Context: an optimization exercise on an open-source flow, tuned for small area. The choices shown serve that exercise and are no tape-out recipe. Where RTL was checked, it was by simulation tests only, not by an equivalence proof against the original. Some runs may be left out. An edit can pass the tests and still lose a function that they never use. Function not checked in runs 12 to 16: the RTL went through the layout flow alone.

Fig. 1: run 1, close-up of the layout
Scale bar: 20 um. Window x 193 to 243, y 48 to 98 um. Cells in grey, sequential cells in the stronger grey; small squares are vias.
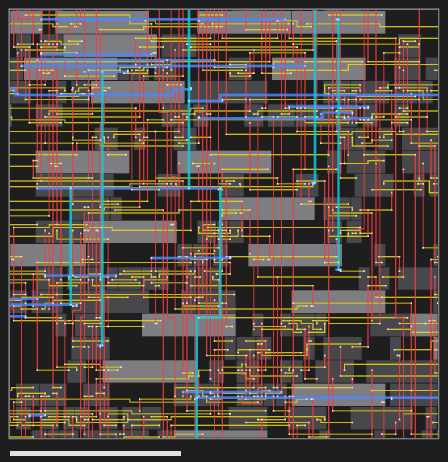
Fig. 2: run 1, placed standard cells
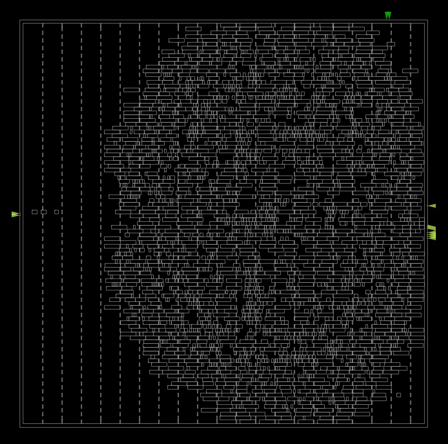
Fig. 3: run 1, cell classes on the final placement
Scale bar: 100 um.
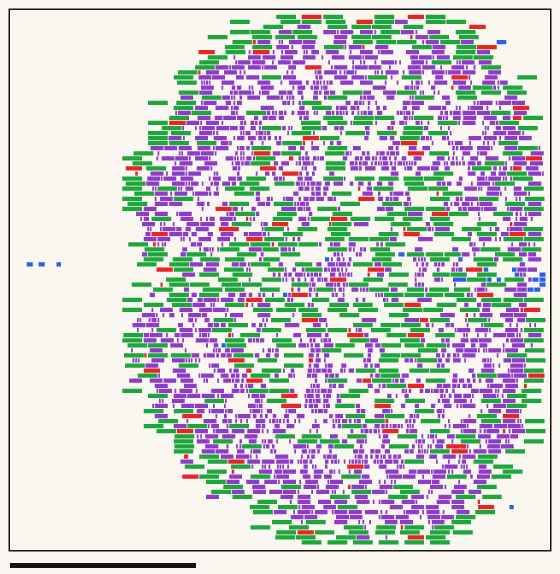
`design.v`:
```
module AudioADC(
input clk, 
input rst, 
input AUD_BCLK, 
input AUD_ADCLRCK, 
input AUD_ADCDAT, 
output reg done, 
output reg [31:0]data 
);
parameter 
START = 4'd0,
WAIT = 4'd1,
BITS = 4'd2,
DONE = 4'd3,
BAD = 4'd4;
reg [3:0]s;
reg [3:0]ns;
reg [4:0]countADCBits;
reg [31:0]tempData;
always @ (posedge AUD_BCLK or negedge rst)
begin
	if(rst == 0)
		begin
			s <= START;
			countADCBits <= 5'd31;
		end
	else
		begin
			s <= ns;
			case(s)
				BITS:
					begin
						countADCBits <= countADCBits - 5'd1;
						tempData[countADCBits] <= AUD_ADCDAT;
					end	
				DONE:
					begin
						countADCBits <= 5'd31;
						data <= tempData;
					end
			endcase
		end
end
always @ (*)
begin
	done = 1'b0;
	case (s)
		START:
			begin
				ns = WAIT;
			end
		WAIT:
			begin
				ns = WAIT;
				if(AUD_ADCLRCK == 1)
					ns = BITS;
			end
		BITS:
			begin
				ns = BITS;
				if(countADCBits == 0)
					ns = DONE;
			end
		DONE:
			begin
				done = 1'b1;
				ns = WAIT;
			end
		BAD:
			begin
				ns = BAD;
			end
		default:
			begin
				ns = BAD;
			end
	endcase
end
endmodule
module AudioDAC(
input clk, 
input rst, 
input AUD_BCLK, 
input AUD_DACLRCK, 
input [31:0]data, 
output reg done, 
output reg AUD_DACDAT 
);
parameter 
START = 4'd0,
WAIT = 4'd1,
BITS = 4'd2,
DONE = 4'd3,
BAD = 4'd4;
reg [3:0]s;
reg [3:0]ns;
reg [4:0]countDACBits;
reg [31:0]dataCopy;
always @ (posedge AUD_BCLK or negedge rst)
begin
	if(rst == 0)
		begin
			s <= START;
			countDACBits <= 5'd31;
		end
	else
		begin
			s <= ns;
			case(s)
				WAIT:
					begin
						if(AUD_DACLRCK == 1)
							dataCopy <= data;
					end
				BITS:
					begin
						countDACBits <= countDACBits - 5'd1;
					end	
				DONE:
					begin
						countDACBits <= 5'd31;
					end
			endcase
		end
end
always @ (*)
begin
	done = 1'b0;
	case (s)
		START:
			begin
				ns = WAIT;
			end
		WAIT:
			begin
				ns = WAIT;
				if(AUD_DACLRCK == 1)
					ns = BITS;
			end
		BITS:
			begin
				ns = BITS;
				if(countDACBits == 0)
					ns = DONE;
			end
		DONE:
			begin
				done = 1'b1;
				ns = WAIT;
			end
		BAD:
			begin
				ns = BAD;
			end
		default:
			begin
				ns = BAD;
			end
	endcase
end
always @ (*)
begin
	AUD_DACDAT = dataCopy[countDACBits];
end
endmodule
module LowPassFilter(
input clk,
input rst,
input AUD_BCLK,
input AUD_DACLRCK,
input AUD_ADCLRCK,
input [31:0]audioIn,
output reg [31:0]audioOut
);
reg [31:0]lastAudioIn;
wire signed [31:0]leftAudio = { {16{audioIn[31]}}, audioIn[31:16]};
reg signed [256:0]delayedLeft;
reg signed [31:0]filtLeft;
wire signed [31:0]rightAudio = { {16{audioIn[15]}}, audioIn[15:0]};
reg signed [256:0]delayedRight;
reg signed [31:0]filtRight;
parameter n0 = 32'd00834,
			 n1 = 32'd12265,
			 n2 = 32'd22513,
			 n3 = 32'd37552,
			 n4 = 32'd39715,
			 den = 32'd10000;
wire		 b0 = n0/den;
wire		 b1 = n1/den;
wire		 b2 = n2/den;
wire		 b3 = n3/den;
wire		 b4 = n4/den;
always @(*)
begin
	audioOut[31:16] = filtLeft[15:0];
	audioOut[15:0] =  filtRight[15:0];
end
always @(posedge AUD_BCLK)
begin
	if (AUD_DACLRCK == 1)
		begin
			delayedLeft[255:224] <= delayedLeft[223:192];  
			delayedRight[255:224] <= delayedRight[223:192];
			delayedLeft[223:192] <= delayedLeft[191:160];  
			delayedRight[223:192] <= delayedRight[191:160];
			delayedLeft[191:160] <= delayedLeft[159:128];  
			delayedRight[191:160] <= delayedRight[159:128];
			delayedLeft[159:128] <= delayedLeft[127:96];  
			delayedRight[159:128] <= delayedRight[127:96];
			delayedLeft[127:96] <= delayedLeft[95:64];  
			delayedRight[127:96] <= delayedRight[95:64];
			delayedLeft[95:64] <= delayedLeft[63:32];  
			delayedRight[95:64] <= delayedRight[63:32];
			delayedLeft[63:32] <= delayedLeft[31:0];  
			delayedRight[63:32] <= delayedRight[31:0];
			delayedLeft[31:0] <= leftAudio;  
			delayedRight[31:0] <= rightAudio;
		end
end
always @(posedge AUD_BCLK)
begin
	if (AUD_DACLRCK == 1)
		begin
			filtLeft <= (b0*$signed(leftAudio) + b1*$signed(delayedLeft[31:0]) + b2*$signed(delayedLeft[63:32]) + b3*$signed(delayedLeft[95:64]) + b4*$signed(delayedLeft[127:96]) + b3*$signed(delayedLeft[159:128]) + b2*$signed(delayedLeft[191:160]) + b1*$signed(delayedLeft[223:192]) + b0*$signed(delayedLeft[255:224]));			
			filtRight <= (b0*$signed(rightAudio) + b1*$signed(delayedRight[31:0]) + b2*$signed(delayedRight[63:32]) + b3*$signed(delayedRight[95:64]) + b4*$signed(delayedRight[127:96]) + b3*$signed(delayedRight[159:128]) + b2*$signed(delayedRight[191:160]) + b1*$signed(delayedRight[223:192]) + b0*$signed(delayedRight[255:224]));
		end
end
endmodule
module HighPassFilter(
input clk,
input rst,
input AUD_BCLK,
input AUD_DACLRCK,
input AUD_ADCLRCK,
input [31:0]audioIn,
output reg [31:0]audioOut
);
reg [31:0]lastAudioIn;
wire signed [31:0]leftAudio = { {16{audioIn[31]}}, audioIn[31:16]};
reg signed [256:0]delayedLeft;
reg signed [31:0]filtLeft;
wire signed [31:0]rightAudio = { {16{audioIn[15]}}, audioIn[15:0]};
reg signed [256:0]delayedRight;
reg signed [31:0]filtRight;
parameter n0 = 32'd17706,
			 n1 = 32'd43962,
			 n2 = 32'd39260,
			 n3 = 32'd04301,
			 n4 = 32'd32463,
			 den = 32'd10000;
wire		 b0 = n0/den;
wire		 b1 = n1/den;
wire		 b2 = n2/den;
wire		 b3 = n3/den;
wire		 b4 = n4/den;
always @(*)
begin
	audioOut[31:16] = filtLeft[15:0];
	audioOut[15:0] =  filtRight[15:0];
end
always @(posedge AUD_BCLK)
begin
	if (AUD_DACLRCK == 1)
		begin
			delayedLeft[255:224] <= delayedLeft[223:192];  
			delayedRight[255:224] <= delayedRight[223:192];
			delayedLeft[223:192] <= delayedLeft[191:160];  
			delayedRight[223:192] <= delayedRight[191:160];
			delayedLeft[191:160] <= delayedLeft[159:128];  
			delayedRight[191:160] <= delayedRight[159:128];
			delayedLeft[159:128] <= delayedLeft[127:96];  
			delayedRight[159:128] <= delayedRight[127:96];
			delayedLeft[127:96] <= delayedLeft[95:64];  
			delayedRight[127:96] <= delayedRight[95:64];
			delayedLeft[95:64] <= delayedLeft[63:32];  
			delayedRight[95:64] <= delayedRight[63:32];
			delayedLeft[63:32] <= delayedLeft[31:0];  
			delayedRight[63:32] <= delayedRight[31:0];
			delayedLeft[31:0] <= leftAudio;  
			delayedRight[31:0] <= rightAudio;
		end
end
always @(posedge AUD_BCLK)
begin
	if (AUD_DACLRCK == 1)
		begin
			filtLeft <= (b1*$signed(delayedLeft[31:0]) - b0*$signed(leftAudio) - b2*$signed(delayedLeft[63:32]) - b3*$signed(delayedLeft[95:64]) + b4*$signed(delayedLeft[127:96]) - b3*$signed(delayedLeft[159:128]) - b2*$signed(delayedLeft[191:160]) + b1*$signed(delayedLeft[223:192]) - b0*$signed(delayedLeft[255:224]));			
			filtRight <= (b1*$signed(delayedRight[31:0]) - b0*$signed(rightAudio) - b2*$signed(delayedRight[63:32]) - b3*$signed(delayedRight[95:64]) + b4*$signed(delayedRight[127:96]) - b3*$signed(delayedRight[159:128]) - b2*$signed(delayedRight[191:160]) + b1*$signed(delayedRight[223:192]) - b0*$signed(delayedRight[255:224]));
		end
end
endmodule
module COMB(
input clk,
input rst,
input AUD_BCLK,
input AUD_DACLRCK,
input AUD_ADCLRCK,
input [31:0]audioIn,
output reg [31:0]audioOut
);
reg [31:0]lastAudioIn;
wire signed [31:0]leftAudio = { {16{audioIn[31]}}, audioIn[31:16]};
reg signed [256:0]delayedLeft;
reg signed [31:0]filtLeft;
wire signed [31:0]rightAudio = { {16{audioIn[15]}}, audioIn[15:0]};
reg signed [256:0]delayedRight;
reg signed [31:0]filtRight;
always @(*)
begin
	audioOut[31:16] = filtLeft[15:0];
	audioOut[15:0] =  filtRight[15:0];
end
always @(posedge AUD_BCLK)
begin
	if (AUD_DACLRCK == 1)
		begin
			delayedLeft[255:224] <= delayedLeft[223:192];  
			delayedRight[255:224] <= delayedRight[223:192];
			delayedLeft[223:192] <= delayedLeft[191:160];  
			delayedRight[223:192] <= delayedRight[191:160];
			delayedLeft[191:160] <= delayedLeft[159:128];  
			delayedRight[191:160] <= delayedRight[159:128];
			delayedLeft[159:128] <= delayedLeft[127:96];  
			delayedRight[159:128] <= delayedRight[127:96];
			delayedLeft[127:96] <= delayedLeft[95:64];  
			delayedRight[127:96] <= delayedRight[95:64];
			delayedLeft[95:64] <= delayedLeft[63:32];  
			delayedRight[95:64] <= delayedRight[63:32];
			delayedLeft[63:32] <= delayedLeft[31:0];  
			delayedRight[63:32] <= delayedRight[31:0];
			delayedLeft[31:0] <= leftAudio;  
			delayedRight[31:0] <= rightAudio;
		end
end
always @(posedge AUD_BCLK)
begin
	if (AUD_DACLRCK == 1)
		begin
			filtLeft <= ($signed(leftAudio) - $signed(delayedLeft[255:224]));			
			filtRight <= ($signed(rightAudio) - $signed(delayedRight[255:224]));
		end
end
endmodule
module MAVG(
input clk,
input rst,
input AUD_BCLK,
input AUD_DACLRCK,
input AUD_ADCLRCK,
input [31:0]audioIn,
output reg [31:0]audioOut
);
reg [31:0]lastAudioIn;
wire signed [31:0]leftAudio = { {16{audioIn[31]}}, audioIn[31:16]};
reg signed [256:0]delayedLeft;
reg signed [31:0]filtLeft;
wire signed [31:0]rightAudio = { {16{audioIn[15]}}, audioIn[15:0]};
reg signed [256:0]delayedRight;
reg signed [31:0]filtRight;
always @(*)
begin
	audioOut[31:16] = filtLeft[15:0];
	audioOut[15:0] =  filtRight[15:0];
end
always @(posedge AUD_BCLK)
begin
	if (AUD_DACLRCK == 1)
		begin
			delayedLeft[255:224] <= delayedLeft[223:192];  
			delayedRight[255:224] <= delayedRight[223:192];
			delayedLeft[223:192] <= delayedLeft[191:160];  
			delayedRight[223:192] <= delayedRight[191:160];
			delayedLeft[191:160] <= delayedLeft[159:128];  
			delayedRight[191:160] <= delayedRight[159:128];
			delayedLeft[159:128] <= delayedLeft[127:96];  
			delayedRight[159:128] <= delayedRight[127:96];
			delayedLeft[127:96] <= delayedLeft[95:64];  
			delayedRight[127:96] <= delayedRight[95:64];
			delayedLeft[95:64] <= delayedLeft[63:32];  
			delayedRight[95:64] <= delayedRight[63:32];
			delayedLeft[63:32] <= delayedLeft[31:0];  
			delayedRight[63:32] <= delayedRight[31:0];
			delayedLeft[31:0] <= leftAudio;  
			delayedRight[31:0] <= rightAudio;
		end
end
always @(posedge AUD_BCLK)
begin
	if (AUD_DACLRCK == 1)
		begin
			filtLeft <= ($signed(leftAudio) + $signed(delayedLeft[31:0]) + $signed(delayedLeft[63:32]) + $signed(delayedLeft[95:64]) + $signed(delayedLeft[127:96]) + $signed(delayedLeft[159:128]) + $signed(delayedLeft[191:160]) + $signed(delayedLeft[223:192]) + $signed(delayedLeft[255:224]))/$signed(32'd8);			
			filtRight <= ($signed(rightAudio) + $signed(delayedRight[31:0]) + $signed(delayedRight[63:32]) + $signed(delayedRight[95:64]) + $signed(delayedRight[127:96]) + $signed(delayedRight[159:128]) + $signed(delayedRight[191:160]) + $signed(delayedRight[223:192]) + $signed(delayedRight[255:224]))/$signed(32'd8);
		end
end
endmodule
module AudioEffects(
input AUD_BCLK,
input rst,
input sw1,
input sw2,
input sw3,
input sw4,
input sw5,
input AUD_ADCDAT,
input AUD_ADCLRCK,
input AUD_DACLRCK,
output AUD_DACDAT
);
wire DACDone;
wire ADCDone;
wire [31:0]currentADCData;
reg [31:0]currentDACData;
wire AUD_DACDATOUT;
AudioDAC myDAC(
.clk(AUD_BCLK),
.rst(rst),
.AUD_BCLK(AUD_BCLK),
.AUD_DACLRCK(AUD_DACLRCK),
.data(currentDACData),
.done(DACDone),
.AUD_DACDAT(AUD_DACDATOUT)
);
assign AUD_DACDAT = (sw1 == 1'b1) ? AUD_DACDATOUT : 1'b0;
AudioADC myADC(
.clk(AUD_BCLK),
.rst(rst),
.AUD_BCLK(AUD_BCLK),
.AUD_ADCLRCK(AUD_ADCLRCK),
.AUD_ADCDAT(AUD_ADCDAT),
.done(ADCDone),
.data(currentADCData)
);
wire [31:0]MAVGAudioOut;
MAVG myMAVG(
.clk(AUD_BCLK),
.rst(rst),
.AUD_BCLK(AUD_BCLK),
.AUD_DACLRCK(AUD_DACLRCK),
.AUD_ADCLRCK(AUD_ADCLRCK),
.audioIn(currentADCData),
.audioOut(MAVGAudioOut)
);
wire [31:0]COMBAudioOut;
COMB mycomb(
.clk(AUD_BCLK),
.rst(rst),
.AUD_BCLK(AUD_BCLK),
.AUD_DACLRCK(AUD_DACLRCK),
.AUD_ADCLRCK(AUD_ADCLRCK),
.audioIn(currentADCData),
.audioOut(COMBAudioOut)
);
wire [31:0]lowPassFilterAudioOut;
LowPassFilter lowPassFilter(
.clk(AUD_BCLK),
.rst(rst),
.AUD_BCLK(AUD_BCLK),
.AUD_DACLRCK(AUD_DACLRCK),
.AUD_ADCLRCK(AUD_ADCLRCK),
.audioIn(currentADCData),
.audioOut(lowPassFilterAudioOut)
);
wire [31:0]highPassFilterAudioOut;
HighPassFilter highPassFilter(
.clk(AUD_BCLK),
.rst(rst),
.AUD_BCLK(AUD_BCLK),
.AUD_DACLRCK(AUD_DACLRCK),
.AUD_ADCLRCK(AUD_ADCLRCK),
.audioIn(currentADCData),
.audioOut(highPassFilterAudioOut)
);
always @ (*)
begin
	currentDACData = currentADCData;
	case({sw5, sw4, sw3, sw2})
		4'b1000: currentDACData = lowPassFilterAudioOut;
		4'b0100: currentDACData = highPassFilterAudioOut;
		4'b0010: currentDACData = COMBAudioOut;
		4'b0001: currentDACData = MAVGAudioOut;
		default: currentDACData = currentADCData;
	endcase
end
endmodule
```
`run.sh`:
```
#!/bin/bash
# synth_recipe.tcl (not shown) runs the flow's synth.tcl, then flattens the netlist and writes it again
# the make line also repeats each setting of config.mk as NAME=value (left out here)
make -C /OpenROAD-flow-scripts/flow DESIGN_CONFIG=/design/flow/config.mk WORK_HOME=/design/flow/orfs CLKGATE_MAP_FILE= SYNTH_SCRIPT=/design/flow/synth_recipe.tcl finish
```
`config.mk`:
```
export PLATFORM = sky130hd
export DESIGN_NAME = AudioEffects
export DESIGN_NICKNAME = AudioEffects
export VERILOG_FILES = /design/flow/design.v
export SDC_FILE = /design/flow/constraint.sdc
export NUM_CORES = 4
export LEC_CHECK = 0
export CAP_MARGIN = 20
export CORE_MARGIN = 2
export CORE_UTILIZATION = 40
export SLEW_MARGIN = 20
```
`constraint.sdc`:
```
create_clock -name core_clock -period 10.0 [get_ports {AUD_BCLK}]
set_input_delay 2.0000 -clock core_clock [delete_from_list [all_inputs] [get_ports {AUD_BCLK}]]
set_output_delay 2.0000 -clock core_clock [all_outputs]
set_load 0.01 [all_outputs]
```
==> reports/qor.csv, run 1 <==
metric,value,unit
post-cts-setup-buffers,0,
met1_usage,25.0,%
die_area,84500,um^2
dominant_cells,multi-input gates,
max_slew_margin,26.6,%
fin_area,36100,um^2
fin_setup_tns,0,ps
cts_buffer_depth,3,
fillCellCount,7382,
wirelength_met1,32400,um
start_util,40.2,%
setup_viol,0,
synth_cell_types,72,
synth_area_leaders,"edfxtp_1, fa_1, ha_1",
synth_compound_area_share,7.23,%
multiInputGateArea,16100,um^2
postSynth.asyncResetShare,3.23,%
syn_nets,3061,
cp-startpoint,myADC.data[23],
synthTopCellsByCount,"inv_1, edfxtp_1, fa_1, ha_1, nor2_1",
synth-seq-cells,496,
wire_per_inst,19.1,um
slowest_stage,fa_1,
status,no timing/DRC/antenna violations,
seq_area,14800,um^2
regToRegEndpoint,myMAVG.filtLeft[15],
endpoint,myMAVG.filtLeft[15],
worst_setup_path_end_kind,flip-flop,
clock-sinks,496,
path_clk_slew,60,ps
io_buffers,10,
critPathKind,reg2reg,
grt_pass1_vias,20200,
final_cell_count_no_fill,3651,
maxCapViolations,0,
row_count,105,
num_vias,18600,
start_kind,flip-flop,
overflow,0,
wl,69700,um
cts_tree,yes,
largest_reg_flops,128,
grt_use_met3,2.01,%
die_h,291,um
yosys.area_share.simple,5.46,%
seq_share,41.1,%
grt_setup_unrepaired,no,
Notes on Fig. 1 above:
met3: drawn in blue. met2: drawn in red. met1: drawn in yellow. met4: drawn in cyan.
139 logic cells have their middle in the window. Sequential cells in the window: 17. Most frequent: edfxtp_1 (17), nor2_1 (15), inv_1 (12). Netlist names of flops here include `lowPassFilter.filtLeft` (5), `highPassFilter.filtLeft` (4), `mycomb.filtLeft` (4).

Notes on Fig. 2 above:
tap cells: 1070
core area: 81700 um^2

Notes on Fig. 3 above:
flip-flops: drawn in green, cells 496, share of their area 43%. all other logic: drawn in purple, cells 1962, share of their area 52%. clock drivers and dummy loads: drawn in red, cells 101, share of their area 5.1%. other buffers and delay cells: drawn in blue, cells 22, share of their area 0.60%.

## Run 2: files that changed since run 1, shown whole
==> design.v <==
module AudioADC(
input AUD_BCLK,
input rst,
input AUD_ADCLRCK,
input AUD_ADCDAT,
output reg [31:0] data
);
localparam START = 2'd0, WAIT = 2'd1, BITS = 2'd2, DONE = 2'd3;
reg [1:0] s;
reg [4:0] count;
reg [31:0] shift;
always @(posedge AUD_BCLK or negedge rst)
begin
	if (rst == 0)
		begin
			s <= START;
			count <= 5'd31;
		end
	else
		case (s)
			START: s <= WAIT;
			WAIT:  if (AUD_ADCLRCK) s <= BITS;
			BITS:
				begin
					count <= count - 5'd1;  
					if (count == 5'd0) s <= DONE;
				end
			DONE:  s <= WAIT;
		endcase
end
always @(posedge AUD_BCLK)
begin
	shift <= {shift[30:0], AUD_ADCDAT};
	if (s == DONE)
		data <= shift;
end
endmodule
module AudioDAC(
input AUD_BCLK,
input rst,
input AUD_DACLRCK,
input [15:0] half,
output load,
output reg loadLo,
output AUD_DACDAT
);
localparam START = 2'd0, WAIT = 2'd1, BITS = 2'd2, DONE = 2'd3;
reg [1:0] s;
reg [4:0] count;
reg [31:0] dataCopy;
assign load = (s == WAIT) & AUD_DACLRCK;
always @(posedge AUD_BCLK or negedge rst)
begin
	if (rst == 0)
		begin
			s <= START;
			count <= 5'd31;
		end
	else
		case (s)
			START: s <= WAIT;
			WAIT:  if (AUD_DACLRCK) s <= BITS;
			BITS:
				begin
					count <= count - 5'd1;  
					if (count == 5'd0) s <= DONE;
				end
			DONE:  s <= WAIT;
		endcase
end
always @(posedge AUD_BCLK)
begin
	loadLo <= load;
	if (load)
		dataCopy[31:16] <= half;
	if (loadLo)
		dataCopy[15:0] <= half;
end
assign AUD_DACDAT = dataCopy[count];
endmodule
module FxCore(
input [143:0] x,
input lpf,
input hpf,
input comb,
input mavg,
output [15:0] y
);
wire [15:0] u0 = {~x[15], x[14:0]};
wire [15:0] u1 = {~x[31], x[30:16]};
wire [15:0] u2 = {~x[47], x[46:32]};
wire [15:0] u3 = {~x[63], x[62:48]};
wire [15:0] u4 = {~x[79], x[78:64]};
wire [15:0] u5 = {~x[95], x[94:80]};
wire [15:0] u6 = {~x[111], x[110:96]};
wire [15:0] u7 = {~x[127], x[126:112]};
wire [15:0] u8 = {~x[143], x[142:128]};
wire ncomb = ~comb;
wire hs1;
wire hc2;
wire fs3;
wire fc4;
wire fs5;
wire fc6;
wire fs7;
wire fc8;
wire fs9;
wire fc10;
wire fs11;
wire fc12;
wire fs13;
wire fc14;
wire fs15;
wire fc16;
wire fs17;
wire fc18;
wire fs19;
wire fc20;
wire fs21;
wire fc22;
wire fs23;
wire fc24;
wire fs25;
wire fc26;
wire fs27;
wire fc28;
wire fs29;
wire fc30;
wire fs31;
wire fc32;
wire hs33;
wire hc34;
wire fs35;
wire fc36;
wire fs37;
wire fc38;
wire fs39;
wire fc40;
wire fs41;
wire fc42;
wire fs43;
wire fc44;
wire fs45;
wire fc46;
wire fs47;
wire fc48;
wire fs49;
wire fc50;
wire fs51;
wire fc52;
wire fs53;
wire fc54;
wire fs55;
wire fc56;
wire fs57;
wire fc58;
wire fs59;
wire fc60;
wire fs61;
wire fc62;
wire fs63;
wire fc64;
wire hs65;
wire hc66;
wire fs67;
wire fc68;
wire fs69;
wire fc70;
wire fs71;
wire fc72;
wire fs73;
wire fc74;
wire fs75;
wire fc76;
wire fs77;
wire fc78;
wire fs79;
wire fc80;
wire fs81;
wire fc82;
wire fs83;
wire fc84;
wire fs85;
wire fc86;
wire fs87;
wire fc88;
wire fs89;
wire fc90;
wire fs91;
wire fc92;
wire fs93;
wire fc94;
wire fs95;
wire fc96;
wire hs97;
wire hc98;
wire fs99;
wire fc100;
wire fs101;
wire fc102;
wire fs103;
wire fc104;
wire fs105;
wire fc106;
wire fs107;
wire fc108;
wire fs109;
wire fc110;
wire fs111;
wire fc112;
wire fs113;
wire fc114;
wire fs115;
wire fc116;
wire fs117;
wire fc118;
wire fs119;
wire fc120;
wire fs121;
wire fc122;
wire fs123;
wire fc124;
wire fs125;
wire fc126;
wire fs127;
wire fc128;
wire [17:0] oa;
wire [17:0] ob;
wire [17:0] ea;
wire [17:0] eb;
wire fs129;
wire fc130;
wire fs131;
wire fc132;
wire hs133;
wire hc134;
wire fs135;
wire fc136;
wire hs137;
wire hc138;
wire fs139;
wire fc140;
wire hs141;
wire hc142;
wire fs143;
wire fc144;
wire hs145;
wire hc146;
wire fs147;
wire fc148;
wire hs149;
wire hc150;
wire fs151;
wire fc152;
wire hs153;
wire hc154;
wire fs155;
wire fc156;
wire hs157;
wire hc158;
wire fs159;
wire fc160;
wire hs161;
wire hc162;
wire fs163;
wire fc164;
wire hs165;
wire hc166;
wire fs167;
wire fc168;
wire hs169;
wire hc170;
wire fs171;
wire fc172;
wire hs173;
wire hc174;
wire fs175;
wire fc176;
wire hs177;
wire hc178;
wire fs179;
wire fc180;
wire hs181;
wire hc182;
wire fs183;
wire fc184;
wire hs185;
wire hc186;
wire fs187;
wire fc188;
wire fs189;
wire fc190;
wire fs191;
wire fc192;
wire hs193;
wire hc194;
wire fs195;
wire fc196;
wire hs197;
wire hc198;
wire hs199;
wire hc200;
wire fs201;
wire fc202;
wire fs203;
wire fc204;
wire fs205;
wire fc206;
wire fs207;
wire fc208;
wire fs209;
wire fc210;
wire fs211;
wire fc212;
wire fs213;
wire fc214;
wire fs215;
wire fc216;
wire fs217;
wire fc218;
wire fs219;
wire fc220;
wire fs221;
wire fc222;
wire fs223;
wire fc224;
wire fs225;
wire fc226;
wire fs227;
wire fc228;
wire fs229;
wire fc230;
wire fs231;
wire fc232;
wire fs233;
wire fc234;
wire hs235;
wire hc236;
wire fs237;
wire fc238;
wire fs239;
wire fc240;
wire fs241;
wire fc242;
wire fs243;
wire fc244;
wire fs245;
wire fc246;
wire fs247;
wire fc248;
wire fs249;
wire fc250;
wire fs251;
wire fc252;
wire fs253;
wire fc254;
wire fs255;
wire fc256;
wire fs257;
wire fc258;
wire fs259;
wire fc260;
wire fs261;
wire fc262;
wire fs263;
wire fc264;
wire fs265;
wire fc266;
wire fs267;
wire fc268;
wire fs269;
wire fc270;
wire fs271;
wire fc272;
wire [19:0] sa;
wire [19:0] sb;
wire [15:0] p = comb ? u0 : u4;
wire [17:0] qa = {18{lpf | mavg}} & oa;
wire [17:0] qb = {18{lpf | mavg}} & ob;
wire [17:0] ra = {{2{mavg}} & ea[17:16], ({16{mavg}} & ea[15:0]) | ({16{hpf}} & ~ea[15:0]) | ({16{comb}} & ~u8)};
wire [17:0] rb = {{2{mavg}} & eb[17:16], ({16{mavg}} & eb[15:0]) | ({16{hpf}} & ~eb[15:0])};
assign hs1 = u1[0] ^ u3[0];
assign hc2 = u1[0] & u3[0];
assign fs3 = u1[1] ^ u3[1] ^ u5[1];
assign fc4 = (u1[1] & u3[1]) | (u5[1] & (u1[1] ^ u3[1]));
assign fs5 = u1[2] ^ u3[2] ^ u5[2];
assign fc6 = (u1[2] & u3[2]) | (u5[2] & (u1[2] ^ u3[2]));
assign fs7 = u1[3] ^ u3[3] ^ u5[3];
assign fc8 = (u1[3] & u3[3]) | (u5[3] & (u1[3] ^ u3[3]));
assign fs9 = u1[4] ^ u3[4] ^ u5[4];
assign fc10 = (u1[4] & u3[4]) | (u5[4] & (u1[4] ^ u3[4]));
assign fs11 = u1[5] ^ u3[5] ^ u5[5];
assign fc12 = (u1[5] & u3[5]) | (u5[5] & (u1[5] ^ u3[5]));
assign fs13 = u1[6] ^ u3[6] ^ u5[6];
assign fc14 = (u1[6] & u3[6]) | (u5[6] & (u1[6] ^ u3[6]));
assign fs15 = u1[7] ^ u3[7] ^ u5[7];
assign fc16 = (u1[7] & u3[7]) | (u5[7] & (u1[7] ^ u3[7]));
assign fs17 = u1[8] ^ u3[8] ^ u5[8];
assign fc18 = (u1[8] & u3[8]) | (u5[8] & (u1[8] ^ u3[8]));
assign fs19 = u1[9] ^ u3[9] ^ u5[9];
assign fc20 = (u1[9] & u3[9]) | (u5[9] & (u1[9] ^ u3[9]));
assign fs21 = u1[10] ^ u3[10] ^ u5[10];
assign fc22 = (u1[10] & u3[10]) | (u5[10] & (u1[10] ^ u3[10]));
assign fs23 = u1[11] ^ u3[11] ^ u5[11];
assign fc24 = (u1[11] & u3[11]) | (u5[11] & (u1[11] ^ u3[11]));
assign fs25 = u1[12] ^ u3[12] ^ u5[12];
assign fc26 = (u1[12] & u3[12]) | (u5[12] & (u1[12] ^ u3[12]));
assign fs27 = u1[13] ^ u3[13] ^ u5[13];
assign fc28 = (u1[13] & u3[13]) | (u5[13] & (u1[13] ^ u3[13]));
assign fs29 = u1[14] ^ u3[14] ^ u5[14];
assign fc30 = (u1[14] & u3[14]) | (u5[14] & (u1[14] ^ u3[14]));
assign fs31 = u1[15] ^ u3[15] ^ u5[15];
assign fc32 = (u1[15] & u3[15]) | (u5[15] & (u1[15] ^ u3[15]));
assign hs33 = hs1 ^ u5[0];
assign hc34 = hs1 & u5[0];
assign fs35 = fs3 ^ u7[1] ^ hc2;
assign fc36 = (fs3 & u7[1]) | (hc2 & (fs3 ^ u7[1]));
assign fs37 = fs5 ^ u7[2] ^ fc4;
assign fc38 = (fs5 & u7[2]) | (fc4 & (fs5 ^ u7[2]));
assign fs39 = fs7 ^ u7[3] ^ fc6;
assign fc40 = (fs7 & u7[3]) | (fc6 & (fs7 ^ u7[3]));
assign fs41 = fs9 ^ u7[4] ^ fc8;
assign fc42 = (fs9 & u7[4]) | (fc8 & (fs9 ^ u7[4]));
assign fs43 = fs11 ^ u7[5] ^ fc10;
assign fc44 = (fs11 & u7[5]) | (fc10 & (fs11 ^ u7[5]));
assign fs45 = fs13 ^ u7[6] ^ fc12;
assign fc46 = (fs13 & u7[6]) | (fc12 & (fs13 ^ u7[6]));
assign fs47 = fs15 ^ u7[7] ^ fc14;
assign fc48 = (fs15 & u7[7]) | (fc14 & (fs15 ^ u7[7]));
assign fs49 = fs17 ^ u7[8] ^ fc16;
assign fc50 = (fs17 & u7[8]) | (fc16 & (fs17 ^ u7[8]));
assign fs51 = fs19 ^ u7[9] ^ fc18;
assign fc52 = (fs19 & u7[9]) | (fc18 & (fs19 ^ u7[9]));
assign fs53 = fs21 ^ u7[10] ^ fc20;
assign fc54 = (fs21 & u7[10]) | (fc20 & (fs21 ^ u7[10]));
assign fs55 = fs23 ^ u7[11] ^ fc22;
assign fc56 = (fs23 & u7[11]) | (fc22 & (fs23 ^ u7[11]));
assign fs57 = fs25 ^ u7[12] ^ fc24;
assign fc58 = (fs25 & u7[12]) | (fc24 & (fs25 ^ u7[12]));
assign fs59 = fs27 ^ u7[13] ^ fc26;
assign fc60 = (fs27 & u7[13]) | (fc26 & (fs27 ^ u7[13]));
assign fs61 = fs29 ^ u7[14] ^ fc28;
assign fc62 = (fs29 & u7[14]) | (fc28 & (fs29 ^ u7[14]));
assign fs63 = fs31 ^ u7[15] ^ fc30;
assign fc64 = (fs31 & u7[15]) | (fc30 & (fs31 ^ u7[15]));
assign hs65 = u0[0] ^ u2[0];
assign hc66 = u0[0] & u2[0];
assign fs67 = u0[1] ^ u2[1] ^ u6[1];
assign fc68 = (u0[1] & u2[1]) | (u6[1] & (u0[1] ^ u2[1]));
assign fs69 = u0[2] ^ u2[2] ^ u6[2];
assign fc70 = (u0[2] & u2[2]) | (u6[2] & (u0[2] ^ u2[2]));
assign fs71 = u0[3] ^ u2[3] ^ u6[3];
assign fc72 = (u0[3] & u2[3]) | (u6[3] & (u0[3] ^ u2[3]));
assign fs73 = u0[4] ^ u2[4] ^ u6[4];
assign fc74 = (u0[4] & u2[4]) | (u6[4] & (u0[4] ^ u2[4]));
assign fs75 = u0[5] ^ u2[5] ^ u6[5];
assign fc76 = (u0[5] & u2[5]) | (u6[5] & (u0[5] ^ u2[5]));
assign fs77 = u0[6] ^ u2[6] ^ u6[6];
assign fc78 = (u0[6] & u2[6]) | (u6[6] & (u0[6] ^ u2[6]));
assign fs79 = u0[7] ^ u2[7] ^ u6[7];
assign fc80 = (u0[7] & u2[7]) | (u6[7] & (u0[7] ^ u2[7]));
assign fs81 = u0[8] ^ u2[8] ^ u6[8];
assign fc82 = (u0[8] & u2[8]) | (u6[8] & (u0[8] ^ u2[8]));
assign fs83 = u0[9] ^ u2[9] ^ u6[9];
assign fc84 = (u0[9] & u2[9]) | (u6[9] & (u0[9] ^ u2[9]));
assign fs85 = u0[10] ^ u2[10] ^ u6[10];
assign fc86 = (u0[10] & u2[10]) | (u6[10] & (u0[10] ^ u2[10]));
assign fs87 = u0[11] ^ u2[11] ^ u6[11];
assign fc88 = (u0[11] & u2[11]) | (u6[11] & (u0[11] ^ u2[11]));
assign fs89 = u0[12] ^ u2[12] ^ u6[12];
assign fc90 = (u0[12] & u2[12]) | (u6[12] & (u0[12] ^ u2[12]));
assign fs91 = u0[13] ^ u2[13] ^ u6[13];
assign fc92 = (u0[13] & u2[13]) | (u6[13] & (u0[13] ^ u2[13]));
assign fs93 = u0[14] ^ u2[14] ^ u6[14];
assign fc94 = (u0[14] & u2[14]) | (u6[14] & (u0[14] ^ u2[14]));
assign fs95 = u0[15] ^ u2[15] ^ u6[15];
assign fc96 = (u0[15] & u2[15]) | (u6[15] & (u0[15] ^ u2[15]));
assign hs97 = hs65 ^ u6[0];
assign hc98 = hs65 & u6[0];
assign fs99 = fs67 ^ u8[1] ^ hc66;
assign fc100 = (fs67 & u8[1]) | (hc66 & (fs67 ^ u8[1]));
assign fs101 = fs69 ^ u8[2] ^ fc68;
assign fc102 = (fs69 & u8[2]) | (fc68 & (fs69 ^ u8[2]));
assign fs103 = fs71 ^ u8[3] ^ fc70;
assign fc104 = (fs71 & u8[3]) | (fc70 & (fs71 ^ u8[3]));
assign fs105 = fs73 ^ u8[4] ^ fc72;
assign fc106 = (fs73 & u8[4]) | (fc72 & (fs73 ^ u8[4]));
assign fs107 = fs75 ^ u8[5] ^ fc74;
assign fc108 = (fs75 & u8[5]) | (fc74 & (fs75 ^ u8[5]));
assign fs109 = fs77 ^ u8[6] ^ fc76;
assign fc110 = (fs77 & u8[6]) | (fc76 & (fs77 ^ u8[6]));
assign fs111 = fs79 ^ u8[7] ^ fc78;
assign fc112 = (fs79 & u8[7]) | (fc78 & (fs79 ^ u8[7]));
assign fs113 = fs81 ^ u8[8] ^ fc80;
assign fc114 = (fs81 & u8[8]) | (fc80 & (fs81 ^ u8[8]));
assign fs115 = fs83 ^ u8[9] ^ fc82;
assign fc116 = (fs83 & u8[9]) | (fc82 & (fs83 ^ u8[9]));
assign fs117 = fs85 ^ u8[10] ^ fc84;
assign fc118 = (fs85 & u8[10]) | (fc84 & (fs85 ^ u8[10]));
assign fs119 = fs87 ^ u8[11] ^ fc86;
assign fc120 = (fs87 & u8[11]) | (fc86 & (fs87 ^ u8[11]));
assign fs121 = fs89 ^ u8[12] ^ fc88;
assign fc122 = (fs89 & u8[12]) | (fc88 & (fs89 ^ u8[12]));
assign fs123 = fs91 ^ u8[13] ^ fc90;
assign fc124 = (fs91 & u8[13]) | (fc90 & (fs91 ^ u8[13]));
assign fs125 = fs93 ^ u8[14] ^ fc92;
assign fc126 = (fs93 & u8[14]) | (fc92 & (fs93 ^ u8[14]));
assign fs127 = fs95 ^ u8[15] ^ fc94;
assign fc128 = (fs95 & u8[15]) | (fc94 & (fs95 ^ u8[15]));
assign oa = {1'b0, fc32, fs63, fs61, fs59, fs57, fs55, fs53, fs51, fs49, fs47, fs45, fs43, fs41, fs39, fs37, fs35, hs33};
assign ob = {1'b0, fc64, fc62, fc60, fc58, fc56, fc54, fc52, fc50, fc48, fc46, fc44, fc42, fc40, fc38, fc36, hc34, u7[0]};
assign ea = {1'b0, fc96, fs127, fs125, fs123, fs121, fs119, fs117, fs115, fs113, fs111, fs109, fs107, fs105, fs103, fs101, fs99, hs97};
assign eb = {1'b0, fc128, fc126, fc124, fc122, fc120, fc118, fc116, fc114, fc112, fc110, fc108, fc106, fc104, fc102, fc100, hc98, u8[0]};
assign fs129 = p[0] ^ qa[0] ^ qb[0];
assign fc130 = (p[0] & qa[0]) | (qb[0] & (p[0] ^ qa[0]));
assign fs131 = p[1] ^ qa[1] ^ qb[1];
assign fc132 = (p[1] & qa[1]) | (qb[1] & (p[1] ^ qa[1]));
assign hs133 = ra[1] ^ rb[1];
assign hc134 = ra[1] & rb[1];
assign fs135 = p[2] ^ qa[2] ^ qb[2];
assign fc136 = (p[2] & qa[2]) | (qb[2] & (p[2] ^ qa[2]));
assign hs137 = ra[2] ^ rb[2];
assign hc138 = ra[2] & rb[2];
assign fs139 = p[3] ^ qa[3] ^ qb[3];
assign fc140 = (p[3] & qa[3]) | (qb[3] & (p[3] ^ qa[3]));
assign hs141 = ra[3] ^ rb[3];
assign hc142 = ra[3] & rb[3];
assign fs143 = p[4] ^ qa[4] ^ qb[4];
assign fc144 = (p[4] & qa[4]) | (qb[4] & (p[4] ^ qa[4]));
assign hs145 = ra[4] ^ rb[4];
assign hc146 = ra[4] & rb[4];
assign fs147 = p[5] ^ qa[5] ^ qb[5];
assign fc148 = (p[5] & qa[5]) | (qb[5] & (p[5] ^ qa[5]));
assign hs149 = ra[5] ^ rb[5];
assign hc150 = ra[5] & rb[5];
assign fs151 = p[6] ^ qa[6] ^ qb[6];
assign fc152 = (p[6] & qa[6]) | (qb[6] & (p[6] ^ qa[6]));
assign hs153 = ra[6] ^ rb[6];
assign hc154 = ra[6] & rb[6];
assign fs155 = p[7] ^ qa[7] ^ qb[7];
assign fc156 = (p[7] & qa[7]) | (qb[7] & (p[7] ^ qa[7]));
assign hs157 = ra[7] ^ rb[7];
assign hc158 = ra[7] & rb[7];
assign fs159 = p[8] ^ qa[8] ^ qb[8];
assign fc160 = (p[8] & qa[8]) | (qb[8] & (p[8] ^ qa[8]));
assign hs161 = ra[8] ^ rb[8];
assign hc162 = ra[8] & rb[8];
assign fs163 = p[9] ^ qa[9] ^ qb[9];
assign fc164 = (p[9] & qa[9]) | (qb[9] & (p[9] ^ qa[9]));
assign hs165 = ra[9] ^ rb[9];
assign hc166 = ra[9] & rb[9];
assign fs167 = p[10] ^ qa[10] ^ qb[10];
assign fc168 = (p[10] & qa[10]) | (qb[10] & (p[10] ^ qa[10]));
assign hs169 = ra[10] ^ rb[10];
assign hc170 = ra[10] & rb[10];
assign fs171 = p[11] ^ qa[11] ^ qb[11];
assign fc172 = (p[11] & qa[11]) | (qb[11] & (p[11] ^ qa[11]));
assign hs173 = ra[11] ^ rb[11];
assign hc174 = ra[11] & rb[11];
assign fs175 = p[12] ^ qa[12] ^ qb[12];
assign fc176 = (p[12] & qa[12]) | (qb[12] & (p[12] ^ qa[12]));
assign hs177 = ra[12] ^ rb[12];
assign hc178 = ra[12] & rb[12];
assign fs179 = p[13] ^ qa[13] ^ qb[13];
assign fc180 = (p[13] & qa[13]) | (qb[13] & (p[13] ^ qa[13]));
assign hs181 = ra[13] ^ rb[13];
assign hc182 = ra[13] & rb[13];
assign fs183 = p[14] ^ qa[14] ^ qb[14];
assign fc184 = (p[14] & qa[14]) | (qb[14] & (p[14] ^ qa[14]));
assign hs185 = ra[14] ^ rb[14];
assign hc186 = ra[14] & rb[14];
assign fs187 = p[15] ^ qa[15] ^ qb[15];
assign fc188 = (p[15] & qa[15]) | (qb[15] & (p[15] ^ qa[15]));
assign fs189 = ra[15] ^ rb[15] ^ ncomb;
assign fc190 = (ra[15] & rb[15]) | (ncomb & (ra[15] ^ rb[15]));
assign fs191 = qa[16] ^ qb[16] ^ ra[16];
assign fc192 = (qa[16] & qb[16]) | (ra[16] & (qa[16] ^ qb[16]));
assign hs193 = rb[16] ^ 1'b1;
assign hc194 = rb[16] & 1'b1;
assign fs195 = qa[17] ^ qb[17] ^ ra[17];
assign fc196 = (qa[17] & qb[17]) | (ra[17] & (qa[17] ^ qb[17]));
assign hs197 = rb[17] ^ 1'b1;
assign hc198 = rb[17] & 1'b1;
assign hs199 = fs129 ^ ra[0];
assign hc200 = fs129 & ra[0];
assign fs201 = fs131 ^ hs133 ^ hpf;
assign fc202 = (fs131 & hs133) | (hpf & (fs131 ^ hs133));
assign fs203 = fs135 ^ hs137 ^ fc132;
assign fc204 = (fs135 & hs137) | (fc132 & (fs135 ^ hs137));
assign fs205 = fs139 ^ hs141 ^ fc136;
assign fc206 = (fs139 & hs141) | (fc136 & (fs139 ^ hs141));
assign fs207 = fs143 ^ hs145 ^ fc140;
assign fc208 = (fs143 & hs145) | (fc140 & (fs143 ^ hs145));
assign fs209 = fs147 ^ hs149 ^ fc144;
assign fc210 = (fs147 & hs149) | (fc144 & (fs147 ^ hs149));
assign fs211 = fs151 ^ hs153 ^ fc148;
assign fc212 = (fs151 & hs153) | (fc148 & (fs151 ^ hs153));
assign fs213 = fs155 ^ hs157 ^ fc152;
assign fc214 = (fs155 & hs157) | (fc152 & (fs155 ^ hs157));
assign fs215 = fs159 ^ hs161 ^ fc156;
assign fc216 = (fs159 & hs161) | (fc156 & (fs159 ^ hs161));
assign fs217 = fs163 ^ hs165 ^ fc160;
assign fc218 = (fs163 & hs165) | (fc160 & (fs163 ^ hs165));
assign fs219 = fs167 ^ hs169 ^ fc164;
assign fc220 = (fs167 & hs169) | (fc164 & (fs167 ^ hs169));
assign fs221 = fs171 ^ hs173 ^ fc168;
assign fc222 = (fs171 & hs173) | (fc168 & (fs171 ^ hs173));
assign fs223 = fs175 ^ hs177 ^ fc172;
assign fc224 = (fs175 & hs177) | (fc172 & (fs175 ^ hs177));
assign fs225 = fs179 ^ hs181 ^ fc176;
assign fc226 = (fs179 & hs181) | (fc176 & (fs179 ^ hs181));
assign fs227 = fs183 ^ hs185 ^ fc180;
assign fc228 = (fs183 & hs185) | (fc180 & (fs183 ^ hs185));
assign fs229 = fs187 ^ fs189 ^ fc184;
assign fc230 = (fs187 & fs189) | (fc184 & (fs187 ^ fs189));
assign fs231 = fs191 ^ hs193 ^ fc188;
assign fc232 = (fs191 & hs193) | (fc188 & (fs191 ^ hs193));
assign fs233 = fs195 ^ hs197 ^ fc192;
assign fc234 = (fs195 & hs197) | (fc192 & (fs195 ^ hs197));
assign hs235 = hs199 ^ rb[0];
assign hc236 = hs199 & rb[0];
assign fs237 = fs201 ^ fc130 ^ hc200;
assign fc238 = (fs201 & fc130) | (hc200 & (fs201 ^ fc130));
assign fs239 = fs203 ^ hc134 ^ fc202;
assign fc240 = (fs203 & hc134) | (fc202 & (fs203 ^ hc134));
assign fs241 = fs205 ^ hc138 ^ fc204;
assign fc242 = (fs205 & hc138) | (fc204 & (fs205 ^ hc138));
assign fs243 = fs207 ^ hc142 ^ fc206;
assign fc244 = (fs207 & hc142) | (fc206 & (fs207 ^ hc142));
assign fs245 = fs209 ^ hc146 ^ fc208;
assign fc246 = (fs209 & hc146) | (fc208 & (fs209 ^ hc146));
assign fs247 = fs211 ^ hc150 ^ fc210;
assign fc248 = (fs211 & hc150) | (fc210 & (fs211 ^ hc150));
assign fs249 = fs213 ^ hc154 ^ fc212;
assign fc250 = (fs213 & hc154) | (fc212 & (fs213 ^ hc154));
assign fs251 = fs215 ^ hc158 ^ fc214;
assign fc252 = (fs215 & hc158) | (fc214 & (fs215 ^ hc158));
assign fs253 = fs217 ^ hc162 ^ fc216;
assign fc254 = (fs217 & hc162) | (fc216 & (fs217 ^ hc162));
assign fs255 = fs219 ^ hc166 ^ fc218;
assign fc256 = (fs219 & hc166) | (fc218 & (fs219 ^ hc166));
assign fs257 = fs221 ^ hc170 ^ fc220;
assign fc258 = (fs221 & hc170) | (fc220 & (fs221 ^ hc170));
assign fs259 = fs223 ^ hc174 ^ fc222;
assign fc260 = (fs223 & hc174) | (fc222 & (fs223 ^ hc174));
assign fs261 = fs225 ^ hc178 ^ fc224;
assign fc262 = (fs225 & hc178) | (fc224 & (fs225 ^ hc178));
assign fs263 = fs227 ^ hc182 ^ fc226;
assign fc264 = (fs227 & hc182) | (fc226 & (fs227 ^ hc182));
assign fs265 = fs229 ^ hc186 ^ fc228;
assign fc266 = (fs229 & hc186) | (fc228 & (fs229 ^ hc186));
assign fs267 = fs231 ^ fc190 ^ fc230;
assign fc268 = (fs231 & fc190) | (fc230 & (fs231 ^ fc190));
assign fs269 = fs233 ^ hc194 ^ fc232;
assign fc270 = (fs233 & hc194) | (fc232 & (fs233 ^ hc194));
assign fs271 = fc196 ^ hc198 ^ fc234;
assign fc272 = (fc196 & hc198) | (fc234 & (fc196 ^ hc198));
assign sa = {1'b1, fs271, fs269, fs267, fs265, fs263, fs261, fs259, fs257, fs255, fs253, fs251, fs249, fs247, fs245, fs243, fs241, fs239, fs237, hs235};
assign sb = {fc272, fc270, fc268, fc266, fc264, fc262, fc260, fc258, fc256, fc254, fc252, fc250, fc248, fc246, fc244, fc242, fc240, fc238, hc236, comb};
wire [20:0] cc;
wire [19:0] s;
assign cc[0] = 1'b0;
genvar gi;
generate for (gi = 0; gi < 20; gi = gi + 1) begin : rca
	assign s[gi] = sa[gi] ^ sb[gi] ^ cc[gi];
	assign cc[gi+1] = (sa[gi] & sb[gi]) | (cc[gi] & (sa[gi] ^ sb[gi]));
end endgenerate
wire negfrac = s[19] & (s[2:0] != 3'd0);
wire [15:0] avg = s[18:3] + negfrac;
assign y = mavg ? avg : s[15:0];
endmodule
module AudioEffects(
input AUD_BCLK,
input rst,
input sw1,
input sw2,
input sw3,
input sw4,
input sw5,
input AUD_ADCDAT,
input AUD_ADCLRCK,
input AUD_DACLRCK,
output AUD_DACDAT
);
wire [31:0] adcData;
wire dacLoad;
wire phase;         
wire dacBit;
AudioADC myADC(
.AUD_BCLK(AUD_BCLK),
.rst(rst),
.AUD_ADCLRCK(AUD_ADCLRCK),
.AUD_ADCDAT(AUD_ADCDAT),
.data(adcData)
);
reg [143:0] lineL;    
reg [159:0] lineR;    
always @(posedge AUD_BCLK)
begin
	if (AUD_DACLRCK == 1)
		begin
			lineL <= {lineL[127:0], adcData[31:16]};
			lineR <= {lineR[143:0], adcData[15:0]};
		end
end
reg [3:0] selD;
always @(posedge AUD_BCLK)
	selD <= {sw5, sw4, sw3, sw2};
wire [3:0] sel = phase ? selD : {sw5, sw4, sw3, sw2};
wire isFx = (sel == 4'b1000) | (sel == 4'b0100) | (sel == 4'b0010) | (sel == 4'b0001);
wire [143:0] x = phase ? lineR[159:16] : lineL;
wire [15:0] dflt = phase ? lineR[15:0] : adcData[31:16];
wire [15:0] fx;
FxCore core(.x(x), .lpf(sel[3]), .hpf(sel[2]), .comb(sel[1]), .mavg(sel[0]), .y(fx));
wire [15:0] half = isFx ? fx : dflt;
AudioDAC myDAC(
.AUD_BCLK(AUD_BCLK),
.rst(rst),
.AUD_DACLRCK(AUD_DACLRCK),
.half(half),
.load(dacLoad),
.loadLo(phase),
.AUD_DACDAT(dacBit)
);
assign AUD_DACDAT = sw1 & dacBit;
endmodule
Fig. 4: run 2, placed standard cells
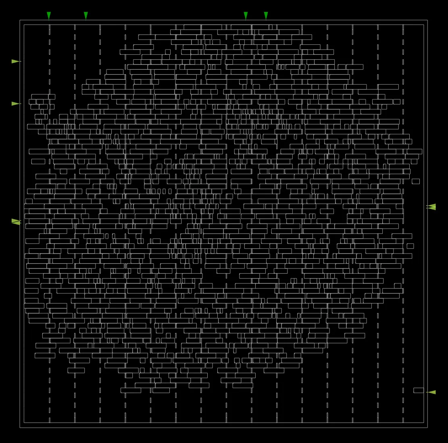
Layout Utilization: 46.7%
core area: 47500 um^2
Final Non-Filler Cells: 1876

Fig. 5: run 2, close-up of the layout
Scale bar: 20 um. Window x 142 to 192, y 31 to 81 um. Cells in grey, sequential cells in the stronger grey; small squares are vias.
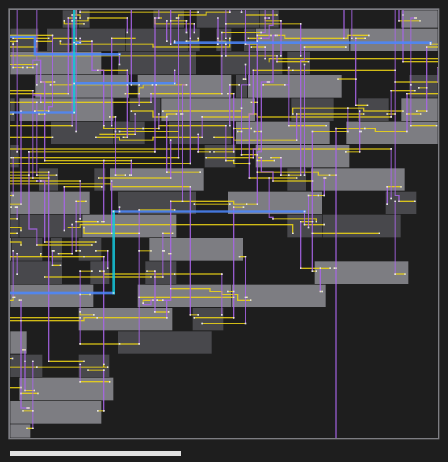
met1: drawn in yellow. met3: drawn in blue. met2: drawn in purple. met4: drawn in cyan.
Sequential cells in the window: 24. Netlist names of flops here include `lineL` (12), `lineR` (12). 66 logic cells have their middle in the window. Most frequent: edfxtp_1 (24), mux2i_1 (11), fa_1 (7).

Fig. 6: run 2, cell classes on the final placement
Scale bar: 50 um.
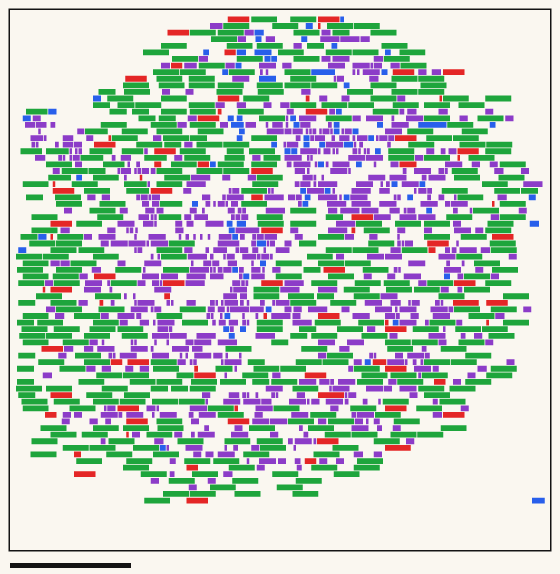
flip-flops: drawn in green, cells 419, share of their area 57%. clock drivers and dummy loads: drawn in red, cells 81, share of their area 6.8%. all other logic: drawn in purple, cells 681, share of their area 33%. other buffers and delay cells: drawn in blue, cells 80, share of their area 3.4%.
num rows: 80
Design Area, Final: 22200 um^2
sequential cell area share: 54.7%

==> reports/qor.csv, run 2 <==
metric,value,unit
maxCapViolations,0,
dominant_cells,sequential cells,
synthTopCellsByCount,"edfxtp_1, fa_1, mux2i_1, inv_1, nor2_1",
die_h,223,um
grt_use_met3,3.04,%
regToRegEndpoint,myDAC.dataCopy[21],
grt_setup_unrepaired,yes,
cp-startpoint,sw2,
tap_cells,615,
max_slew_margin,33.3,%
clock-sinks,419,
wl,35600,um
synth_cell_types,53,
endpoint,myDAC.dataCopy[21],
wire_per_inst,19.0,um
met1_usage,22.1,%
syn_nets,1315,
largest_reg_flops,160,
cts_tree,yes,
synthFlopType,edfxtp_1,
grt_pass1_vias,10100,
path_clk_slew,60,ps
num_vias,9304,
synth-seq-cells,419,
slowest_stage,fa_1,
fin_ws,-977,ps
start_kind,primary input,
worst_setup_path_end_kind,flip-flop,
die_area,49700,um^2
so_faults,negative setup slack,
synth_compound_area_share,3.42,%
setup_viol,32,
synth_area_leaders,"edfxtp_1, fa_1, mux2i_1",
status,"complete, but fails checks",
tightest_slew,1000,ps
post-cts-setup-buffers,10,
seq_area,12200,um^2
==> run 3: changes to the inputs <==
--- a/design.v
+++ b/design.v
@@ -657,14 +657,7 @@
 assign fc272 = (fc196 & hc198) | (fc234 & (fc196 ^ hc198));
 assign sa = {1'b1, fs271, fs269, fs267, fs265, fs263, fs261, fs259, fs257, fs255, fs253, fs251, fs249, fs247, fs245, fs243, fs241, fs239, fs237, hs235};
 assign sb = {fc272, fc270, fc268, fc266, fc264, fc262, fc260, fc258, fc256, fc254, fc252, fc250, fc248, fc246, fc244, fc242, fc240, fc238, hc236, comb};
-wire [20:0] cc;
-wire [19:0] s;
-assign cc[0] = 1'b0;
-genvar gi;
-generate for (gi = 0; gi < 20; gi = gi + 1) begin : rca
-	assign s[gi] = sa[gi] ^ sb[gi] ^ cc[gi];
-	assign cc[gi+1] = (sa[gi] & sb[gi]) | (cc[gi] & (sa[gi] ^ sb[gi]));
-end endgenerate
+wire [19:0] s = sa + sb;
 wire negfrac = s[19] & (s[2:0] != 3'd0);
 wire [15:0] avg = s[18:3] + negfrac;
 assign y = mavg ? avg : s[15:0];
Fig. 7: run 3, close-up of the layout
Scale bar: 20 um. Window x 146 to 196, y 32 to 82 um. Cells in grey, sequential cells in the stronger grey; small squares are vias.
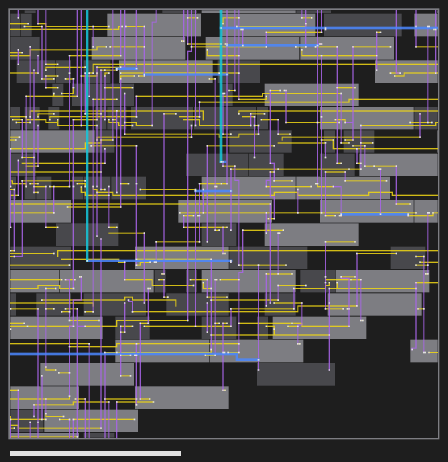
met2: drawn in purple. met4: drawn in cyan. met3: drawn in blue. met1: drawn in yellow.
Netlist names of flops here include `lineL` (17), `lineR` (14). Most frequent: edfxtp_1 (31), mux2_2 (11), fa_1 (8). 78 logic cells have their middle in the window. Sequential cells in the window: 31.

Fig. 8: run 3, placed standard cells
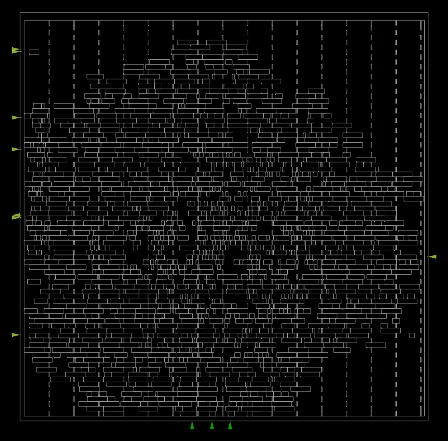
num rows: 81
Final Non-Filler Cells: 2035

Fig. 9: run 3, register map, names as in the netlist
Other sequential cells in the stronger grey, the rest of the logic in the fainter grey.
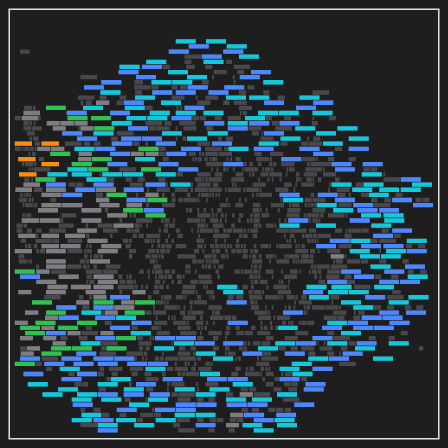
`lineR`: drawn in blue, sequential cells 160, where all over the die. `myADC.data`: drawn in green, sequential cells 32. `myADC.count`: drawn in orange, sequential cells 5. `lineL`: drawn in cyan, sequential cells 144, where all over the die.
Another 78 sequential cells are not coloured.

==> reports/qor.csv, run 3 <==
metric,value,unit
worst_setup_path_end_kind,flip-flop,
synth_cell_types,68,
met1_usage,21.8,%
yosys.area_share.simple,4.45,%
seq_area,12200,um^2
fillCellCount,4289,
num_vias,10100,
synthTopCellsByCount,"edfxtp_1, inv_1, fa_1, mux2_2, mux2i_1",
fin_setup_tns,0,ps
largest_reg_flops,160,
fin_ws,1600,ps
setup_viol,0,
die_h,227,um
seq_share,54.5,%
cts_tree,yes,
synth_area_leaders,"edfxtp_1, fa_1, mux2_2",
synth-seq-cells,419,
dominant_cells,sequential cells,
die_area,51700,um^2
grt_setup_unrepaired,no,
synth_compound_area_share,4.86,%
multiInputGateArea,7100,um^2
status,no timing/DRC/antenna violations,
tightest_slew,1070,ps
==> run 4: changes to the inputs <==
--- a/design.v
+++ b/design.v
@@ -3,12 +3,14 @@
 input rst,
 input AUD_ADCLRCK,
 input AUD_ADCDAT,
-output reg [31:0] data
+output reg [15:0] dataL,
+output reg [15:0] dataR
 );
 localparam START = 2'd0, WAIT = 2'd1, BITS = 2'd2, DONE = 2'd3;
 reg [1:0] s;
 reg [4:0] count;
 reg [31:0] shift;
+reg doneD;
 always @(posedge AUD_BCLK or negedge rst)
 begin
 	if (rst == 0)
@@ -31,8 +33,11 @@
 always @(posedge AUD_BCLK)
 begin
 	shift <= {shift[30:0], AUD_ADCDAT};
+	doneD <= (s == DONE);
 	if (s == DONE)
-		data <= shift;
+		dataL <= shift[31:16];
+	if (doneD)
+		dataR <= shift[16:1];
 end
 endmodule
 module AudioDAC(
@@ -657,9 +662,37 @@
 assign fc272 = (fc196 & hc198) | (fc234 & (fc196 ^ hc198));
 assign sa = {1'b1, fs271, fs269, fs267, fs265, fs263, fs261, fs259, fs257, fs255, fs253, fs251, fs249, fs247, fs245, fs243, fs241, fs239, fs237, hs235};
 assign sb = {fc272, fc270, fc268, fc266, fc264, fc262, fc260, fc258, fc256, fc254, fc252, fc250, fc248, fc246, fc244, fc242, fc240, fc238, hc236, comb};
-wire [19:0] s = sa + sb;
+wire [20:0] cc;
+wire [19:0] s0;
+wire [19:0] s;
+wire [20:10] ones;    
+assign cc[0] = 1'b0;
+assign cc[10] = 1'b0;
+genvar gi;
+generate for (gi = 0; gi < 20; gi = gi + 1) begin : rca
+	assign s0[gi] = sa[gi] ^ sb[gi] ^ cc[gi];
+	if (gi != 10 - 1)
+		assign cc[gi+1] = (sa[gi] & sb[gi]) | (cc[gi] & (sa[gi] ^ sb[gi]));
+end endgenerate
+wire clo = (sa[10-1] & sb[10-1]) | (cc[10-1] & (sa[10-1] ^ sb[10-1]));
+assign ones[10] = 1'b1;
+generate for (gi = 0; gi < 20; gi = gi + 1) begin : inc
+	if (gi < 10)
+		assign s[gi] = s0[gi];
+	else begin
+		assign ones[gi+1] = ones[gi] & s0[gi];
+		assign s[gi] = s0[gi] ^ (clo & ones[gi]);
+	end
+end endgenerate
 wire negfrac = s[19] & (s[2:0] != 3'd0);
-wire [15:0] avg = s[18:3] + negfrac;
+wire [16:0] aones;   
+wire [15:0] avg;
+assign aones[0] = 1'b1;
+genvar ai;
+generate for (ai = 0; ai < 16; ai = ai + 1) begin : div
+	assign aones[ai+1] = aones[ai] & s[ai+3];
+	assign avg[ai] = s[ai+3] ^ (negfrac & aones[ai]);
+end endgenerate
 assign y = mavg ? avg : s[15:0];
 endmodule
 module AudioEffects(
@@ -675,7 +708,7 @@
 input AUD_DACLRCK,
 output AUD_DACDAT
 );
-wire [31:0] adcData;
+wire [15:0] adcL, adcR;
 wire dacLoad;
 wire phase;         
 wire dacBit;
@@ -684,25 +717,27 @@
 .rst(rst),
 .AUD_ADCLRCK(AUD_ADCLRCK),
 .AUD_ADCDAT(AUD_ADCDAT),
-.data(adcData)
+.dataL(adcL),
+.dataR(adcR)
 );
-reg [143:0] lineL;    
-reg [159:0] lineR;    
+reg [143:0] lineL;
+reg [143:0] lineR;
+reg shiftR;
 always @(posedge AUD_BCLK)
 begin
+	shiftR <= AUD_DACLRCK;
 	if (AUD_DACLRCK == 1)
-		begin
-			lineL <= {lineL[127:0], adcData[31:16]};
-			lineR <= {lineR[143:0], adcData[15:0]};
-		end
+		lineL <= {lineL[127:0], adcL};
+	if (shiftR == 1)
+		lineR <= {lineR[127:0], adcR};
 end
 reg [3:0] selD;
 always @(posedge AUD_BCLK)
 	selD <= {sw5, sw4, sw3, sw2};
 wire [3:0] sel = phase ? selD : {sw5, sw4, sw3, sw2};
 wire isFx = (sel == 4'b1000) | (sel == 4'b0100) | (sel == 4'b0010) | (sel == 4'b0001);
-wire [143:0] x = phase ? lineR[159:16] : lineL;
-wire [15:0] dflt = phase ? lineR[15:0] : adcData[31:16];
+wire [143:0] x = phase ? lineR : lineL;
+wire [15:0] dflt = phase ? adcR : adcL;
 wire [15:0] fx;
 FxCore core(.x(x), .lpf(sel[3]), .hpf(sel[2]), .comb(sel[1]), .mavg(sel[0]), .y(fx));
 wire [15:0] half = isFx ? fx : dflt;
--- a/config.mk
+++ b/config.mk
@@ -8,4 +8,5 @@
 export CAP_MARGIN = 20
 export CORE_MARGIN = 2
 export CORE_UTILIZATION = 40
+export CTS_BUF_LIST = sky130_fd_sc_hd__clkbuf_4 sky130_fd_sc_hd__clkbuf_8
 export SLEW_MARGIN = 20
Fig. 10: run 4, register map, names as in the netlist
Other sequential cells in the stronger grey, the rest of the logic in the fainter grey.
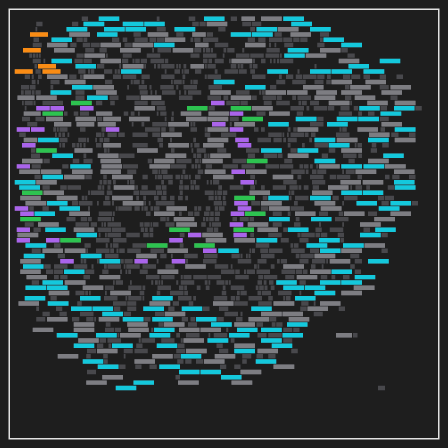
`myADC.count`: drawn in orange, sequential cells 5, where top left. `myADC.dataR`: drawn in green, sequential cells 16. `lineL`: drawn in cyan, sequential cells 144, where all over the die. `myADC.shift`: drawn in purple, sequential cells 32.

Fig. 11: run 4, cell classes on the final placement
Scale bar: 50 um.
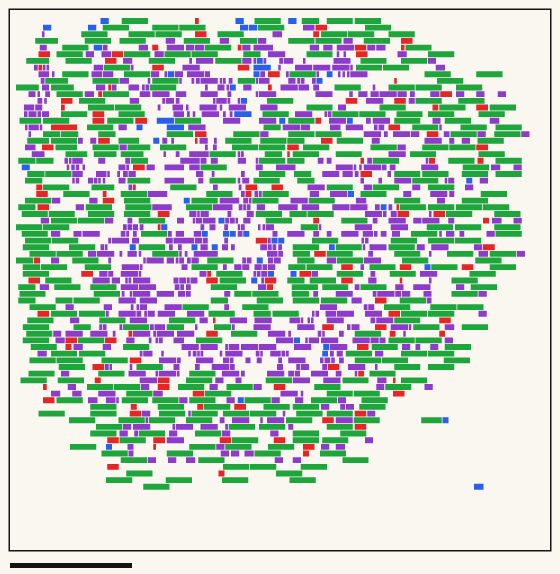
flip-flops: drawn in green, cells 405, share of their area 57%. all other logic: drawn in purple, cells 701, share of their area 34%. other buffers and delay cells: drawn in blue, cells 52, share of their area 2.3%. clock drivers and dummy loads: drawn in red, cells 124, share of their area 6.7%.
sequential cell area share: 55.2%
num rows: 79

Fig. 12: run 4, signal metal coverage by tile
Scale bar: 50 um. The die is cut into 22 by 22 equal tiles; black is low, pale yellow is high, scaled to the fullest tile. Values are wire area over tile area, all layers added.
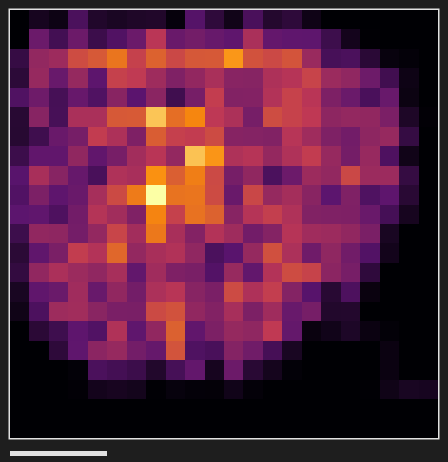
The mean over all tiles is 0.12. The fullest tile reaches 0.45. 24% of the tiles are nearly empty. The emptiest ninth of the die: bottom right. 13% of the tiles are over half the peak.
routed len/inst: 19.2 um
drt total wl: 36200 um
via count: 9520
Global Route Usage Sum: 15.7%

==> reports/qor.csv, run 4 <==
metric,value,unit
tap_cells,607,
slowest_stage,fa_1,
grt_setup_unrepaired,no,
final_cell_count_no_fill,1889,
grt_use_met3,2.80,%
regToRegEndpoint,myDAC.dataCopy[28],
synth_compound_area_share,4.18,%
grt_pass1_vias,10300,
path_depth,27,
synthFlopType,edfxtp_1,
final_util,45.7,%
hold_viol,0,
endpoint,myDAC.dataCopy[28],
fin_area,21200,um^2
multiInputGateArea,6620,um^2
status,no timing/DRC/antenna violations,
synth_area_leaders,"edfxtp_1, fa_1, mux2i_1",
cts_tree,yes,
yosys.area_share.simple,4.38,%
tightest_slew,1050,ps
post-cts-setup-buffers,0,
synth-seq-cells,405,
maxCapViolations,0,
fp.coreArea,46500,um^2
setup_viol,0,
synth_cell_types,54,
grt_max_degree,81,
overflow,0,
die_area,48700,um^2
postSynth.asyncResetShare,3.46,%
dominant_cells,sequential cells,
clock-sinks,405,
met1_usage,22.7,%
path_clk_slew,60,ps
start_kind,primary input,
fin_setup_tns,0,ps
cp-startpoint,sw3,
start_util,40.4,%
worst_setup_path_end_kind,flip-flop,
seq_area,11700,um^2
cts_buffer_depth,3,
fin_ws,564,ps
critPathKind,in2reg,
==> run 5: changes to the inputs <==
--- a/config.mk
+++ b/config.mk
@@ -8,5 +8,4 @@
 export CAP_MARGIN = 20
 export CORE_MARGIN = 2
 export CORE_UTILIZATION = 40
-export CTS_BUF_LIST = sky130_fd_sc_hd__clkbuf_4 sky130_fd_sc_hd__clkbuf_8
 export SLEW_MARGIN = 20
Fig. 13: run 5, signal metal coverage by tile
Scale bar: 50 um. The die is cut into 22 by 22 equal tiles; black is low, pale yellow is high, scaled to the fullest tile. Values are wire area over tile area, all layers added.
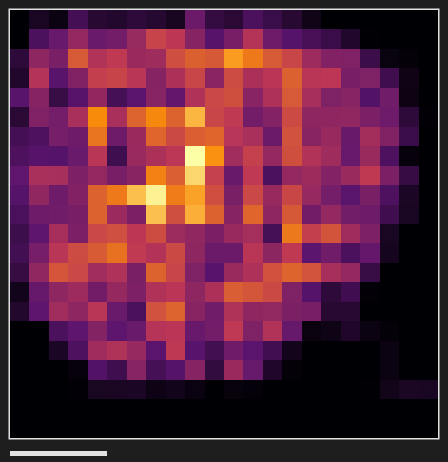
17% of the tiles are over half the peak. The emptiest ninth of the die: bottom right. The fullest tile reaches 0.41. The densest ninth of the die: middle.

Fig. 14: run 5, placed standard cells
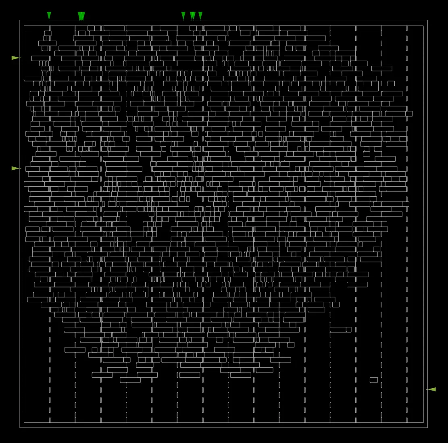
core area: 46500 um^2
tap cells: 607

Fig. 15: run 5, cell classes on the final placement
Scale bar: 50 um.
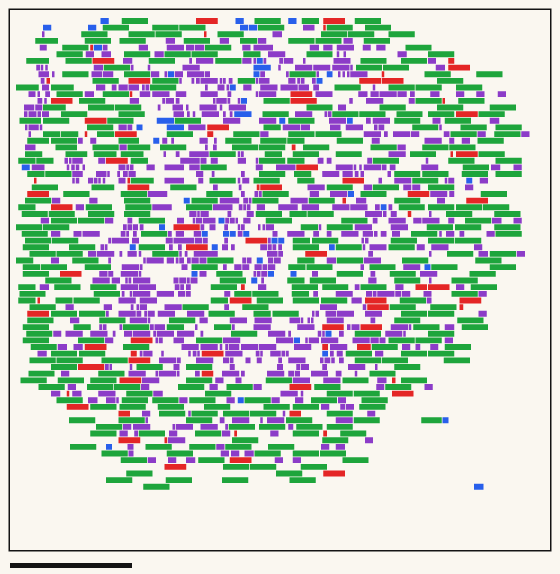
sequential cell area share: 55.0%
Layout Utilization: 45.9%
Design Area, Final: 21300 um^2

==> reports/qor.csv, run 5 <==
metric,value,unit
status,no timing/DRC/antenna violations,
yosys.area_share.simple,4.38,%
clock-sinks,405,
wirelength_met1,17400,um
worst_setup_path_end_kind,flip-flop,
seq_area,11700,um^2
synthFlopType,edfxtp_1,
fillCellCount,4021,
cts_tree,yes,
grt_pass1_vias,10000,
io_buffers,10,
overflow,0,
path_depth,27,
start_util,40.4,%
post-cts-setup-buffers,0,
grt_max_degree,81,
synth_cell_types,54,
met1_usage,22.9,%
die_h,221,um
row_count,79,
die_area,48700,um^2
wl,36000,um
fin_ws,513,ps
max_slew_margin,28.8,%
critPathKind,in2reg,
synthTopCellsByCount,"edfxtp_1, fa_1, mux2i_1, inv_1, mux2_2",
slowest_stage,fa_1,
regToRegEndpoint,myDAC.dataCopy[28],
tightest_slew,1070,ps
==> run 6: changes to the inputs <==
--- a/design.v
+++ b/design.v
@@ -52,7 +52,8 @@
 localparam START = 2'd0, WAIT = 2'd1, BITS = 2'd2, DONE = 2'd3;
 reg [1:0] s;
 reg [4:0] count;
-reg [31:0] dataCopy;
+reg [31:0] sr;
+reg msb;
 assign load = (s == WAIT) & AUD_DACLRCK;
 always @(posedge AUD_BCLK or negedge rst)
 begin
@@ -77,14 +78,19 @@
 begin
 	loadLo <= load;
 	if (load)
-		dataCopy[31:16] <= half;
-	if (loadLo)
-		dataCopy[15:0] <= half;
+		msb <= half[15];
+	if (load)
+		sr <= {half, sr[14:0], sr[31]};
+	else if (loadLo)
+		sr <= {sr[30:16], half, sr[31]};
+	else
+		sr <= {sr[30:0], sr[31]};
 end
-assign AUD_DACDAT = dataCopy[count];
+assign AUD_DACDAT = (s == BITS) ? sr[31] : msb;
 endmodule
 module FxCore(
 input [143:0] x,
+input [15:0] dflt,
 input lpf,
 input hpf,
 input comb,
@@ -379,7 +385,7 @@
 wire fc272;
 wire [19:0] sa;
 wire [19:0] sb;
-wire [15:0] p = comb ? u0 : u4;
+wire [15:0] p = comb ? u0 : (lpf | hpf | mavg) ? u4 : {~dflt[15], dflt[14:0]};
 wire [17:0] qa = {18{lpf | mavg}} & oa;
 wire [17:0] qb = {18{lpf | mavg}} & ob;
 wire [17:0] ra = {{2{mavg}} & ea[17:16], ({16{mavg}} & ea[15:0]) | ({16{hpf}} & ~ea[15:0]) | ({16{comb}} & ~u8)};
@@ -735,12 +741,12 @@
 always @(posedge AUD_BCLK)
 	selD <= {sw5, sw4, sw3, sw2};
 wire [3:0] sel = phase ? selD : {sw5, sw4, sw3, sw2};
-wire isFx = (sel == 4'b1000) | (sel == 4'b0100) | (sel == 4'b0010) | (sel == 4'b0001);
 wire [143:0] x = phase ? lineR : lineL;
 wire [15:0] dflt = phase ? adcR : adcL;
-wire [15:0] fx;
-FxCore core(.x(x), .lpf(sel[3]), .hpf(sel[2]), .comb(sel[1]), .mavg(sel[0]), .y(fx));
-wire [15:0] half = isFx ? fx : dflt;
+wire [15:0] half;
+FxCore core(.x(x), .dflt(dflt),
+	.lpf(sel == 4'b1000), .hpf(sel == 4'b0100), .comb(sel == 4'b0010), .mavg(sel == 4'b0001),
+	.y(half));
 AudioDAC myDAC(
 .AUD_BCLK(AUD_BCLK),
 .rst(rst),
Fig. 16: run 6, register map, names as in the netlist
Other sequential cells in the stronger grey, the rest of the logic in the fainter grey.
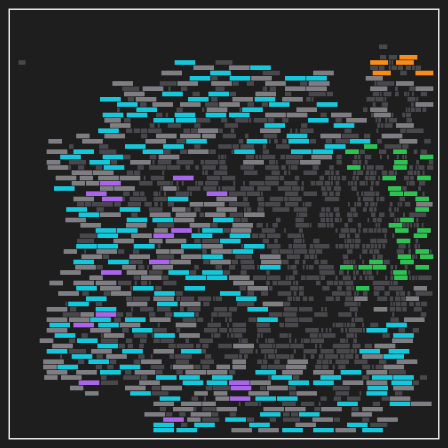
`myDAC.sr`: drawn in green, sequential cells 32, where right middle. `myADC.dataR`: drawn in purple, sequential cells 16. `myADC.count`: drawn in orange, sequential cells 5, where top right. `lineL`: drawn in cyan, sequential cells 144, where all over the die.
Another 209 sequential cells are not coloured.
Layout Utilization: 46.3%

Fig. 17: run 6, signal metal coverage by tile
Scale bar: 50 um. The die is cut into 22 by 22 equal tiles; black is low, pale yellow is high, scaled to the fullest tile. Values are wire area over tile area, all layers added.
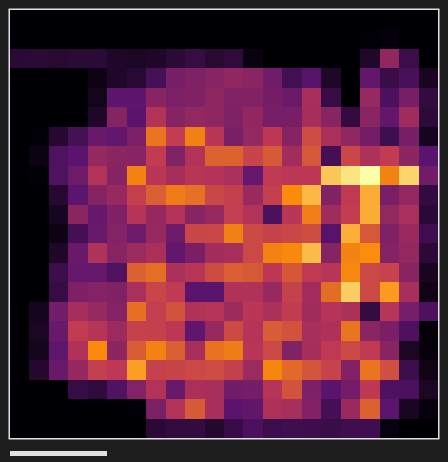
The emptiest ninth of the die: top left. 22% of the tiles are nearly empty. 22% of the tiles are over half the peak. The mean over all tiles is 0.12.
routed len/inst: 19.6 um
via count: 9935
Global Route Usage Sum: 15.9%
drt total wl: 38200 um

Fig. 18: run 6, cell classes on the final placement
Scale bar: 50 um.
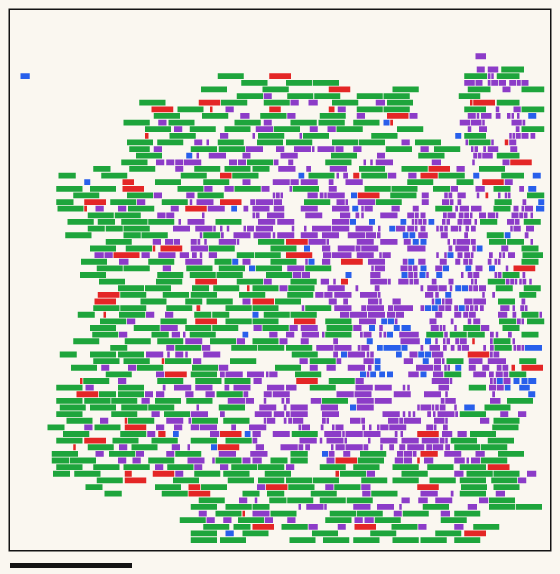
all other logic: drawn in purple, cells 766, share of their area 35%. clock drivers and dummy loads: drawn in red, cells 77, share of their area 6.6%. flip-flops: drawn in green, cells 406, share of their area 55%. other buffers and delay cells: drawn in blue, cells 88, share of their area 3.4%.

==> reports/qor.csv, run 6 <==
metric,value,unit
status,no timing/DRC/antenna violations,
path_depth,30,
row_count,79,
seq_area,11400,um^2
dominant_cells,sequential cells,
synth-seq-cells,406,
synthFlopType,edfxtp_1,
cts_tree,yes,
tap_cells,607,
grt_max_degree,60,
final_cell_count_no_fill,1944,
syn_nets,1394,
fin_area,21600,um^2
io_buffers,10,
start_kind,primary input,
seq_share,52.9,%
setup_viol,0,
place_area,20200,um^2
met1_usage,23.6,%
wirelength_met1,18600,um
grt_use_met3,2.48,%
multiInputGateArea,7040,um^2
synthTopCellsByCount,"edfxtp_1, mux2i_1, fa_1, inv_1, dfxtp_1",
maxCapViolations,0,
path_clk_slew,60,ps
yosys.area_share.simple,5.33,%
endpoint,myDAC.sr[16],
fillCellCount,4045,
slowest_stage,fa_1,
critPathKind,in2reg,
worst_setup_path_end_kind,flip-flop,
die_area,49100,um^2
clock-sinks,406,
postSynth.asyncResetShare,3.45,%
fin_setup_tns,0,ps
overflow,0,
die_h,222,um
grt_pass1_vias,10600,
finalMaxSlewViolations,0,
synth_area_leaders,"edfxtp_1, fa_1, dfxtp_1",
post-cts-setup-buffers,0,
cts_buffer_depth,3,
fin_ws,316,ps
regToRegEndpoint,myDAC.sr[16],
start_util,40.6,%
synth_compound_area_share,4.97,%
==> run 7: changes to the inputs <==
--- a/config.mk
+++ b/config.mk
@@ -8,4 +8,7 @@
 export CAP_MARGIN = 20
 export CORE_MARGIN = 2
 export CORE_UTILIZATION = 40
+export CTS_BUF_LIST = sky130_fd_sc_hd__clkbuf_8
+export CTS_CLUSTER_DIAMETER = 50
+export CTS_CLUSTER_SIZE = 20
 export SLEW_MARGIN = 20
Fig. 19: run 7, cell classes on the final placement
Scale bar: 50 um.
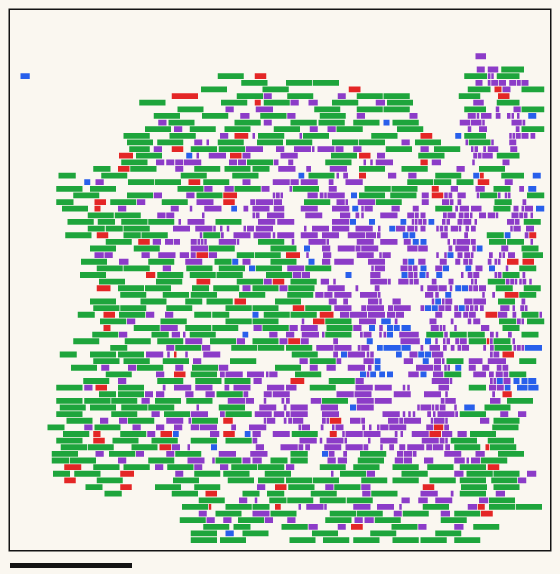
other buffers and delay cells: drawn in blue, cells 87, share of their area 3.5%. all other logic: drawn in purple, cells 766, share of their area 36%. flip-flops: drawn in green, cells 406, share of their area 56%. clock drivers and dummy loads: drawn in red, cells 75, share of their area 4.7%.

Fig. 20: run 7, placed standard cells
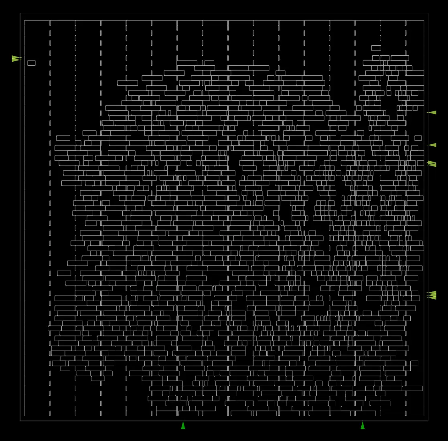
sequential cell area share: 54.0%
Seq Cell Count: 406
Layout Utilization: 45.4%
core area: 46700 um^2

Fig. 21: run 7, register map, names as in the netlist
Other sequential cells in the stronger grey, the rest of the logic in the fainter grey.
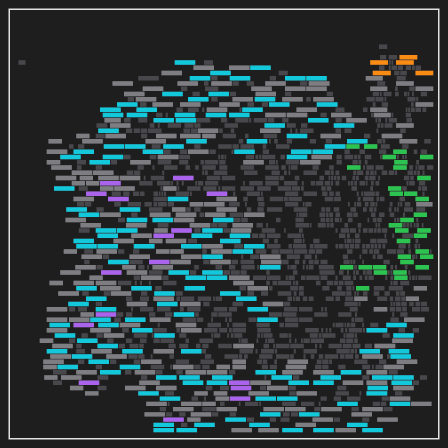
`myDAC.sr`: drawn in green, sequential cells 32, where right middle. `myADC.dataR`: drawn in purple, sequential cells 16. `myADC.count`: drawn in orange, sequential cells 5, where top right. `lineL`: drawn in cyan, sequential cells 144, where all over the die.

==> reports/qor.csv, run 7 <==
metric,value,unit
met1_usage,23.5,%
grt_max_degree,60,
finalMaxSlewViolations,0,
tightest_slew,1000,ps
endpoint,myDAC.sr[16],
grt_use_met3,2.99,%
max_slew_margin,33.2,%
synth_area_leaders,"edfxtp_1, fa_1, dfxtp_1",
critPathKind,in2reg,
row_count,79,
maxCapViolations,0,
syn_nets,1394,
track_usage,15.8,%
final_cell_count_no_fill,1941,
status,no timing/DRC/antenna violations,
start_util,40.6,%
start_kind,primary input,
regToRegEndpoint,myDAC.sr[16],
cp-startpoint,sw2,
die_area,49100,um^2
dominant_cells,sequential cells,
synthTopCellsByCount,"edfxtp_1, mux2i_1, fa_1, inv_1, dfxtp_1",
wl,37900,um
yosys.area_share.simple,5.33,%
fillCellCount,4086,
setup_viol,0,
num_vias,9893,
path_depth,30,
postSynth.asyncResetShare,3.45,%
hold_viol,0,
grt_pass1_vias,10500,
cts_buffer_depth,3,
grt_setup_unrepaired,no,
==> run 8: changes to the inputs <==
--- a/config.mk
+++ b/config.mk
@@ -8,7 +8,6 @@
 export CAP_MARGIN = 20
 export CORE_MARGIN = 2
 export CORE_UTILIZATION = 40
-export CTS_BUF_LIST = sky130_fd_sc_hd__clkbuf_8
-export CTS_CLUSTER_DIAMETER = 50
-export CTS_CLUSTER_SIZE = 20
+export CTS_BUF_LIST = sky130_fd_sc_hd__clkbuf_16
+export CTS_CLUSTER_SIZE = 30
 export SLEW_MARGIN = 20
Fig. 22: run 8, signal metal coverage by tile
Scale bar: 50 um. The die is cut into 22 by 22 equal tiles; black is low, pale yellow is high, scaled to the fullest tile. Values are wire area over tile area, all layers added.
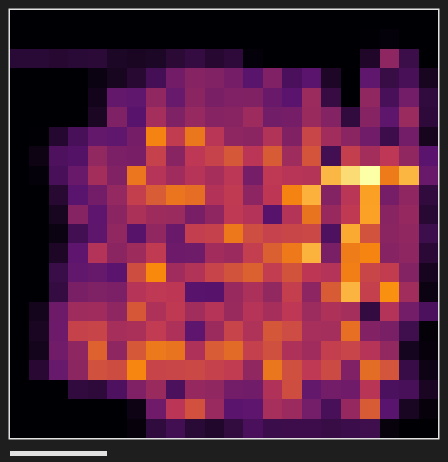
22% of the tiles are nearly empty. The emptiest ninth of the die: top left. The mean over all tiles is 0.12. The fullest tile reaches 0.41. 21% of the tiles are over half the peak.
Global Route Usage Sum: 15.9%
via count: 9932
routed len/inst: 19.6 um

Fig. 23: run 8, placed standard cells
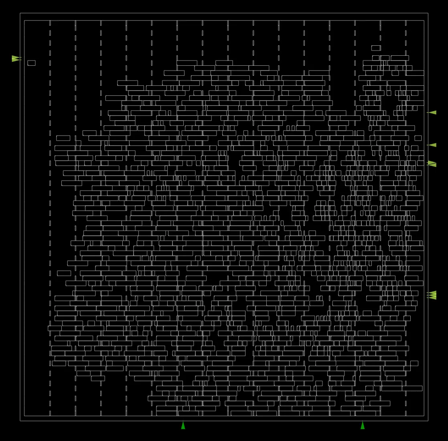
sequential cell area share: 53.0%
Final Non-Filler Cells: 1944

Fig. 24: run 8, cell classes on the final placement
Scale bar: 50 um.
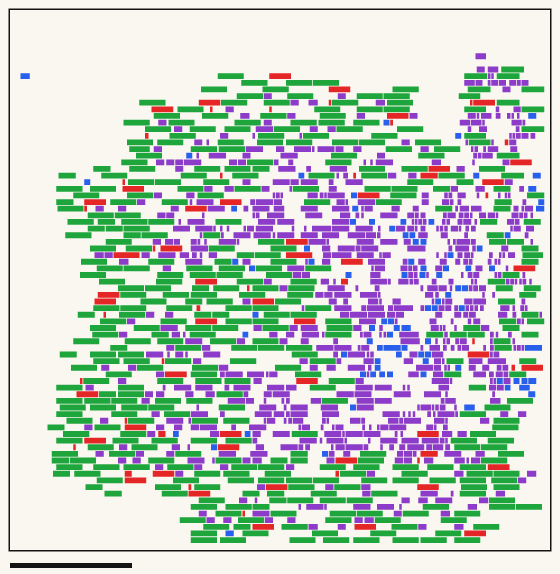
Layout Utilization: 46.2%
Design Area, Final: 21600 um^2

==> reports/qor.csv, run 8 <==
metric,value,unit
tightest_slew,960,ps
synth_area_leaders,"edfxtp_1, fa_1, dfxtp_1",
path_clk_slew,60,ps
synthFlopType,edfxtp_1,
hold_viol,0,
syn_nets,1394,
design.seq.count,406,
fin_ws,327,ps
overflow,0,
wl,38200,um
maxCapViolations,0,
synth_cell_types,66,
row_count,79,
synth_compound_area_share,4.97,%
cts_buffer_depth,3,
rr_worst_depth,29,
yosys.area_share.simple,5.33,%
worst_setup_path_end_kind,flip-flop,
fillCellCount,4049,
die_h,222,um
busiest_layer,met2,
place_area,20200,um^2
grt_use_met3,2.48,%
grt_pass1_vias,10600,
start_kind,primary input,
endpoint,myDAC.sr[16],
synth-seq-cells,406,
fp.coreArea,46700,um^2
seq_area,11400,um^2
met1_usage,23.6,%
finalMaxSlewViolations,0,
post-cts-setup-buffers,0,
ys_seq_area_share,60.3,%
tap_cells,607,
die_area,49100,um^2
setup_viol,0,
max_slew_margin,35.9,%
cts_tree,yes,
start_util,40.6,%
multiInputGateArea,7040,um^2
status,no timing/DRC/antenna violations,
slowest_stage,fa_1,
wirelength_met1,18600,um
io_buffers,10,
dominant_cells,sequential cells,
postSynth.asyncResetShare,3.45,%
layout.nonclk_buf_share,3.34,%
grtUsageMet2,23.8,%
regToRegEndpoint,myDAC.sr[16],
layout.cells.most_common_list,"edfxtp_1, mux2i_1, fa_1",
grt_max_degree,60,
==> run 9: changes to the inputs <==
--- a/config.mk
+++ b/config.mk
@@ -7,7 +7,5 @@
 export LEC_CHECK = 0
 export CAP_MARGIN = 20
 export CORE_MARGIN = 2
-export CORE_UTILIZATION = 40
-export CTS_BUF_LIST = sky130_fd_sc_hd__clkbuf_16
-export CTS_CLUSTER_SIZE = 30
+export CORE_UTILIZATION = 60
 export SLEW_MARGIN = 20
Fig. 25: run 9, signal metal coverage by tile
Scale bar: 50 um. The die is cut into 36 by 36 equal tiles; black is low, pale yellow is high, scaled to the fullest tile. Values are wire area over tile area, all layers added.
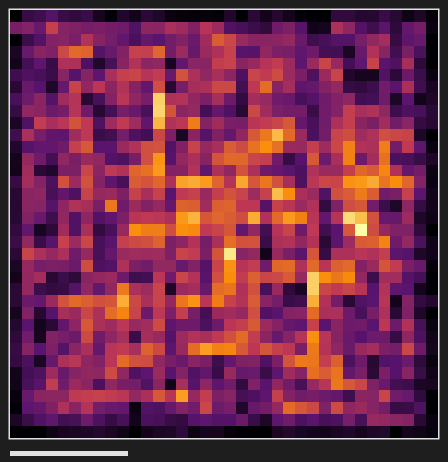
The densest ninth of the die: middle. The mean over all tiles is 0.18. The emptiest ninth of the die: top right. 22% of the tiles are over half the peak.
Global Route Usage Sum: 24.3%
via count: 10.0k
routed len/inst: 21.8 um
drt total wl: 38300 um

Fig. 26: run 9, cell classes on the final placement
Scale bar: 50 um.
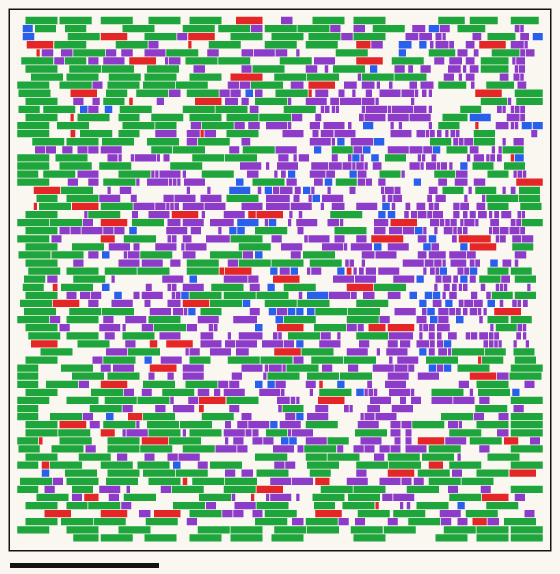
num rows: 65
Layout Utilization: 68.9%
Design Area, Final: 21600 um^2
core area: 31300 um^2
sequential cell area share: 53.0%

Fig. 27: run 9, close-up of the layout
Scale bar: 20 um. Window x 111 to 161, y 20 to 70 um. Cells in grey, sequential cells in the stronger grey; small squares are vias.
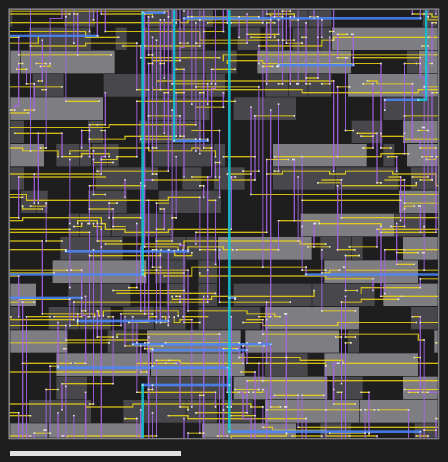
met3: drawn in blue. met4: drawn in cyan. met1: drawn in yellow. met2: drawn in purple.
Sequential cells in the window: 23. Most frequent: edfxtp_1 (23), fa_1 (19), mux2i_1 (18). 107 logic cells have their middle in the window. Netlist names of flops here include `lineR` (11), `lineL` (10), `myADC.dataL` (2).

==> reports/qor.csv, run 9 <==
metric,value,unit
hold_viol,0,
tightest_slew,1060,ps
wirelength_met1,17600,um
met1_usage,35.7,%
fin_ws,329,ps
post-cts-setup-buffers,4,
path_clk_slew,60,ps
overflow,0,
layout-drive-gt1-share,17.8,%
start_kind,primary input,
multiInputGateArea,7050,um^2
design.seq.count,406,
layout.cells.most_common_list,"edfxtp_1, mux2i_1, fa_1",
path_depth,32,
tap_cells,402,
hpwl,27000,um
cts_tree,yes,
die_h,182,um
synthFlopType,edfxtp_1,
ys_seq_area_share,60.3,%
die_area,33000,um^2
final_cell_count_no_fill,1754,
status,no timing/DRC/antenna violations,
min_from,myADC.shift[0],
synth_compound_area_share,4.97,%
synthTopCellsByCount,"edfxtp_1, mux2i_1, fa_1, inv_1, dfxtp_1",
synth-seq-cells,406,
max_slew_margin,29.1,%
cp-startpoint,sw2,
rr_worst_depth,27,
clock-sinks,406,
worst_setup_path_end_kind,flip-flop,
grt_max_degree,57,
synth_cell_types,66,
synth_area_leaders,"edfxtp_1, fa_1, dfxtp_1",
cts_buffer_depth,3,
grtUsageMet2,38.7,%
yosys.area_share.simple,5.33,%
layout.nonclk_buf_share,3.77,%
critPathKind,in2reg,
endpoint,myDAC.sr[16],
place_area,20000,um^2
dominant_cells,sequential cells,
io_buffers,10,
maxCapViolations,0,
crit_top_cell,fa_1,
min_path_type,reg2reg,
finalMaxSlewViolations,0,
regToRegEndpoint,myDAC.sr[19],
==> run 10: changes to the inputs <==
--- a/config.mk
+++ b/config.mk
@@ -7,5 +7,6 @@
 export LEC_CHECK = 0
 export CAP_MARGIN = 20
 export CORE_MARGIN = 2
-export CORE_UTILIZATION = 60
+export CORE_UTILIZATION = 40
+export GPL_TIMING_DRIVEN = 0
 export SLEW_MARGIN = 20
Fig. 28: run 10, placed standard cells
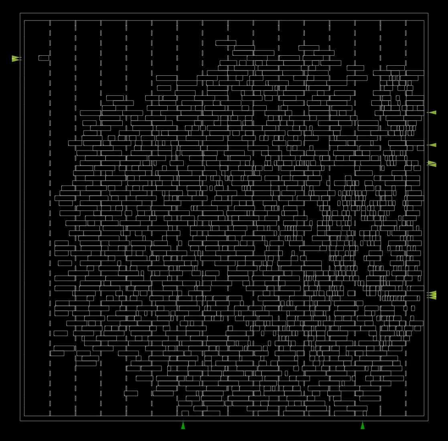
num rows: 79
Fillers: 4087
core area: 46700 um^2

Fig. 29: run 10, register map, names as in the netlist
Other sequential cells in the stronger grey, the rest of the logic in the fainter grey.
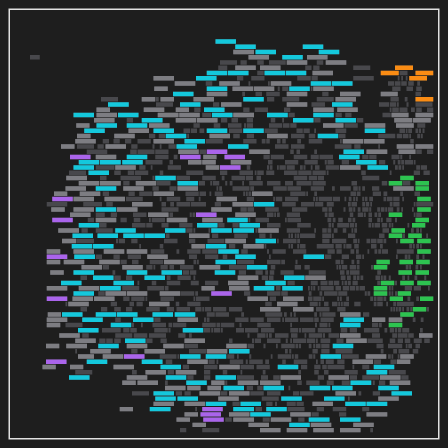
register area: 11400 um^2

Fig. 30: run 10, signal metal coverage by tile
Scale bar: 50 um. The die is cut into 22 by 22 equal tiles; black is low, pale yellow is high, scaled to the fullest tile. Values are wire area over tile area, all layers added.
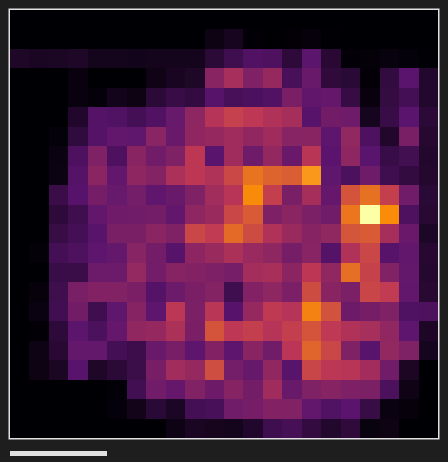
8.5% of the tiles are over half the peak. 23% of the tiles are nearly empty. The densest ninth of the die: middle. The mean over all tiles is 0.14. The emptiest ninth of the die: top left.

==> reports/qor.csv, run 10 <==
metric,value,unit
status,no timing/DRC/antenna violations,
hpwl,28400,um
post-cts-setup-buffers,10,
path_depth,30,
regToRegEndpoint,myDAC.sr[6],
cts_tree,yes,
tightest_slew,1080,ps
grtUsageMet2,27.0,%
synth_cell_types,66,
io_buffers,10,
grt_setup_unrepaired,no,
layout-drive-gt1-share,15.8,%
yosys.area_share.simple,5.33,%
design.seq.count,406,
final_util,46.6,%
syn_nets,1394,
seq_share,52.6,%
synth_area_leaders,"edfxtp_1, fa_1, dfxtp_1",
clock-sinks,406,
layout.cells.most_common_list,"edfxtp_1, mux2i_1, fa_1",
max_slew_margin,28.0,%
grt_use_met3,4.06,%
die_area,49100,um^2
track_usage,17.4,%
overflow,0,
path_clk_slew,60,ps
dominant_cells,sequential cells,
fin_ws,328,ps
met1_usage,24.3,%
postSynth.asyncResetShare,3.45,%
slowest_stage,buf_1,
layout.nonclk_buf_share,2.93,%
setup_viol,0,
min_path_type,reg2reg,
final_cell_count_no_fill,1940,
rr_worst_depth,30,
ys_seq_area_share,60.3,%
multiInputGateArea,7080,um^2
synth-seq-cells,406,
==> run 11: changes to the inputs <==
--- a/config.mk
+++ b/config.mk
@@ -8,5 +8,7 @@
 export CAP_MARGIN = 20
 export CORE_MARGIN = 2
 export CORE_UTILIZATION = 40
-export GPL_TIMING_DRIVEN = 0
+export CTS_BUF_LIST = sky130_fd_sc_hd__clkbuf_16
+export CTS_CLUSTER_DIAMETER = 100
+export CTS_CLUSTER_SIZE = 24
 export SLEW_MARGIN = 20
Fig. 31: run 11, signal metal coverage by tile
Scale bar: 50 um. The die is cut into 22 by 22 equal tiles; black is low, pale yellow is high, scaled to the fullest tile. Values are wire area over tile area, all layers added.
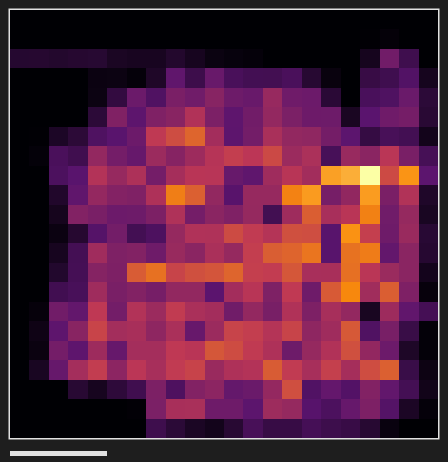
The emptiest ninth of the die: top left. 23% of the tiles are nearly empty. 13% of the tiles are over half the peak.

Fig. 32: run 11, cell classes on the final placement
Scale bar: 50 um.
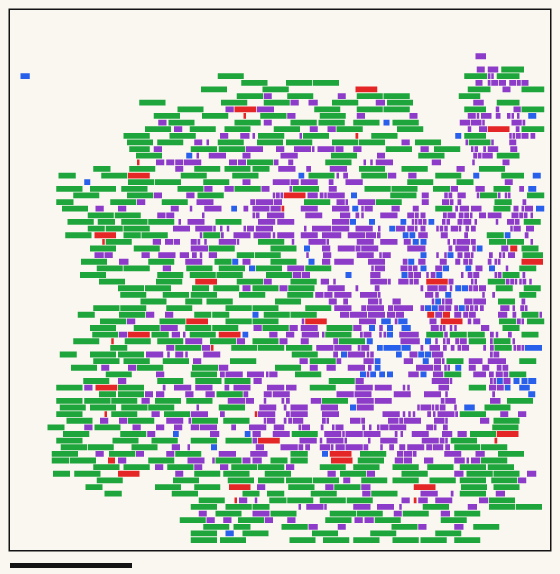
Layout Utilization: 44.8%
Design Area, Final: 20900 um^2
sequential cell area share: 54.7%

Fig. 33: run 11, placed standard cells
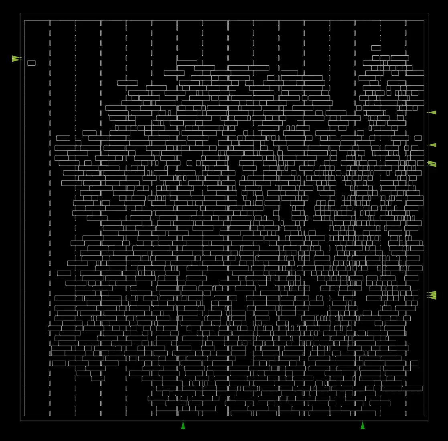
Fillers: 4092
Final Non-Filler Cells: 1904

==> reports/qor.csv, run 11 <==
metric,value,unit
hpwl,26400,um
setup_viol,0,
synth_compound_area_share,4.97,%
endpoint,myDAC.sr[16],
maxCapViolations,0,
critPathKind,in2reg,
synth_cell_types,66,
max_slew_margin,32.9,%
cts_buffer_depth,3,
cts_tree,yes,
grt_max_degree,60,
wire_per_inst,19.8,um
cp-startpoint,sw2,
overflow,0,
crit_top_cell,fa_1,
tap_cells,607,
syn_nets,1394,
place_area,20200,um^2
met1_usage,23.8,%
design.seq.count,406,
grt_use_met3,1.91,%
min_path_type,reg2reg,
clock-sinks,406,
seq_area,11400,um^2
track_usage,15.5,%
status,no timing/DRC/antenna violations,
fp.coreArea,46700,um^2
rr_worst_depth,29,
io_buffers,10,
min_from,myADC.shift[0],
multiInputGateArea,7060,um^2
synth-seq-cells,406,
==> run 12: changes to the inputs <==
--- a/design.v
+++ b/design.v
@@ -741,7 +741,14 @@
 always @(posedge AUD_BCLK)
 	selD <= {sw5, sw4, sw3, sw2};
 wire [3:0] sel = phase ? selD : {sw5, sw4, sw3, sw2};
-wire [143:0] x = phase ? lineR : lineL;
+reg [8:0] phaseX;
+always @(posedge AUD_BCLK)
+	phaseX <= {9{dacLoad}};
+wire [143:0] x;
+genvar k;
+generate for (k = 0; k < 9; k = k + 1) begin : chsel
+	assign x[16*k+15:16*k] = phaseX[k] ? lineR[16*k+15:16*k] : lineL[16*k+15:16*k];
+end endgenerate
 wire [15:0] dflt = phase ? adcR : adcL;
 wire [15:0] half;
 FxCore core(.x(x), .dflt(dflt),
Fig. 34: run 12, close-up of the layout
Scale bar: 20 um. Window x 141 to 191, y 30 to 80 um. Cells in grey, sequential cells in the stronger grey; small squares are vias.
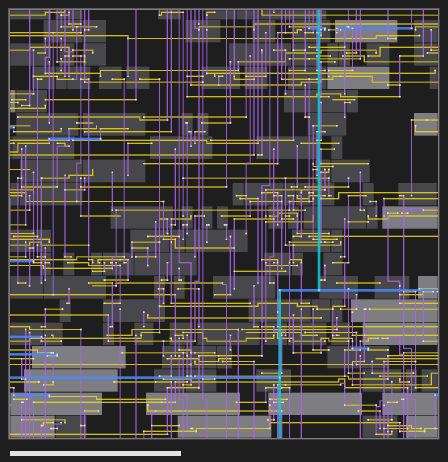

Fig. 35: run 12, register map, names as in the netlist
Other sequential cells in the stronger grey, the rest of the logic in the fainter grey.
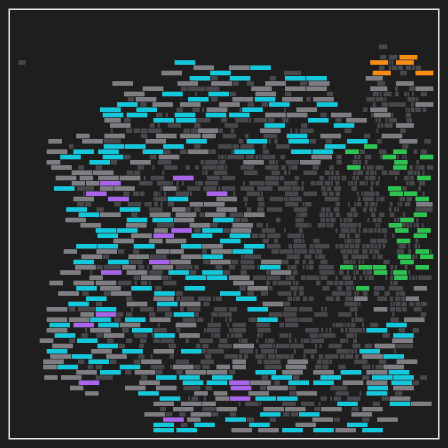
`myADC.count`: drawn in orange, sequential cells 5, where top right. `lineL`: drawn in cyan, sequential cells 144, where all over the die. `myADC.dataR`: drawn in purple, sequential cells 16. `myDAC.sr`: drawn in green, sequential cells 32, where right middle.
Another 209 sequential cells are not coloured.

==> reports/qor.csv, run 12 <==
metric,value,unit
status,no timing/DRC/antenna violations,
synth-seq-cells,406,
hold_viol,0,
path_depth,29,
path_clk_slew,100,ps
syn_nets,1394,
min_from,myADC.shift[0],
synthFlopType,edfxtp_1,
tap_cells,607,
min_path_type,reg2reg,
endpoint,myDAC.sr[16],
wl,37700,um
postSynth.asyncResetShare,3.45,%
die_h,222,um
synth_area_leaders,"edfxtp_1, fa_1, dfxtp_1",
ys_seq_area_share,60.3,%
fp.coreArea,46700,um^2
cts_buffer_depth,3,
overflow,0,
yosys.area_share.simple,5.33,%
maxCapViolations,0,
post-cts-setup-buffers,0,
place_area,20200,um^2
grtUsageMet2,23.6,%
hpwl,26400,um
seq_area,11400,um^2
finalMaxSlewViolations,0,
fin_setup_tns,0,ps
track_usage,15.5,%
fin_area,20900,um^2
cts_tree,yes,
met1_usage,23.8,%
cp-startpoint,sw2,
slowest_stage,fa_1,
grt_max_degree,60,
rr_worst_depth,29,
synth_compound_area_share,4.97,%
dominant_cells,sequential cells,
fin_ws,353,ps
crit_top_cell,fa_1,
grt_pass1_vias,10300,
io_buffers,10,
multiInputGateArea,7060,um^2
clock-sinks,406,
fillCellCount,4092,
worst_setup_path_end_kind,flip-flop,
==> run 13: changes to the inputs <==
--- a/design.v
+++ b/design.v
@@ -671,19 +671,19 @@
 wire [20:0] cc;
 wire [19:0] s0;
 wire [19:0] s;
-wire [20:10] ones;    
+wire [20:13] ones;    
 assign cc[0] = 1'b0;
-assign cc[10] = 1'b0;
+assign cc[13] = 1'b0;
 genvar gi;
 generate for (gi = 0; gi < 20; gi = gi + 1) begin : rca
 	assign s0[gi] = sa[gi] ^ sb[gi] ^ cc[gi];
-	if (gi != 10 - 1)
+	if (gi != 13 - 1)
 		assign cc[gi+1] = (sa[gi] & sb[gi]) | (cc[gi] & (sa[gi] ^ sb[gi]));
 end endgenerate
-wire clo = (sa[10-1] & sb[10-1]) | (cc[10-1] & (sa[10-1] ^ sb[10-1]));
-assign ones[10] = 1'b1;
+wire clo = (sa[13-1] & sb[13-1]) | (cc[13-1] & (sa[13-1] ^ sb[13-1]));
+assign ones[13] = 1'b1;
 generate for (gi = 0; gi < 20; gi = gi + 1) begin : inc
-	if (gi < 10)
+	if (gi < 13)
 		assign s[gi] = s0[gi];
 	else begin
 		assign ones[gi+1] = ones[gi] & s0[gi];
@@ -741,14 +741,7 @@
 always @(posedge AUD_BCLK)
 	selD <= {sw5, sw4, sw3, sw2};
 wire [3:0] sel = phase ? selD : {sw5, sw4, sw3, sw2};
-reg [8:0] phaseX;
-always @(posedge AUD_BCLK)
-	phaseX <= {9{dacLoad}};
-wire [143:0] x;
-genvar k;
-generate for (k = 0; k < 9; k = k + 1) begin : chsel
-	assign x[16*k+15:16*k] = phaseX[k] ? lineR[16*k+15:16*k] : lineL[16*k+15:16*k];
-end endgenerate
+wire [143:0] x = phase ? lineR : lineL;
 wire [15:0] dflt = phase ? adcR : adcL;
 wire [15:0] half;
 FxCore core(.x(x), .dflt(dflt),
Fig. 36: run 13, placed standard cells
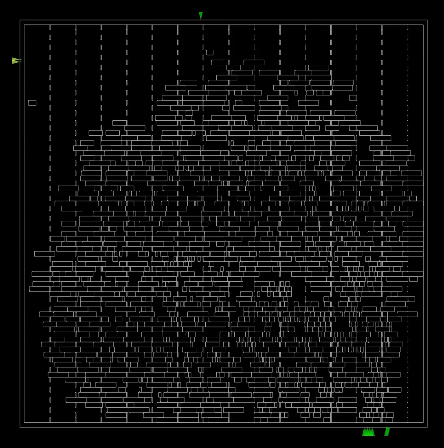
Fillers: 4033
sequential cell area share: 56.0%
Layout Utilization: 44.0%
Final Non-Filler Cells: 1826

Fig. 37: run 13, cell classes on the final placement
Scale bar: 50 um.
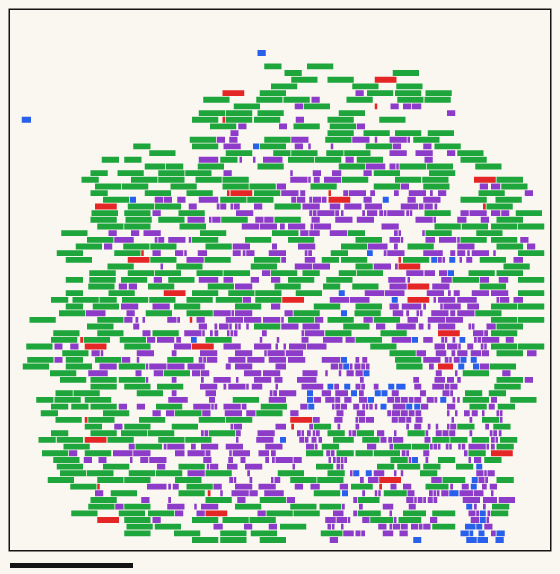
core area: 46400 um^2
Design Area, Final: 20400 um^2

Fig. 38: run 13, register map, names as in the netlist
Other sequential cells in the stronger grey, the rest of the logic in the fainter grey.
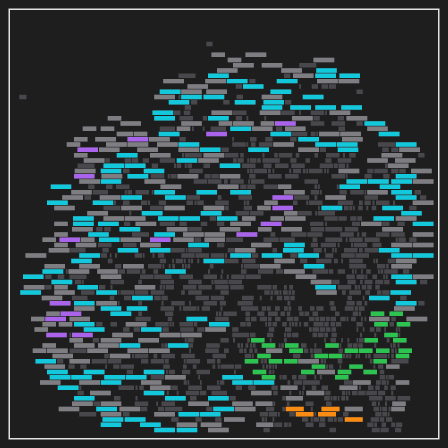
`myADC.dataR`: drawn in purple, sequential cells 16. `myDAC.sr`: drawn in green, sequential cells 32, where bottom right. `myADC.count`: drawn in orange, sequential cells 5, where bottom right. `lineL`: drawn in cyan, sequential cells 144, where all over the die.
Another 209 sequential cells are not coloured.

==> reports/qor.csv, run 13 <==
metric,value,unit
status,no timing/DRC/antenna violations,
grt_max_degree,64,
fin_setup_tns,0,ps
tightest_slew,988,ps
layout-drive-gt1-share,13.9,%
place_area,19700,um^2
overflow,0,
hold_viol,0,
syn_nets,1342,
max_slew_margin,34.1,%
fin_ws,277,ps
cts_tree,yes,
critPathKind,in2reg,
die_area,48500,um^2
hpwl,24700,um
crit_top_cell,fa_2,
synth_area_leaders,"edfxtp_1, fa_1, dfxtp_1",
clock-sinks,406,
required,10440,ps
wire_per_inst,19.6,um
io_buffers,10,
synthTopCellsByCount,"edfxtp_1, fa_1, mux2i_1, nand2_1, inv_1",
busiest_layer,met2,
met1_usage,22.2,%
num_vias,9206,
start_util,40.3,%
synth_compound_area_share,4.42,%
grtUsageMet2,24.5,%
min_path_type,reg2reg,
dominant_cells,sequential cells,
worst_setup_path_end_kind,flip-flop,
post-cts-setup-buffers,0,
min_from,myADC.shift[0],
track_usage,15.2,%
grt_pass1_vias,9849,
die_h,220,um
layout.cells.most_common_list,"edfxtp_1, fa_1, mux2i_1",
regToRegEndpoint,myDAC.sr[16],
setup_viol,0,
cp-startpoint,sw4,
design.seq.count,406,
finalMaxSlewViolations,0,
seq_area,11400,um^2
path_clk_slew,100,ps
path_depth,32,
slowest_stage,fa_1,
synth_cell_types,64,
ys_seq_area_share,61.1,%
synthFlopType,edfxtp_1,
rr_worst_depth,26,
maxCapViolations,0,
start_kind,primary input,
==> run 14: changes to the inputs <==
--- a/design.v
+++ b/design.v
@@ -671,19 +671,19 @@
 wire [20:0] cc;
 wire [19:0] s0;
 wire [19:0] s;
-wire [20:13] ones;    
+wire [20:15] ones;    
 assign cc[0] = 1'b0;
-assign cc[13] = 1'b0;
+assign cc[15] = 1'b0;
 genvar gi;
 generate for (gi = 0; gi < 20; gi = gi + 1) begin : rca
 	assign s0[gi] = sa[gi] ^ sb[gi] ^ cc[gi];
-	if (gi != 13 - 1)
+	if (gi != 15 - 1)
 		assign cc[gi+1] = (sa[gi] & sb[gi]) | (cc[gi] & (sa[gi] ^ sb[gi]));
 end endgenerate
-wire clo = (sa[13-1] & sb[13-1]) | (cc[13-1] & (sa[13-1] ^ sb[13-1]));
-assign ones[13] = 1'b1;
+wire clo = (sa[15-1] & sb[15-1]) | (cc[15-1] & (sa[15-1] ^ sb[15-1]));
+assign ones[15] = 1'b1;
 generate for (gi = 0; gi < 20; gi = gi + 1) begin : inc
-	if (gi < 13)
+	if (gi < 15)
 		assign s[gi] = s0[gi];
 	else begin
 		assign ones[gi+1] = ones[gi] & s0[gi];
Fig. 39: run 14, register map, names as in the netlist
Other sequential cells in the stronger grey, the rest of the logic in the fainter grey.
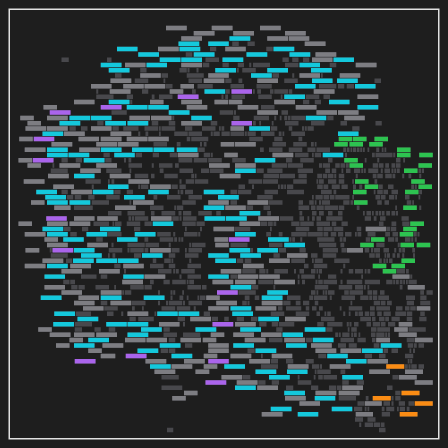
`lineL`: drawn in cyan, sequential cells 144. `myADC.dataR`: drawn in purple, sequential cells 16. `myADC.count`: drawn in orange, sequential cells 5, where bottom right. `myDAC.sr`: drawn in green, sequential cells 32, where right middle.
Another 209 sequential cells are not coloured.

Fig. 40: run 14, signal metal coverage by tile
Scale bar: 50 um. The die is cut into 22 by 22 equal tiles; black is low, pale yellow is high, scaled to the fullest tile. Values are wire area over tile area, all layers added.
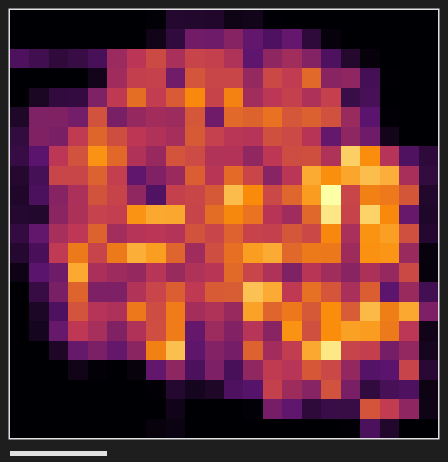
The mean over all tiles is 0.11. The emptiest ninth of the die: bottom left. 21% of the tiles are nearly empty.

Fig. 41: run 14, placed standard cells
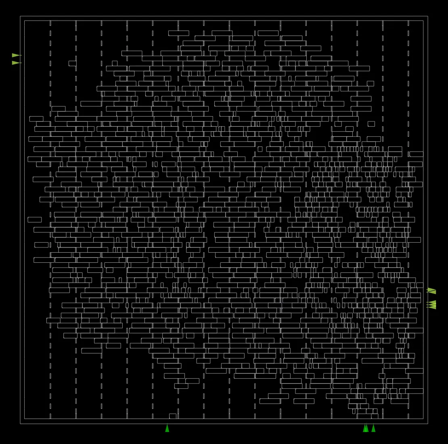
Final Non-Filler Cells: 1848
sequential cell area share: 55.3%
Layout Utilization: 44.7%
core area: 46300 um^2

==> reports/qor.csv, run 14 <==
metric,value,unit
fin_setup_tns,-6380,ps
synth_cell_types,72,
ys_seq_area_share,61.2,%
row_count,79,
fillCellCount,4110,
start_util,40.4,%
path_depth,34,
num_vias,9222,
met1_usage,22.3,%
regToRegEndpoint,myDAC.sr[31],
layout.nonclk_buf_share,3.14,%
worst_setup_path_end_kind,flip-flop,
fin_ws,-453,ps
maxCapViolations,0,
crit_top_cell,fa_2,
synth_compound_area_share,4.12,%
die_h,220,um
critPathKind,in2reg,
dominant_cells,sequential cells,
endpoint,myDAC.sr[31],
synth-seq-cells,406,
tap_cells,607,
required,10480,ps
cp-startpoint,sw3,
wirelength_met1,17200,um
grtUsageMet2,23.3,%
syn_nets,1338,
grt_setup_unrepaired,yes,
status,"complete, but fails checks",
die_area,48400,um^2
seq_area,11400,um^2
wire_per_inst,18.9,um
grt_pass1_vias,9882,
io_buffers,10,
slowest_stage,or4_4,
busiest_layer,met2,
min_path_type,reg2reg,
setup_viol,32,
path_clk_slew,90,ps
so_faults,negative setup slack,
cts_tree,yes,
yosys.area_share.simple,5.26,%
==> run 15: changes to the inputs <==
--- a/design.v
+++ b/design.v
@@ -669,26 +669,12 @@
 assign sa = {1'b1, fs271, fs269, fs267, fs265, fs263, fs261, fs259, fs257, fs255, fs253, fs251, fs249, fs247, fs245, fs243, fs241, fs239, fs237, hs235};
 assign sb = {fc272, fc270, fc268, fc266, fc264, fc262, fc260, fc258, fc256, fc254, fc252, fc250, fc248, fc246, fc244, fc242, fc240, fc238, hc236, comb};
 wire [20:0] cc;
-wire [19:0] s0;
 wire [19:0] s;
-wire [20:15] ones;    
 assign cc[0] = 1'b0;
-assign cc[15] = 1'b0;
 genvar gi;
 generate for (gi = 0; gi < 20; gi = gi + 1) begin : rca
-	assign s0[gi] = sa[gi] ^ sb[gi] ^ cc[gi];
-	if (gi != 15 - 1)
-		assign cc[gi+1] = (sa[gi] & sb[gi]) | (cc[gi] & (sa[gi] ^ sb[gi]));
-end endgenerate
-wire clo = (sa[15-1] & sb[15-1]) | (cc[15-1] & (sa[15-1] ^ sb[15-1]));
-assign ones[15] = 1'b1;
-generate for (gi = 0; gi < 20; gi = gi + 1) begin : inc
-	if (gi < 15)
-		assign s[gi] = s0[gi];
-	else begin
-		assign ones[gi+1] = ones[gi] & s0[gi];
-		assign s[gi] = s0[gi] ^ (clo & ones[gi]);
-	end
+	assign s[gi] = sa[gi] ^ sb[gi] ^ cc[gi];
+	assign cc[gi+1] = (sa[gi] & sb[gi]) | (cc[gi] & (sa[gi] ^ sb[gi]));
 end endgenerate
 wire negfrac = s[19] & (s[2:0] != 3'd0);
 wire [16:0] aones;   
Fig. 42: run 15, close-up of the layout
Scale bar: 20 um. Window x 140 to 190, y 30 to 80 um. Cells in grey, sequential cells in the stronger grey; small squares are vias.
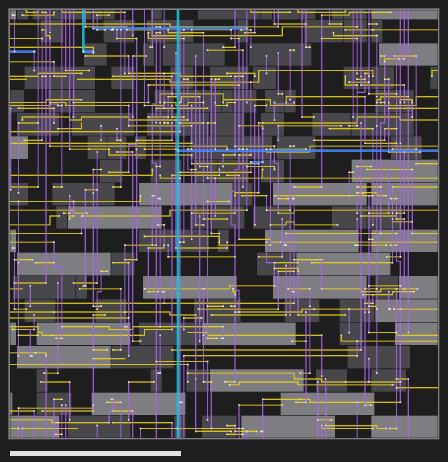
met3: drawn in blue. met2: drawn in purple. met4: drawn in cyan. met1: drawn in yellow.
Sequential cells in the window: 23. 108 logic cells have their middle in the window. Most frequent: edfxtp_1 (22), buf_4 (20). Netlist names of flops here include `lineL` (13), `lineR` (9).

Fig. 43: run 15, register map, names as in the netlist
Other sequential cells in the stronger grey, the rest of the logic in the fainter grey.
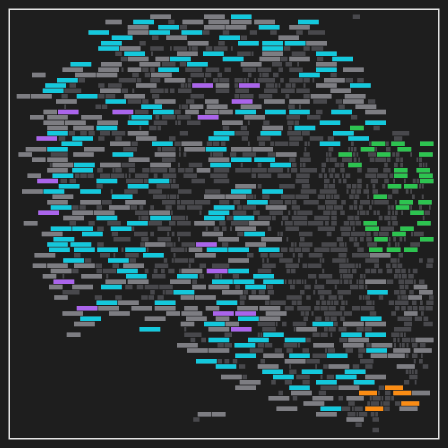
register area: 11400 um^2
Layout Utilization: 45.5%

Fig. 44: run 15, cell classes on the final placement
Scale bar: 50 um.
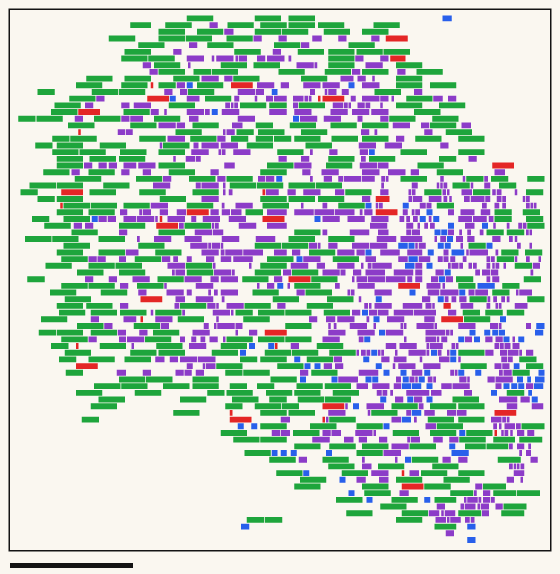
flip-flops: drawn in green, cells 406, share of their area 56%. other buffers and delay cells: drawn in blue, cells 119, share of their area 4.8%. all other logic: drawn in purple, cells 712, share of their area 36%. clock drivers and dummy loads: drawn in red, cells 37, share of their area 3.0%.

==> reports/qor.csv, run 15 <==
metric,value,unit
status,"complete, but fails checks",
so_faults,negative setup slack,
place_area,20100,um^2
seq_share,54.3,%
die_h,220,um
ys_seq_area_share,61.4,%
cts_tree,yes,
fp.coreArea,46300,um^2
grt_setup_unrepaired,yes,
min_from,myADC.shift[0],
critPathKind,in2reg,
syn_nets,1335,
synth_compound_area_share,5.18,%
grtUsageMet2,25.2,%
multiInputGateArea,7000,um^2
wirelength_met1,17900,um
fin_ws,-1430,ps
setup_viol,32,
overflow,0,
final_cell_count_no_fill,1881,
post-cts-setup-buffers,4,
fin_area,21100,um^2
layout-drive-gt1-share,21.0,%
postSynth.asyncResetShare,3.45,%
rr_worst_depth,35,
cts_buffer_depth,3,
synthFlopType,edfxtp_1,
design.seq.count,406,
start_util,40.2,%
wl,37000,um
hold_viol,0,
wire_per_inst,19.7,um
row_count,79,
die_area,48200,um^2
grt_use_met3,1.78,%
==> run 16: changes to the inputs <==
--- a/design.v
+++ b/design.v
@@ -668,13 +668,24 @@
 assign fc272 = (fc196 & hc198) | (fc234 & (fc196 ^ hc198));
 assign sa = {1'b1, fs271, fs269, fs267, fs265, fs263, fs261, fs259, fs257, fs255, fs253, fs251, fs249, fs247, fs245, fs243, fs241, fs239, fs237, hs235};
 assign sb = {fc272, fc270, fc268, fc266, fc264, fc262, fc260, fc258, fc256, fc254, fc252, fc250, fc248, fc246, fc244, fc242, fc240, fc238, hc236, comb};
-wire [20:0] cc;
+wire [20:0] cc;    
+wire [19:0] s0;    
 wire [19:0] s;
 assign cc[0] = 1'b0;
+assign cc[12] = 1'b0;
 genvar gi;
 generate for (gi = 0; gi < 20; gi = gi + 1) begin : rca
-	assign s[gi] = sa[gi] ^ sb[gi] ^ cc[gi];
-	assign cc[gi+1] = (sa[gi] & sb[gi]) | (cc[gi] & (sa[gi] ^ sb[gi]));
+	assign s0[gi] = sa[gi] ^ sb[gi] ^ cc[gi];
+	if (gi != 11)
+		assign cc[gi+1] = (sa[gi] & sb[gi]) | (cc[gi] & (sa[gi] ^ sb[gi]));
+end endgenerate
+assign s[11:0] = s0[11:0];
+wire cin12 = (sa[11] & sb[11]) | (cc[11] & (sa[11] ^ sb[11]));
+wire [20:12] ones12;   
+assign ones12[12] = 1'b1;
+generate for (gi = 12; gi < 20; gi = gi + 1) begin : inc12
+	assign ones12[gi+1] = ones12[gi] & s0[gi];
+	assign s[gi] = s0[gi] ^ (cin12 & ones12[gi]);
 end endgenerate
 wire negfrac = s[19] & (s[2:0] != 3'd0);
 wire [16:0] aones;   
--- a/config.mk
+++ b/config.mk
@@ -5,6 +5,7 @@
 export SDC_FILE = /design/flow/constraint.sdc
 export NUM_CORES = 4
 export LEC_CHECK = 0
+export ABC_AREA = 1
 export CAP_MARGIN = 20
 export CORE_MARGIN = 2
 export CORE_UTILIZATION = 40
Fig. 45: run 16, register map, names as in the netlist
Other sequential cells in the stronger grey, the rest of the logic in the fainter grey.
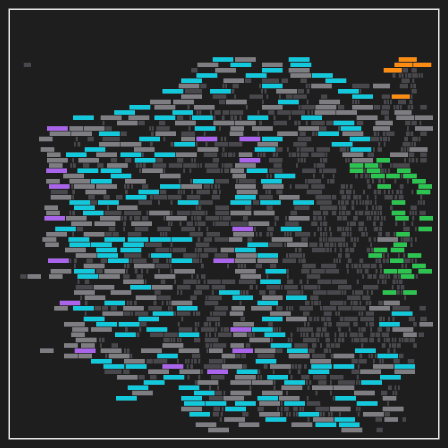
`lineL`: drawn in cyan, sequential cells 144. `myADC.count`: drawn in orange, sequential cells 5, where top right. `myADC.dataR`: drawn in purple, sequential cells 16. `myDAC.sr`: drawn in green, sequential cells 32, where right middle.

Fig. 46: run 16, close-up of the layout
Scale bar: 20 um. Window x 140 to 190, y 30 to 80 um. Cells in grey, sequential cells in the stronger grey; small squares are vias.
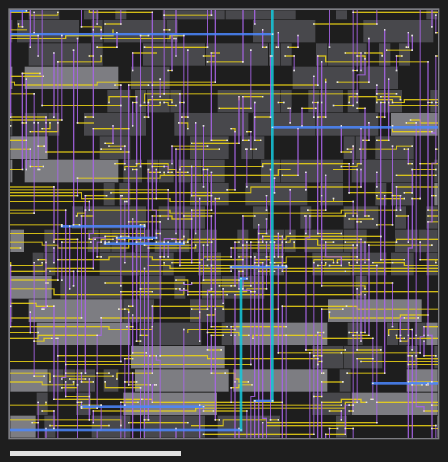
met4: drawn in cyan. met3: drawn in blue. met1: drawn in yellow. met2: drawn in purple.
143 logic cells have their middle in the window. Netlist names of flops here include `lineL` (6), `lineR` (6). Most frequent: nand2_1 (29), fa_1 (21), inv_1 (18). Sequential cells in the window: 12.

Fig. 47: run 16, cell classes on the final placement
Scale bar: 50 um.
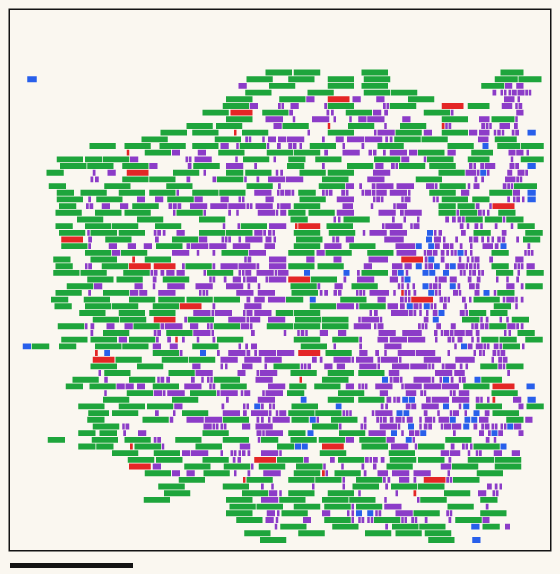
clock drivers and dummy loads: drawn in red, cells 36, share of their area 3.0%. all other logic: drawn in purple, cells 947, share of their area 36%. flip-flops: drawn in green, cells 406, share of their area 58%. other buffers and delay cells: drawn in blue, cells 71, share of their area 2.8%.
Layout Utilization: 44.1%
Design Area, Final: 20400 um^2
sequential cell area share: 56.1%

==> reports/qor.csv, run 16 <==
metric,value,unit
yosys.area_share.simple,9.48,%
clock-sinks,406,
wl,35700,um
postSynth.asyncResetShare,3.45,%
min_from,myADC.shift[22],
design.seq.count,406,
slowest_stage,fa_1,
layout.cells.most_common_list,"edfxtp_1, nand2_1, inv_1",
synth-seq-cells,406,
track_usage,15.4,%
synth_compound_area_share,3.33,%
wirelength_met1,16800,um
critPathKind,in2reg,
path_clk_slew,100,ps
cp-startpoint,sw2,
worst_setup_path_end_kind,flip-flop,
path_depth,37,
layout.nonclk_buf_share,2.74,%
grt_use_met3,2.26,%
hold_viol,0,
overflow,0,
synthTopCellsByCount,"edfxtp_1, nand2_1, fa_1, inv_1, mux2i_1",
synthFlopType,edfxtp_1,
row_count,79,
ys_seq_area_share,61.2,%
required,10450,ps
post-cts-setup-buffers,0,
max_slew_margin,28.5,%
cts_tree,yes,
multiInputGateArea,6550,um^2
status,no timing/DRC/antenna violations,
grtUsageMet2,24.9,%
met1_usage,22.3,%
busiest_layer,met2,
num_vias,10100,
cts_buffer_depth,3,
tightest_slew,1070,ps
fin_ws,438,ps
die_area,48400,um^2
min_path_type,reg2reg,
tap_cells,607,
start_util,40.3,%

-- afterwards: timing with drivers on the ports --
No port has a modelled driver above. Below, the same layouts with a new extraction and two added sets of constraints. Step 1: set_driving_cell puts a clkbuf_16 on AUD_BCLK and a buf_2 on each other input, an assumption about the parent block. Step 2, shift: input delay + t, output delay - t, t = (earliest + latest rising clock arrival at the registers) / 2. This alone moves slack from input paths to output paths. a / b / c = ideal / step 1 / step 2; a / b = the first two.
run | t (ns) | setup WS [ns] | latest minus earliest clock arrival (ns) | slew at the worst register clock pin (ns) | worst data-port slew with drivers (ns)
run 1 | 0.673 | 2.983 / 2.983 / 2.983 | 0.027 / 0.027 | 0.07 / 0.07 | 0.08
run 2 | 0.625 | -0.977 / -0.970 / -1.579 | 0.029 / 0.029 | 0.07 / 0.07 | 0.05
run 3 | 0.625 | 1.599 / 1.620 / 0.994 | 0.025 / 0.025 | 0.07 / 0.07 | 0.05
run 4 | 0.639 | 0.564 / 0.592 / -0.047 | 0.026 / 0.026 | 0.07 / 0.07 | 0.05
run 5 | 0.607 | 0.513 / 0.543 / -0.064 | 0.012 / 0.012 | 0.06 / 0.06 | 0.05
run 6 | 0.631 | 0.316 / 0.347 / -0.285 | 0.017 / 0.017 | 0.06 / 0.06 | 0.06
run 7 | 0.675 | 0.341 / 0.367 / -0.309 | 0.039 / 0.039 | 0.12 / 0.12 | 0.06
run 8 | 0.631 | 0.327 / 0.358 / -0.272 | 0.018 / 0.017 | 0.06 / 0.06 | 0.06
run 9 | 0.594 | 0.329 / 0.330 / -0.264 | 0.017 / 0.018 | 0.06 / 0.06 | 0.07
run 10 | 0.632 | 0.328 / 0.328 / -0.238 | 0.022 / 0.022 | 0.06 / 0.06 | 0.05
run 11 | 0.609 | 0.353 / 0.385 / -0.224 | 0.020 / 0.021 | 0.10 / 0.10 | 0.06
run 12 | 0.609 | 0.353 / 0.385 / -0.224 | 0.020 / 0.021 | 0.10 / 0.10 | 0.06
run 13 | 0.587 | 0.277 / 0.312 / -0.275 | 0.014 / 0.013 | 0.10 / 0.10 | 0.05
run 14 | 0.605 | -0.453 / -0.440 / -1.045 | 0.023 / 0.023 | 0.10 / 0.10 | 0.05
run 15 | 0.599 | -1.432 / -1.410 / -2.009 | 0.023 / 0.023 | 0.10 / 0.10 | 0.04
run 16 | 0.597 | 0.438 / 0.471 / -0.126 | 0.042 / 0.042 | 0.11 / 0.11 | 0.04
Met with ideal ports but missed after step 2: setup timing in 11 of these runs. For run 7, which loses most, drivers alone change the setup slack by +0.026 ns; drivers and shift together by -0.650 ns.
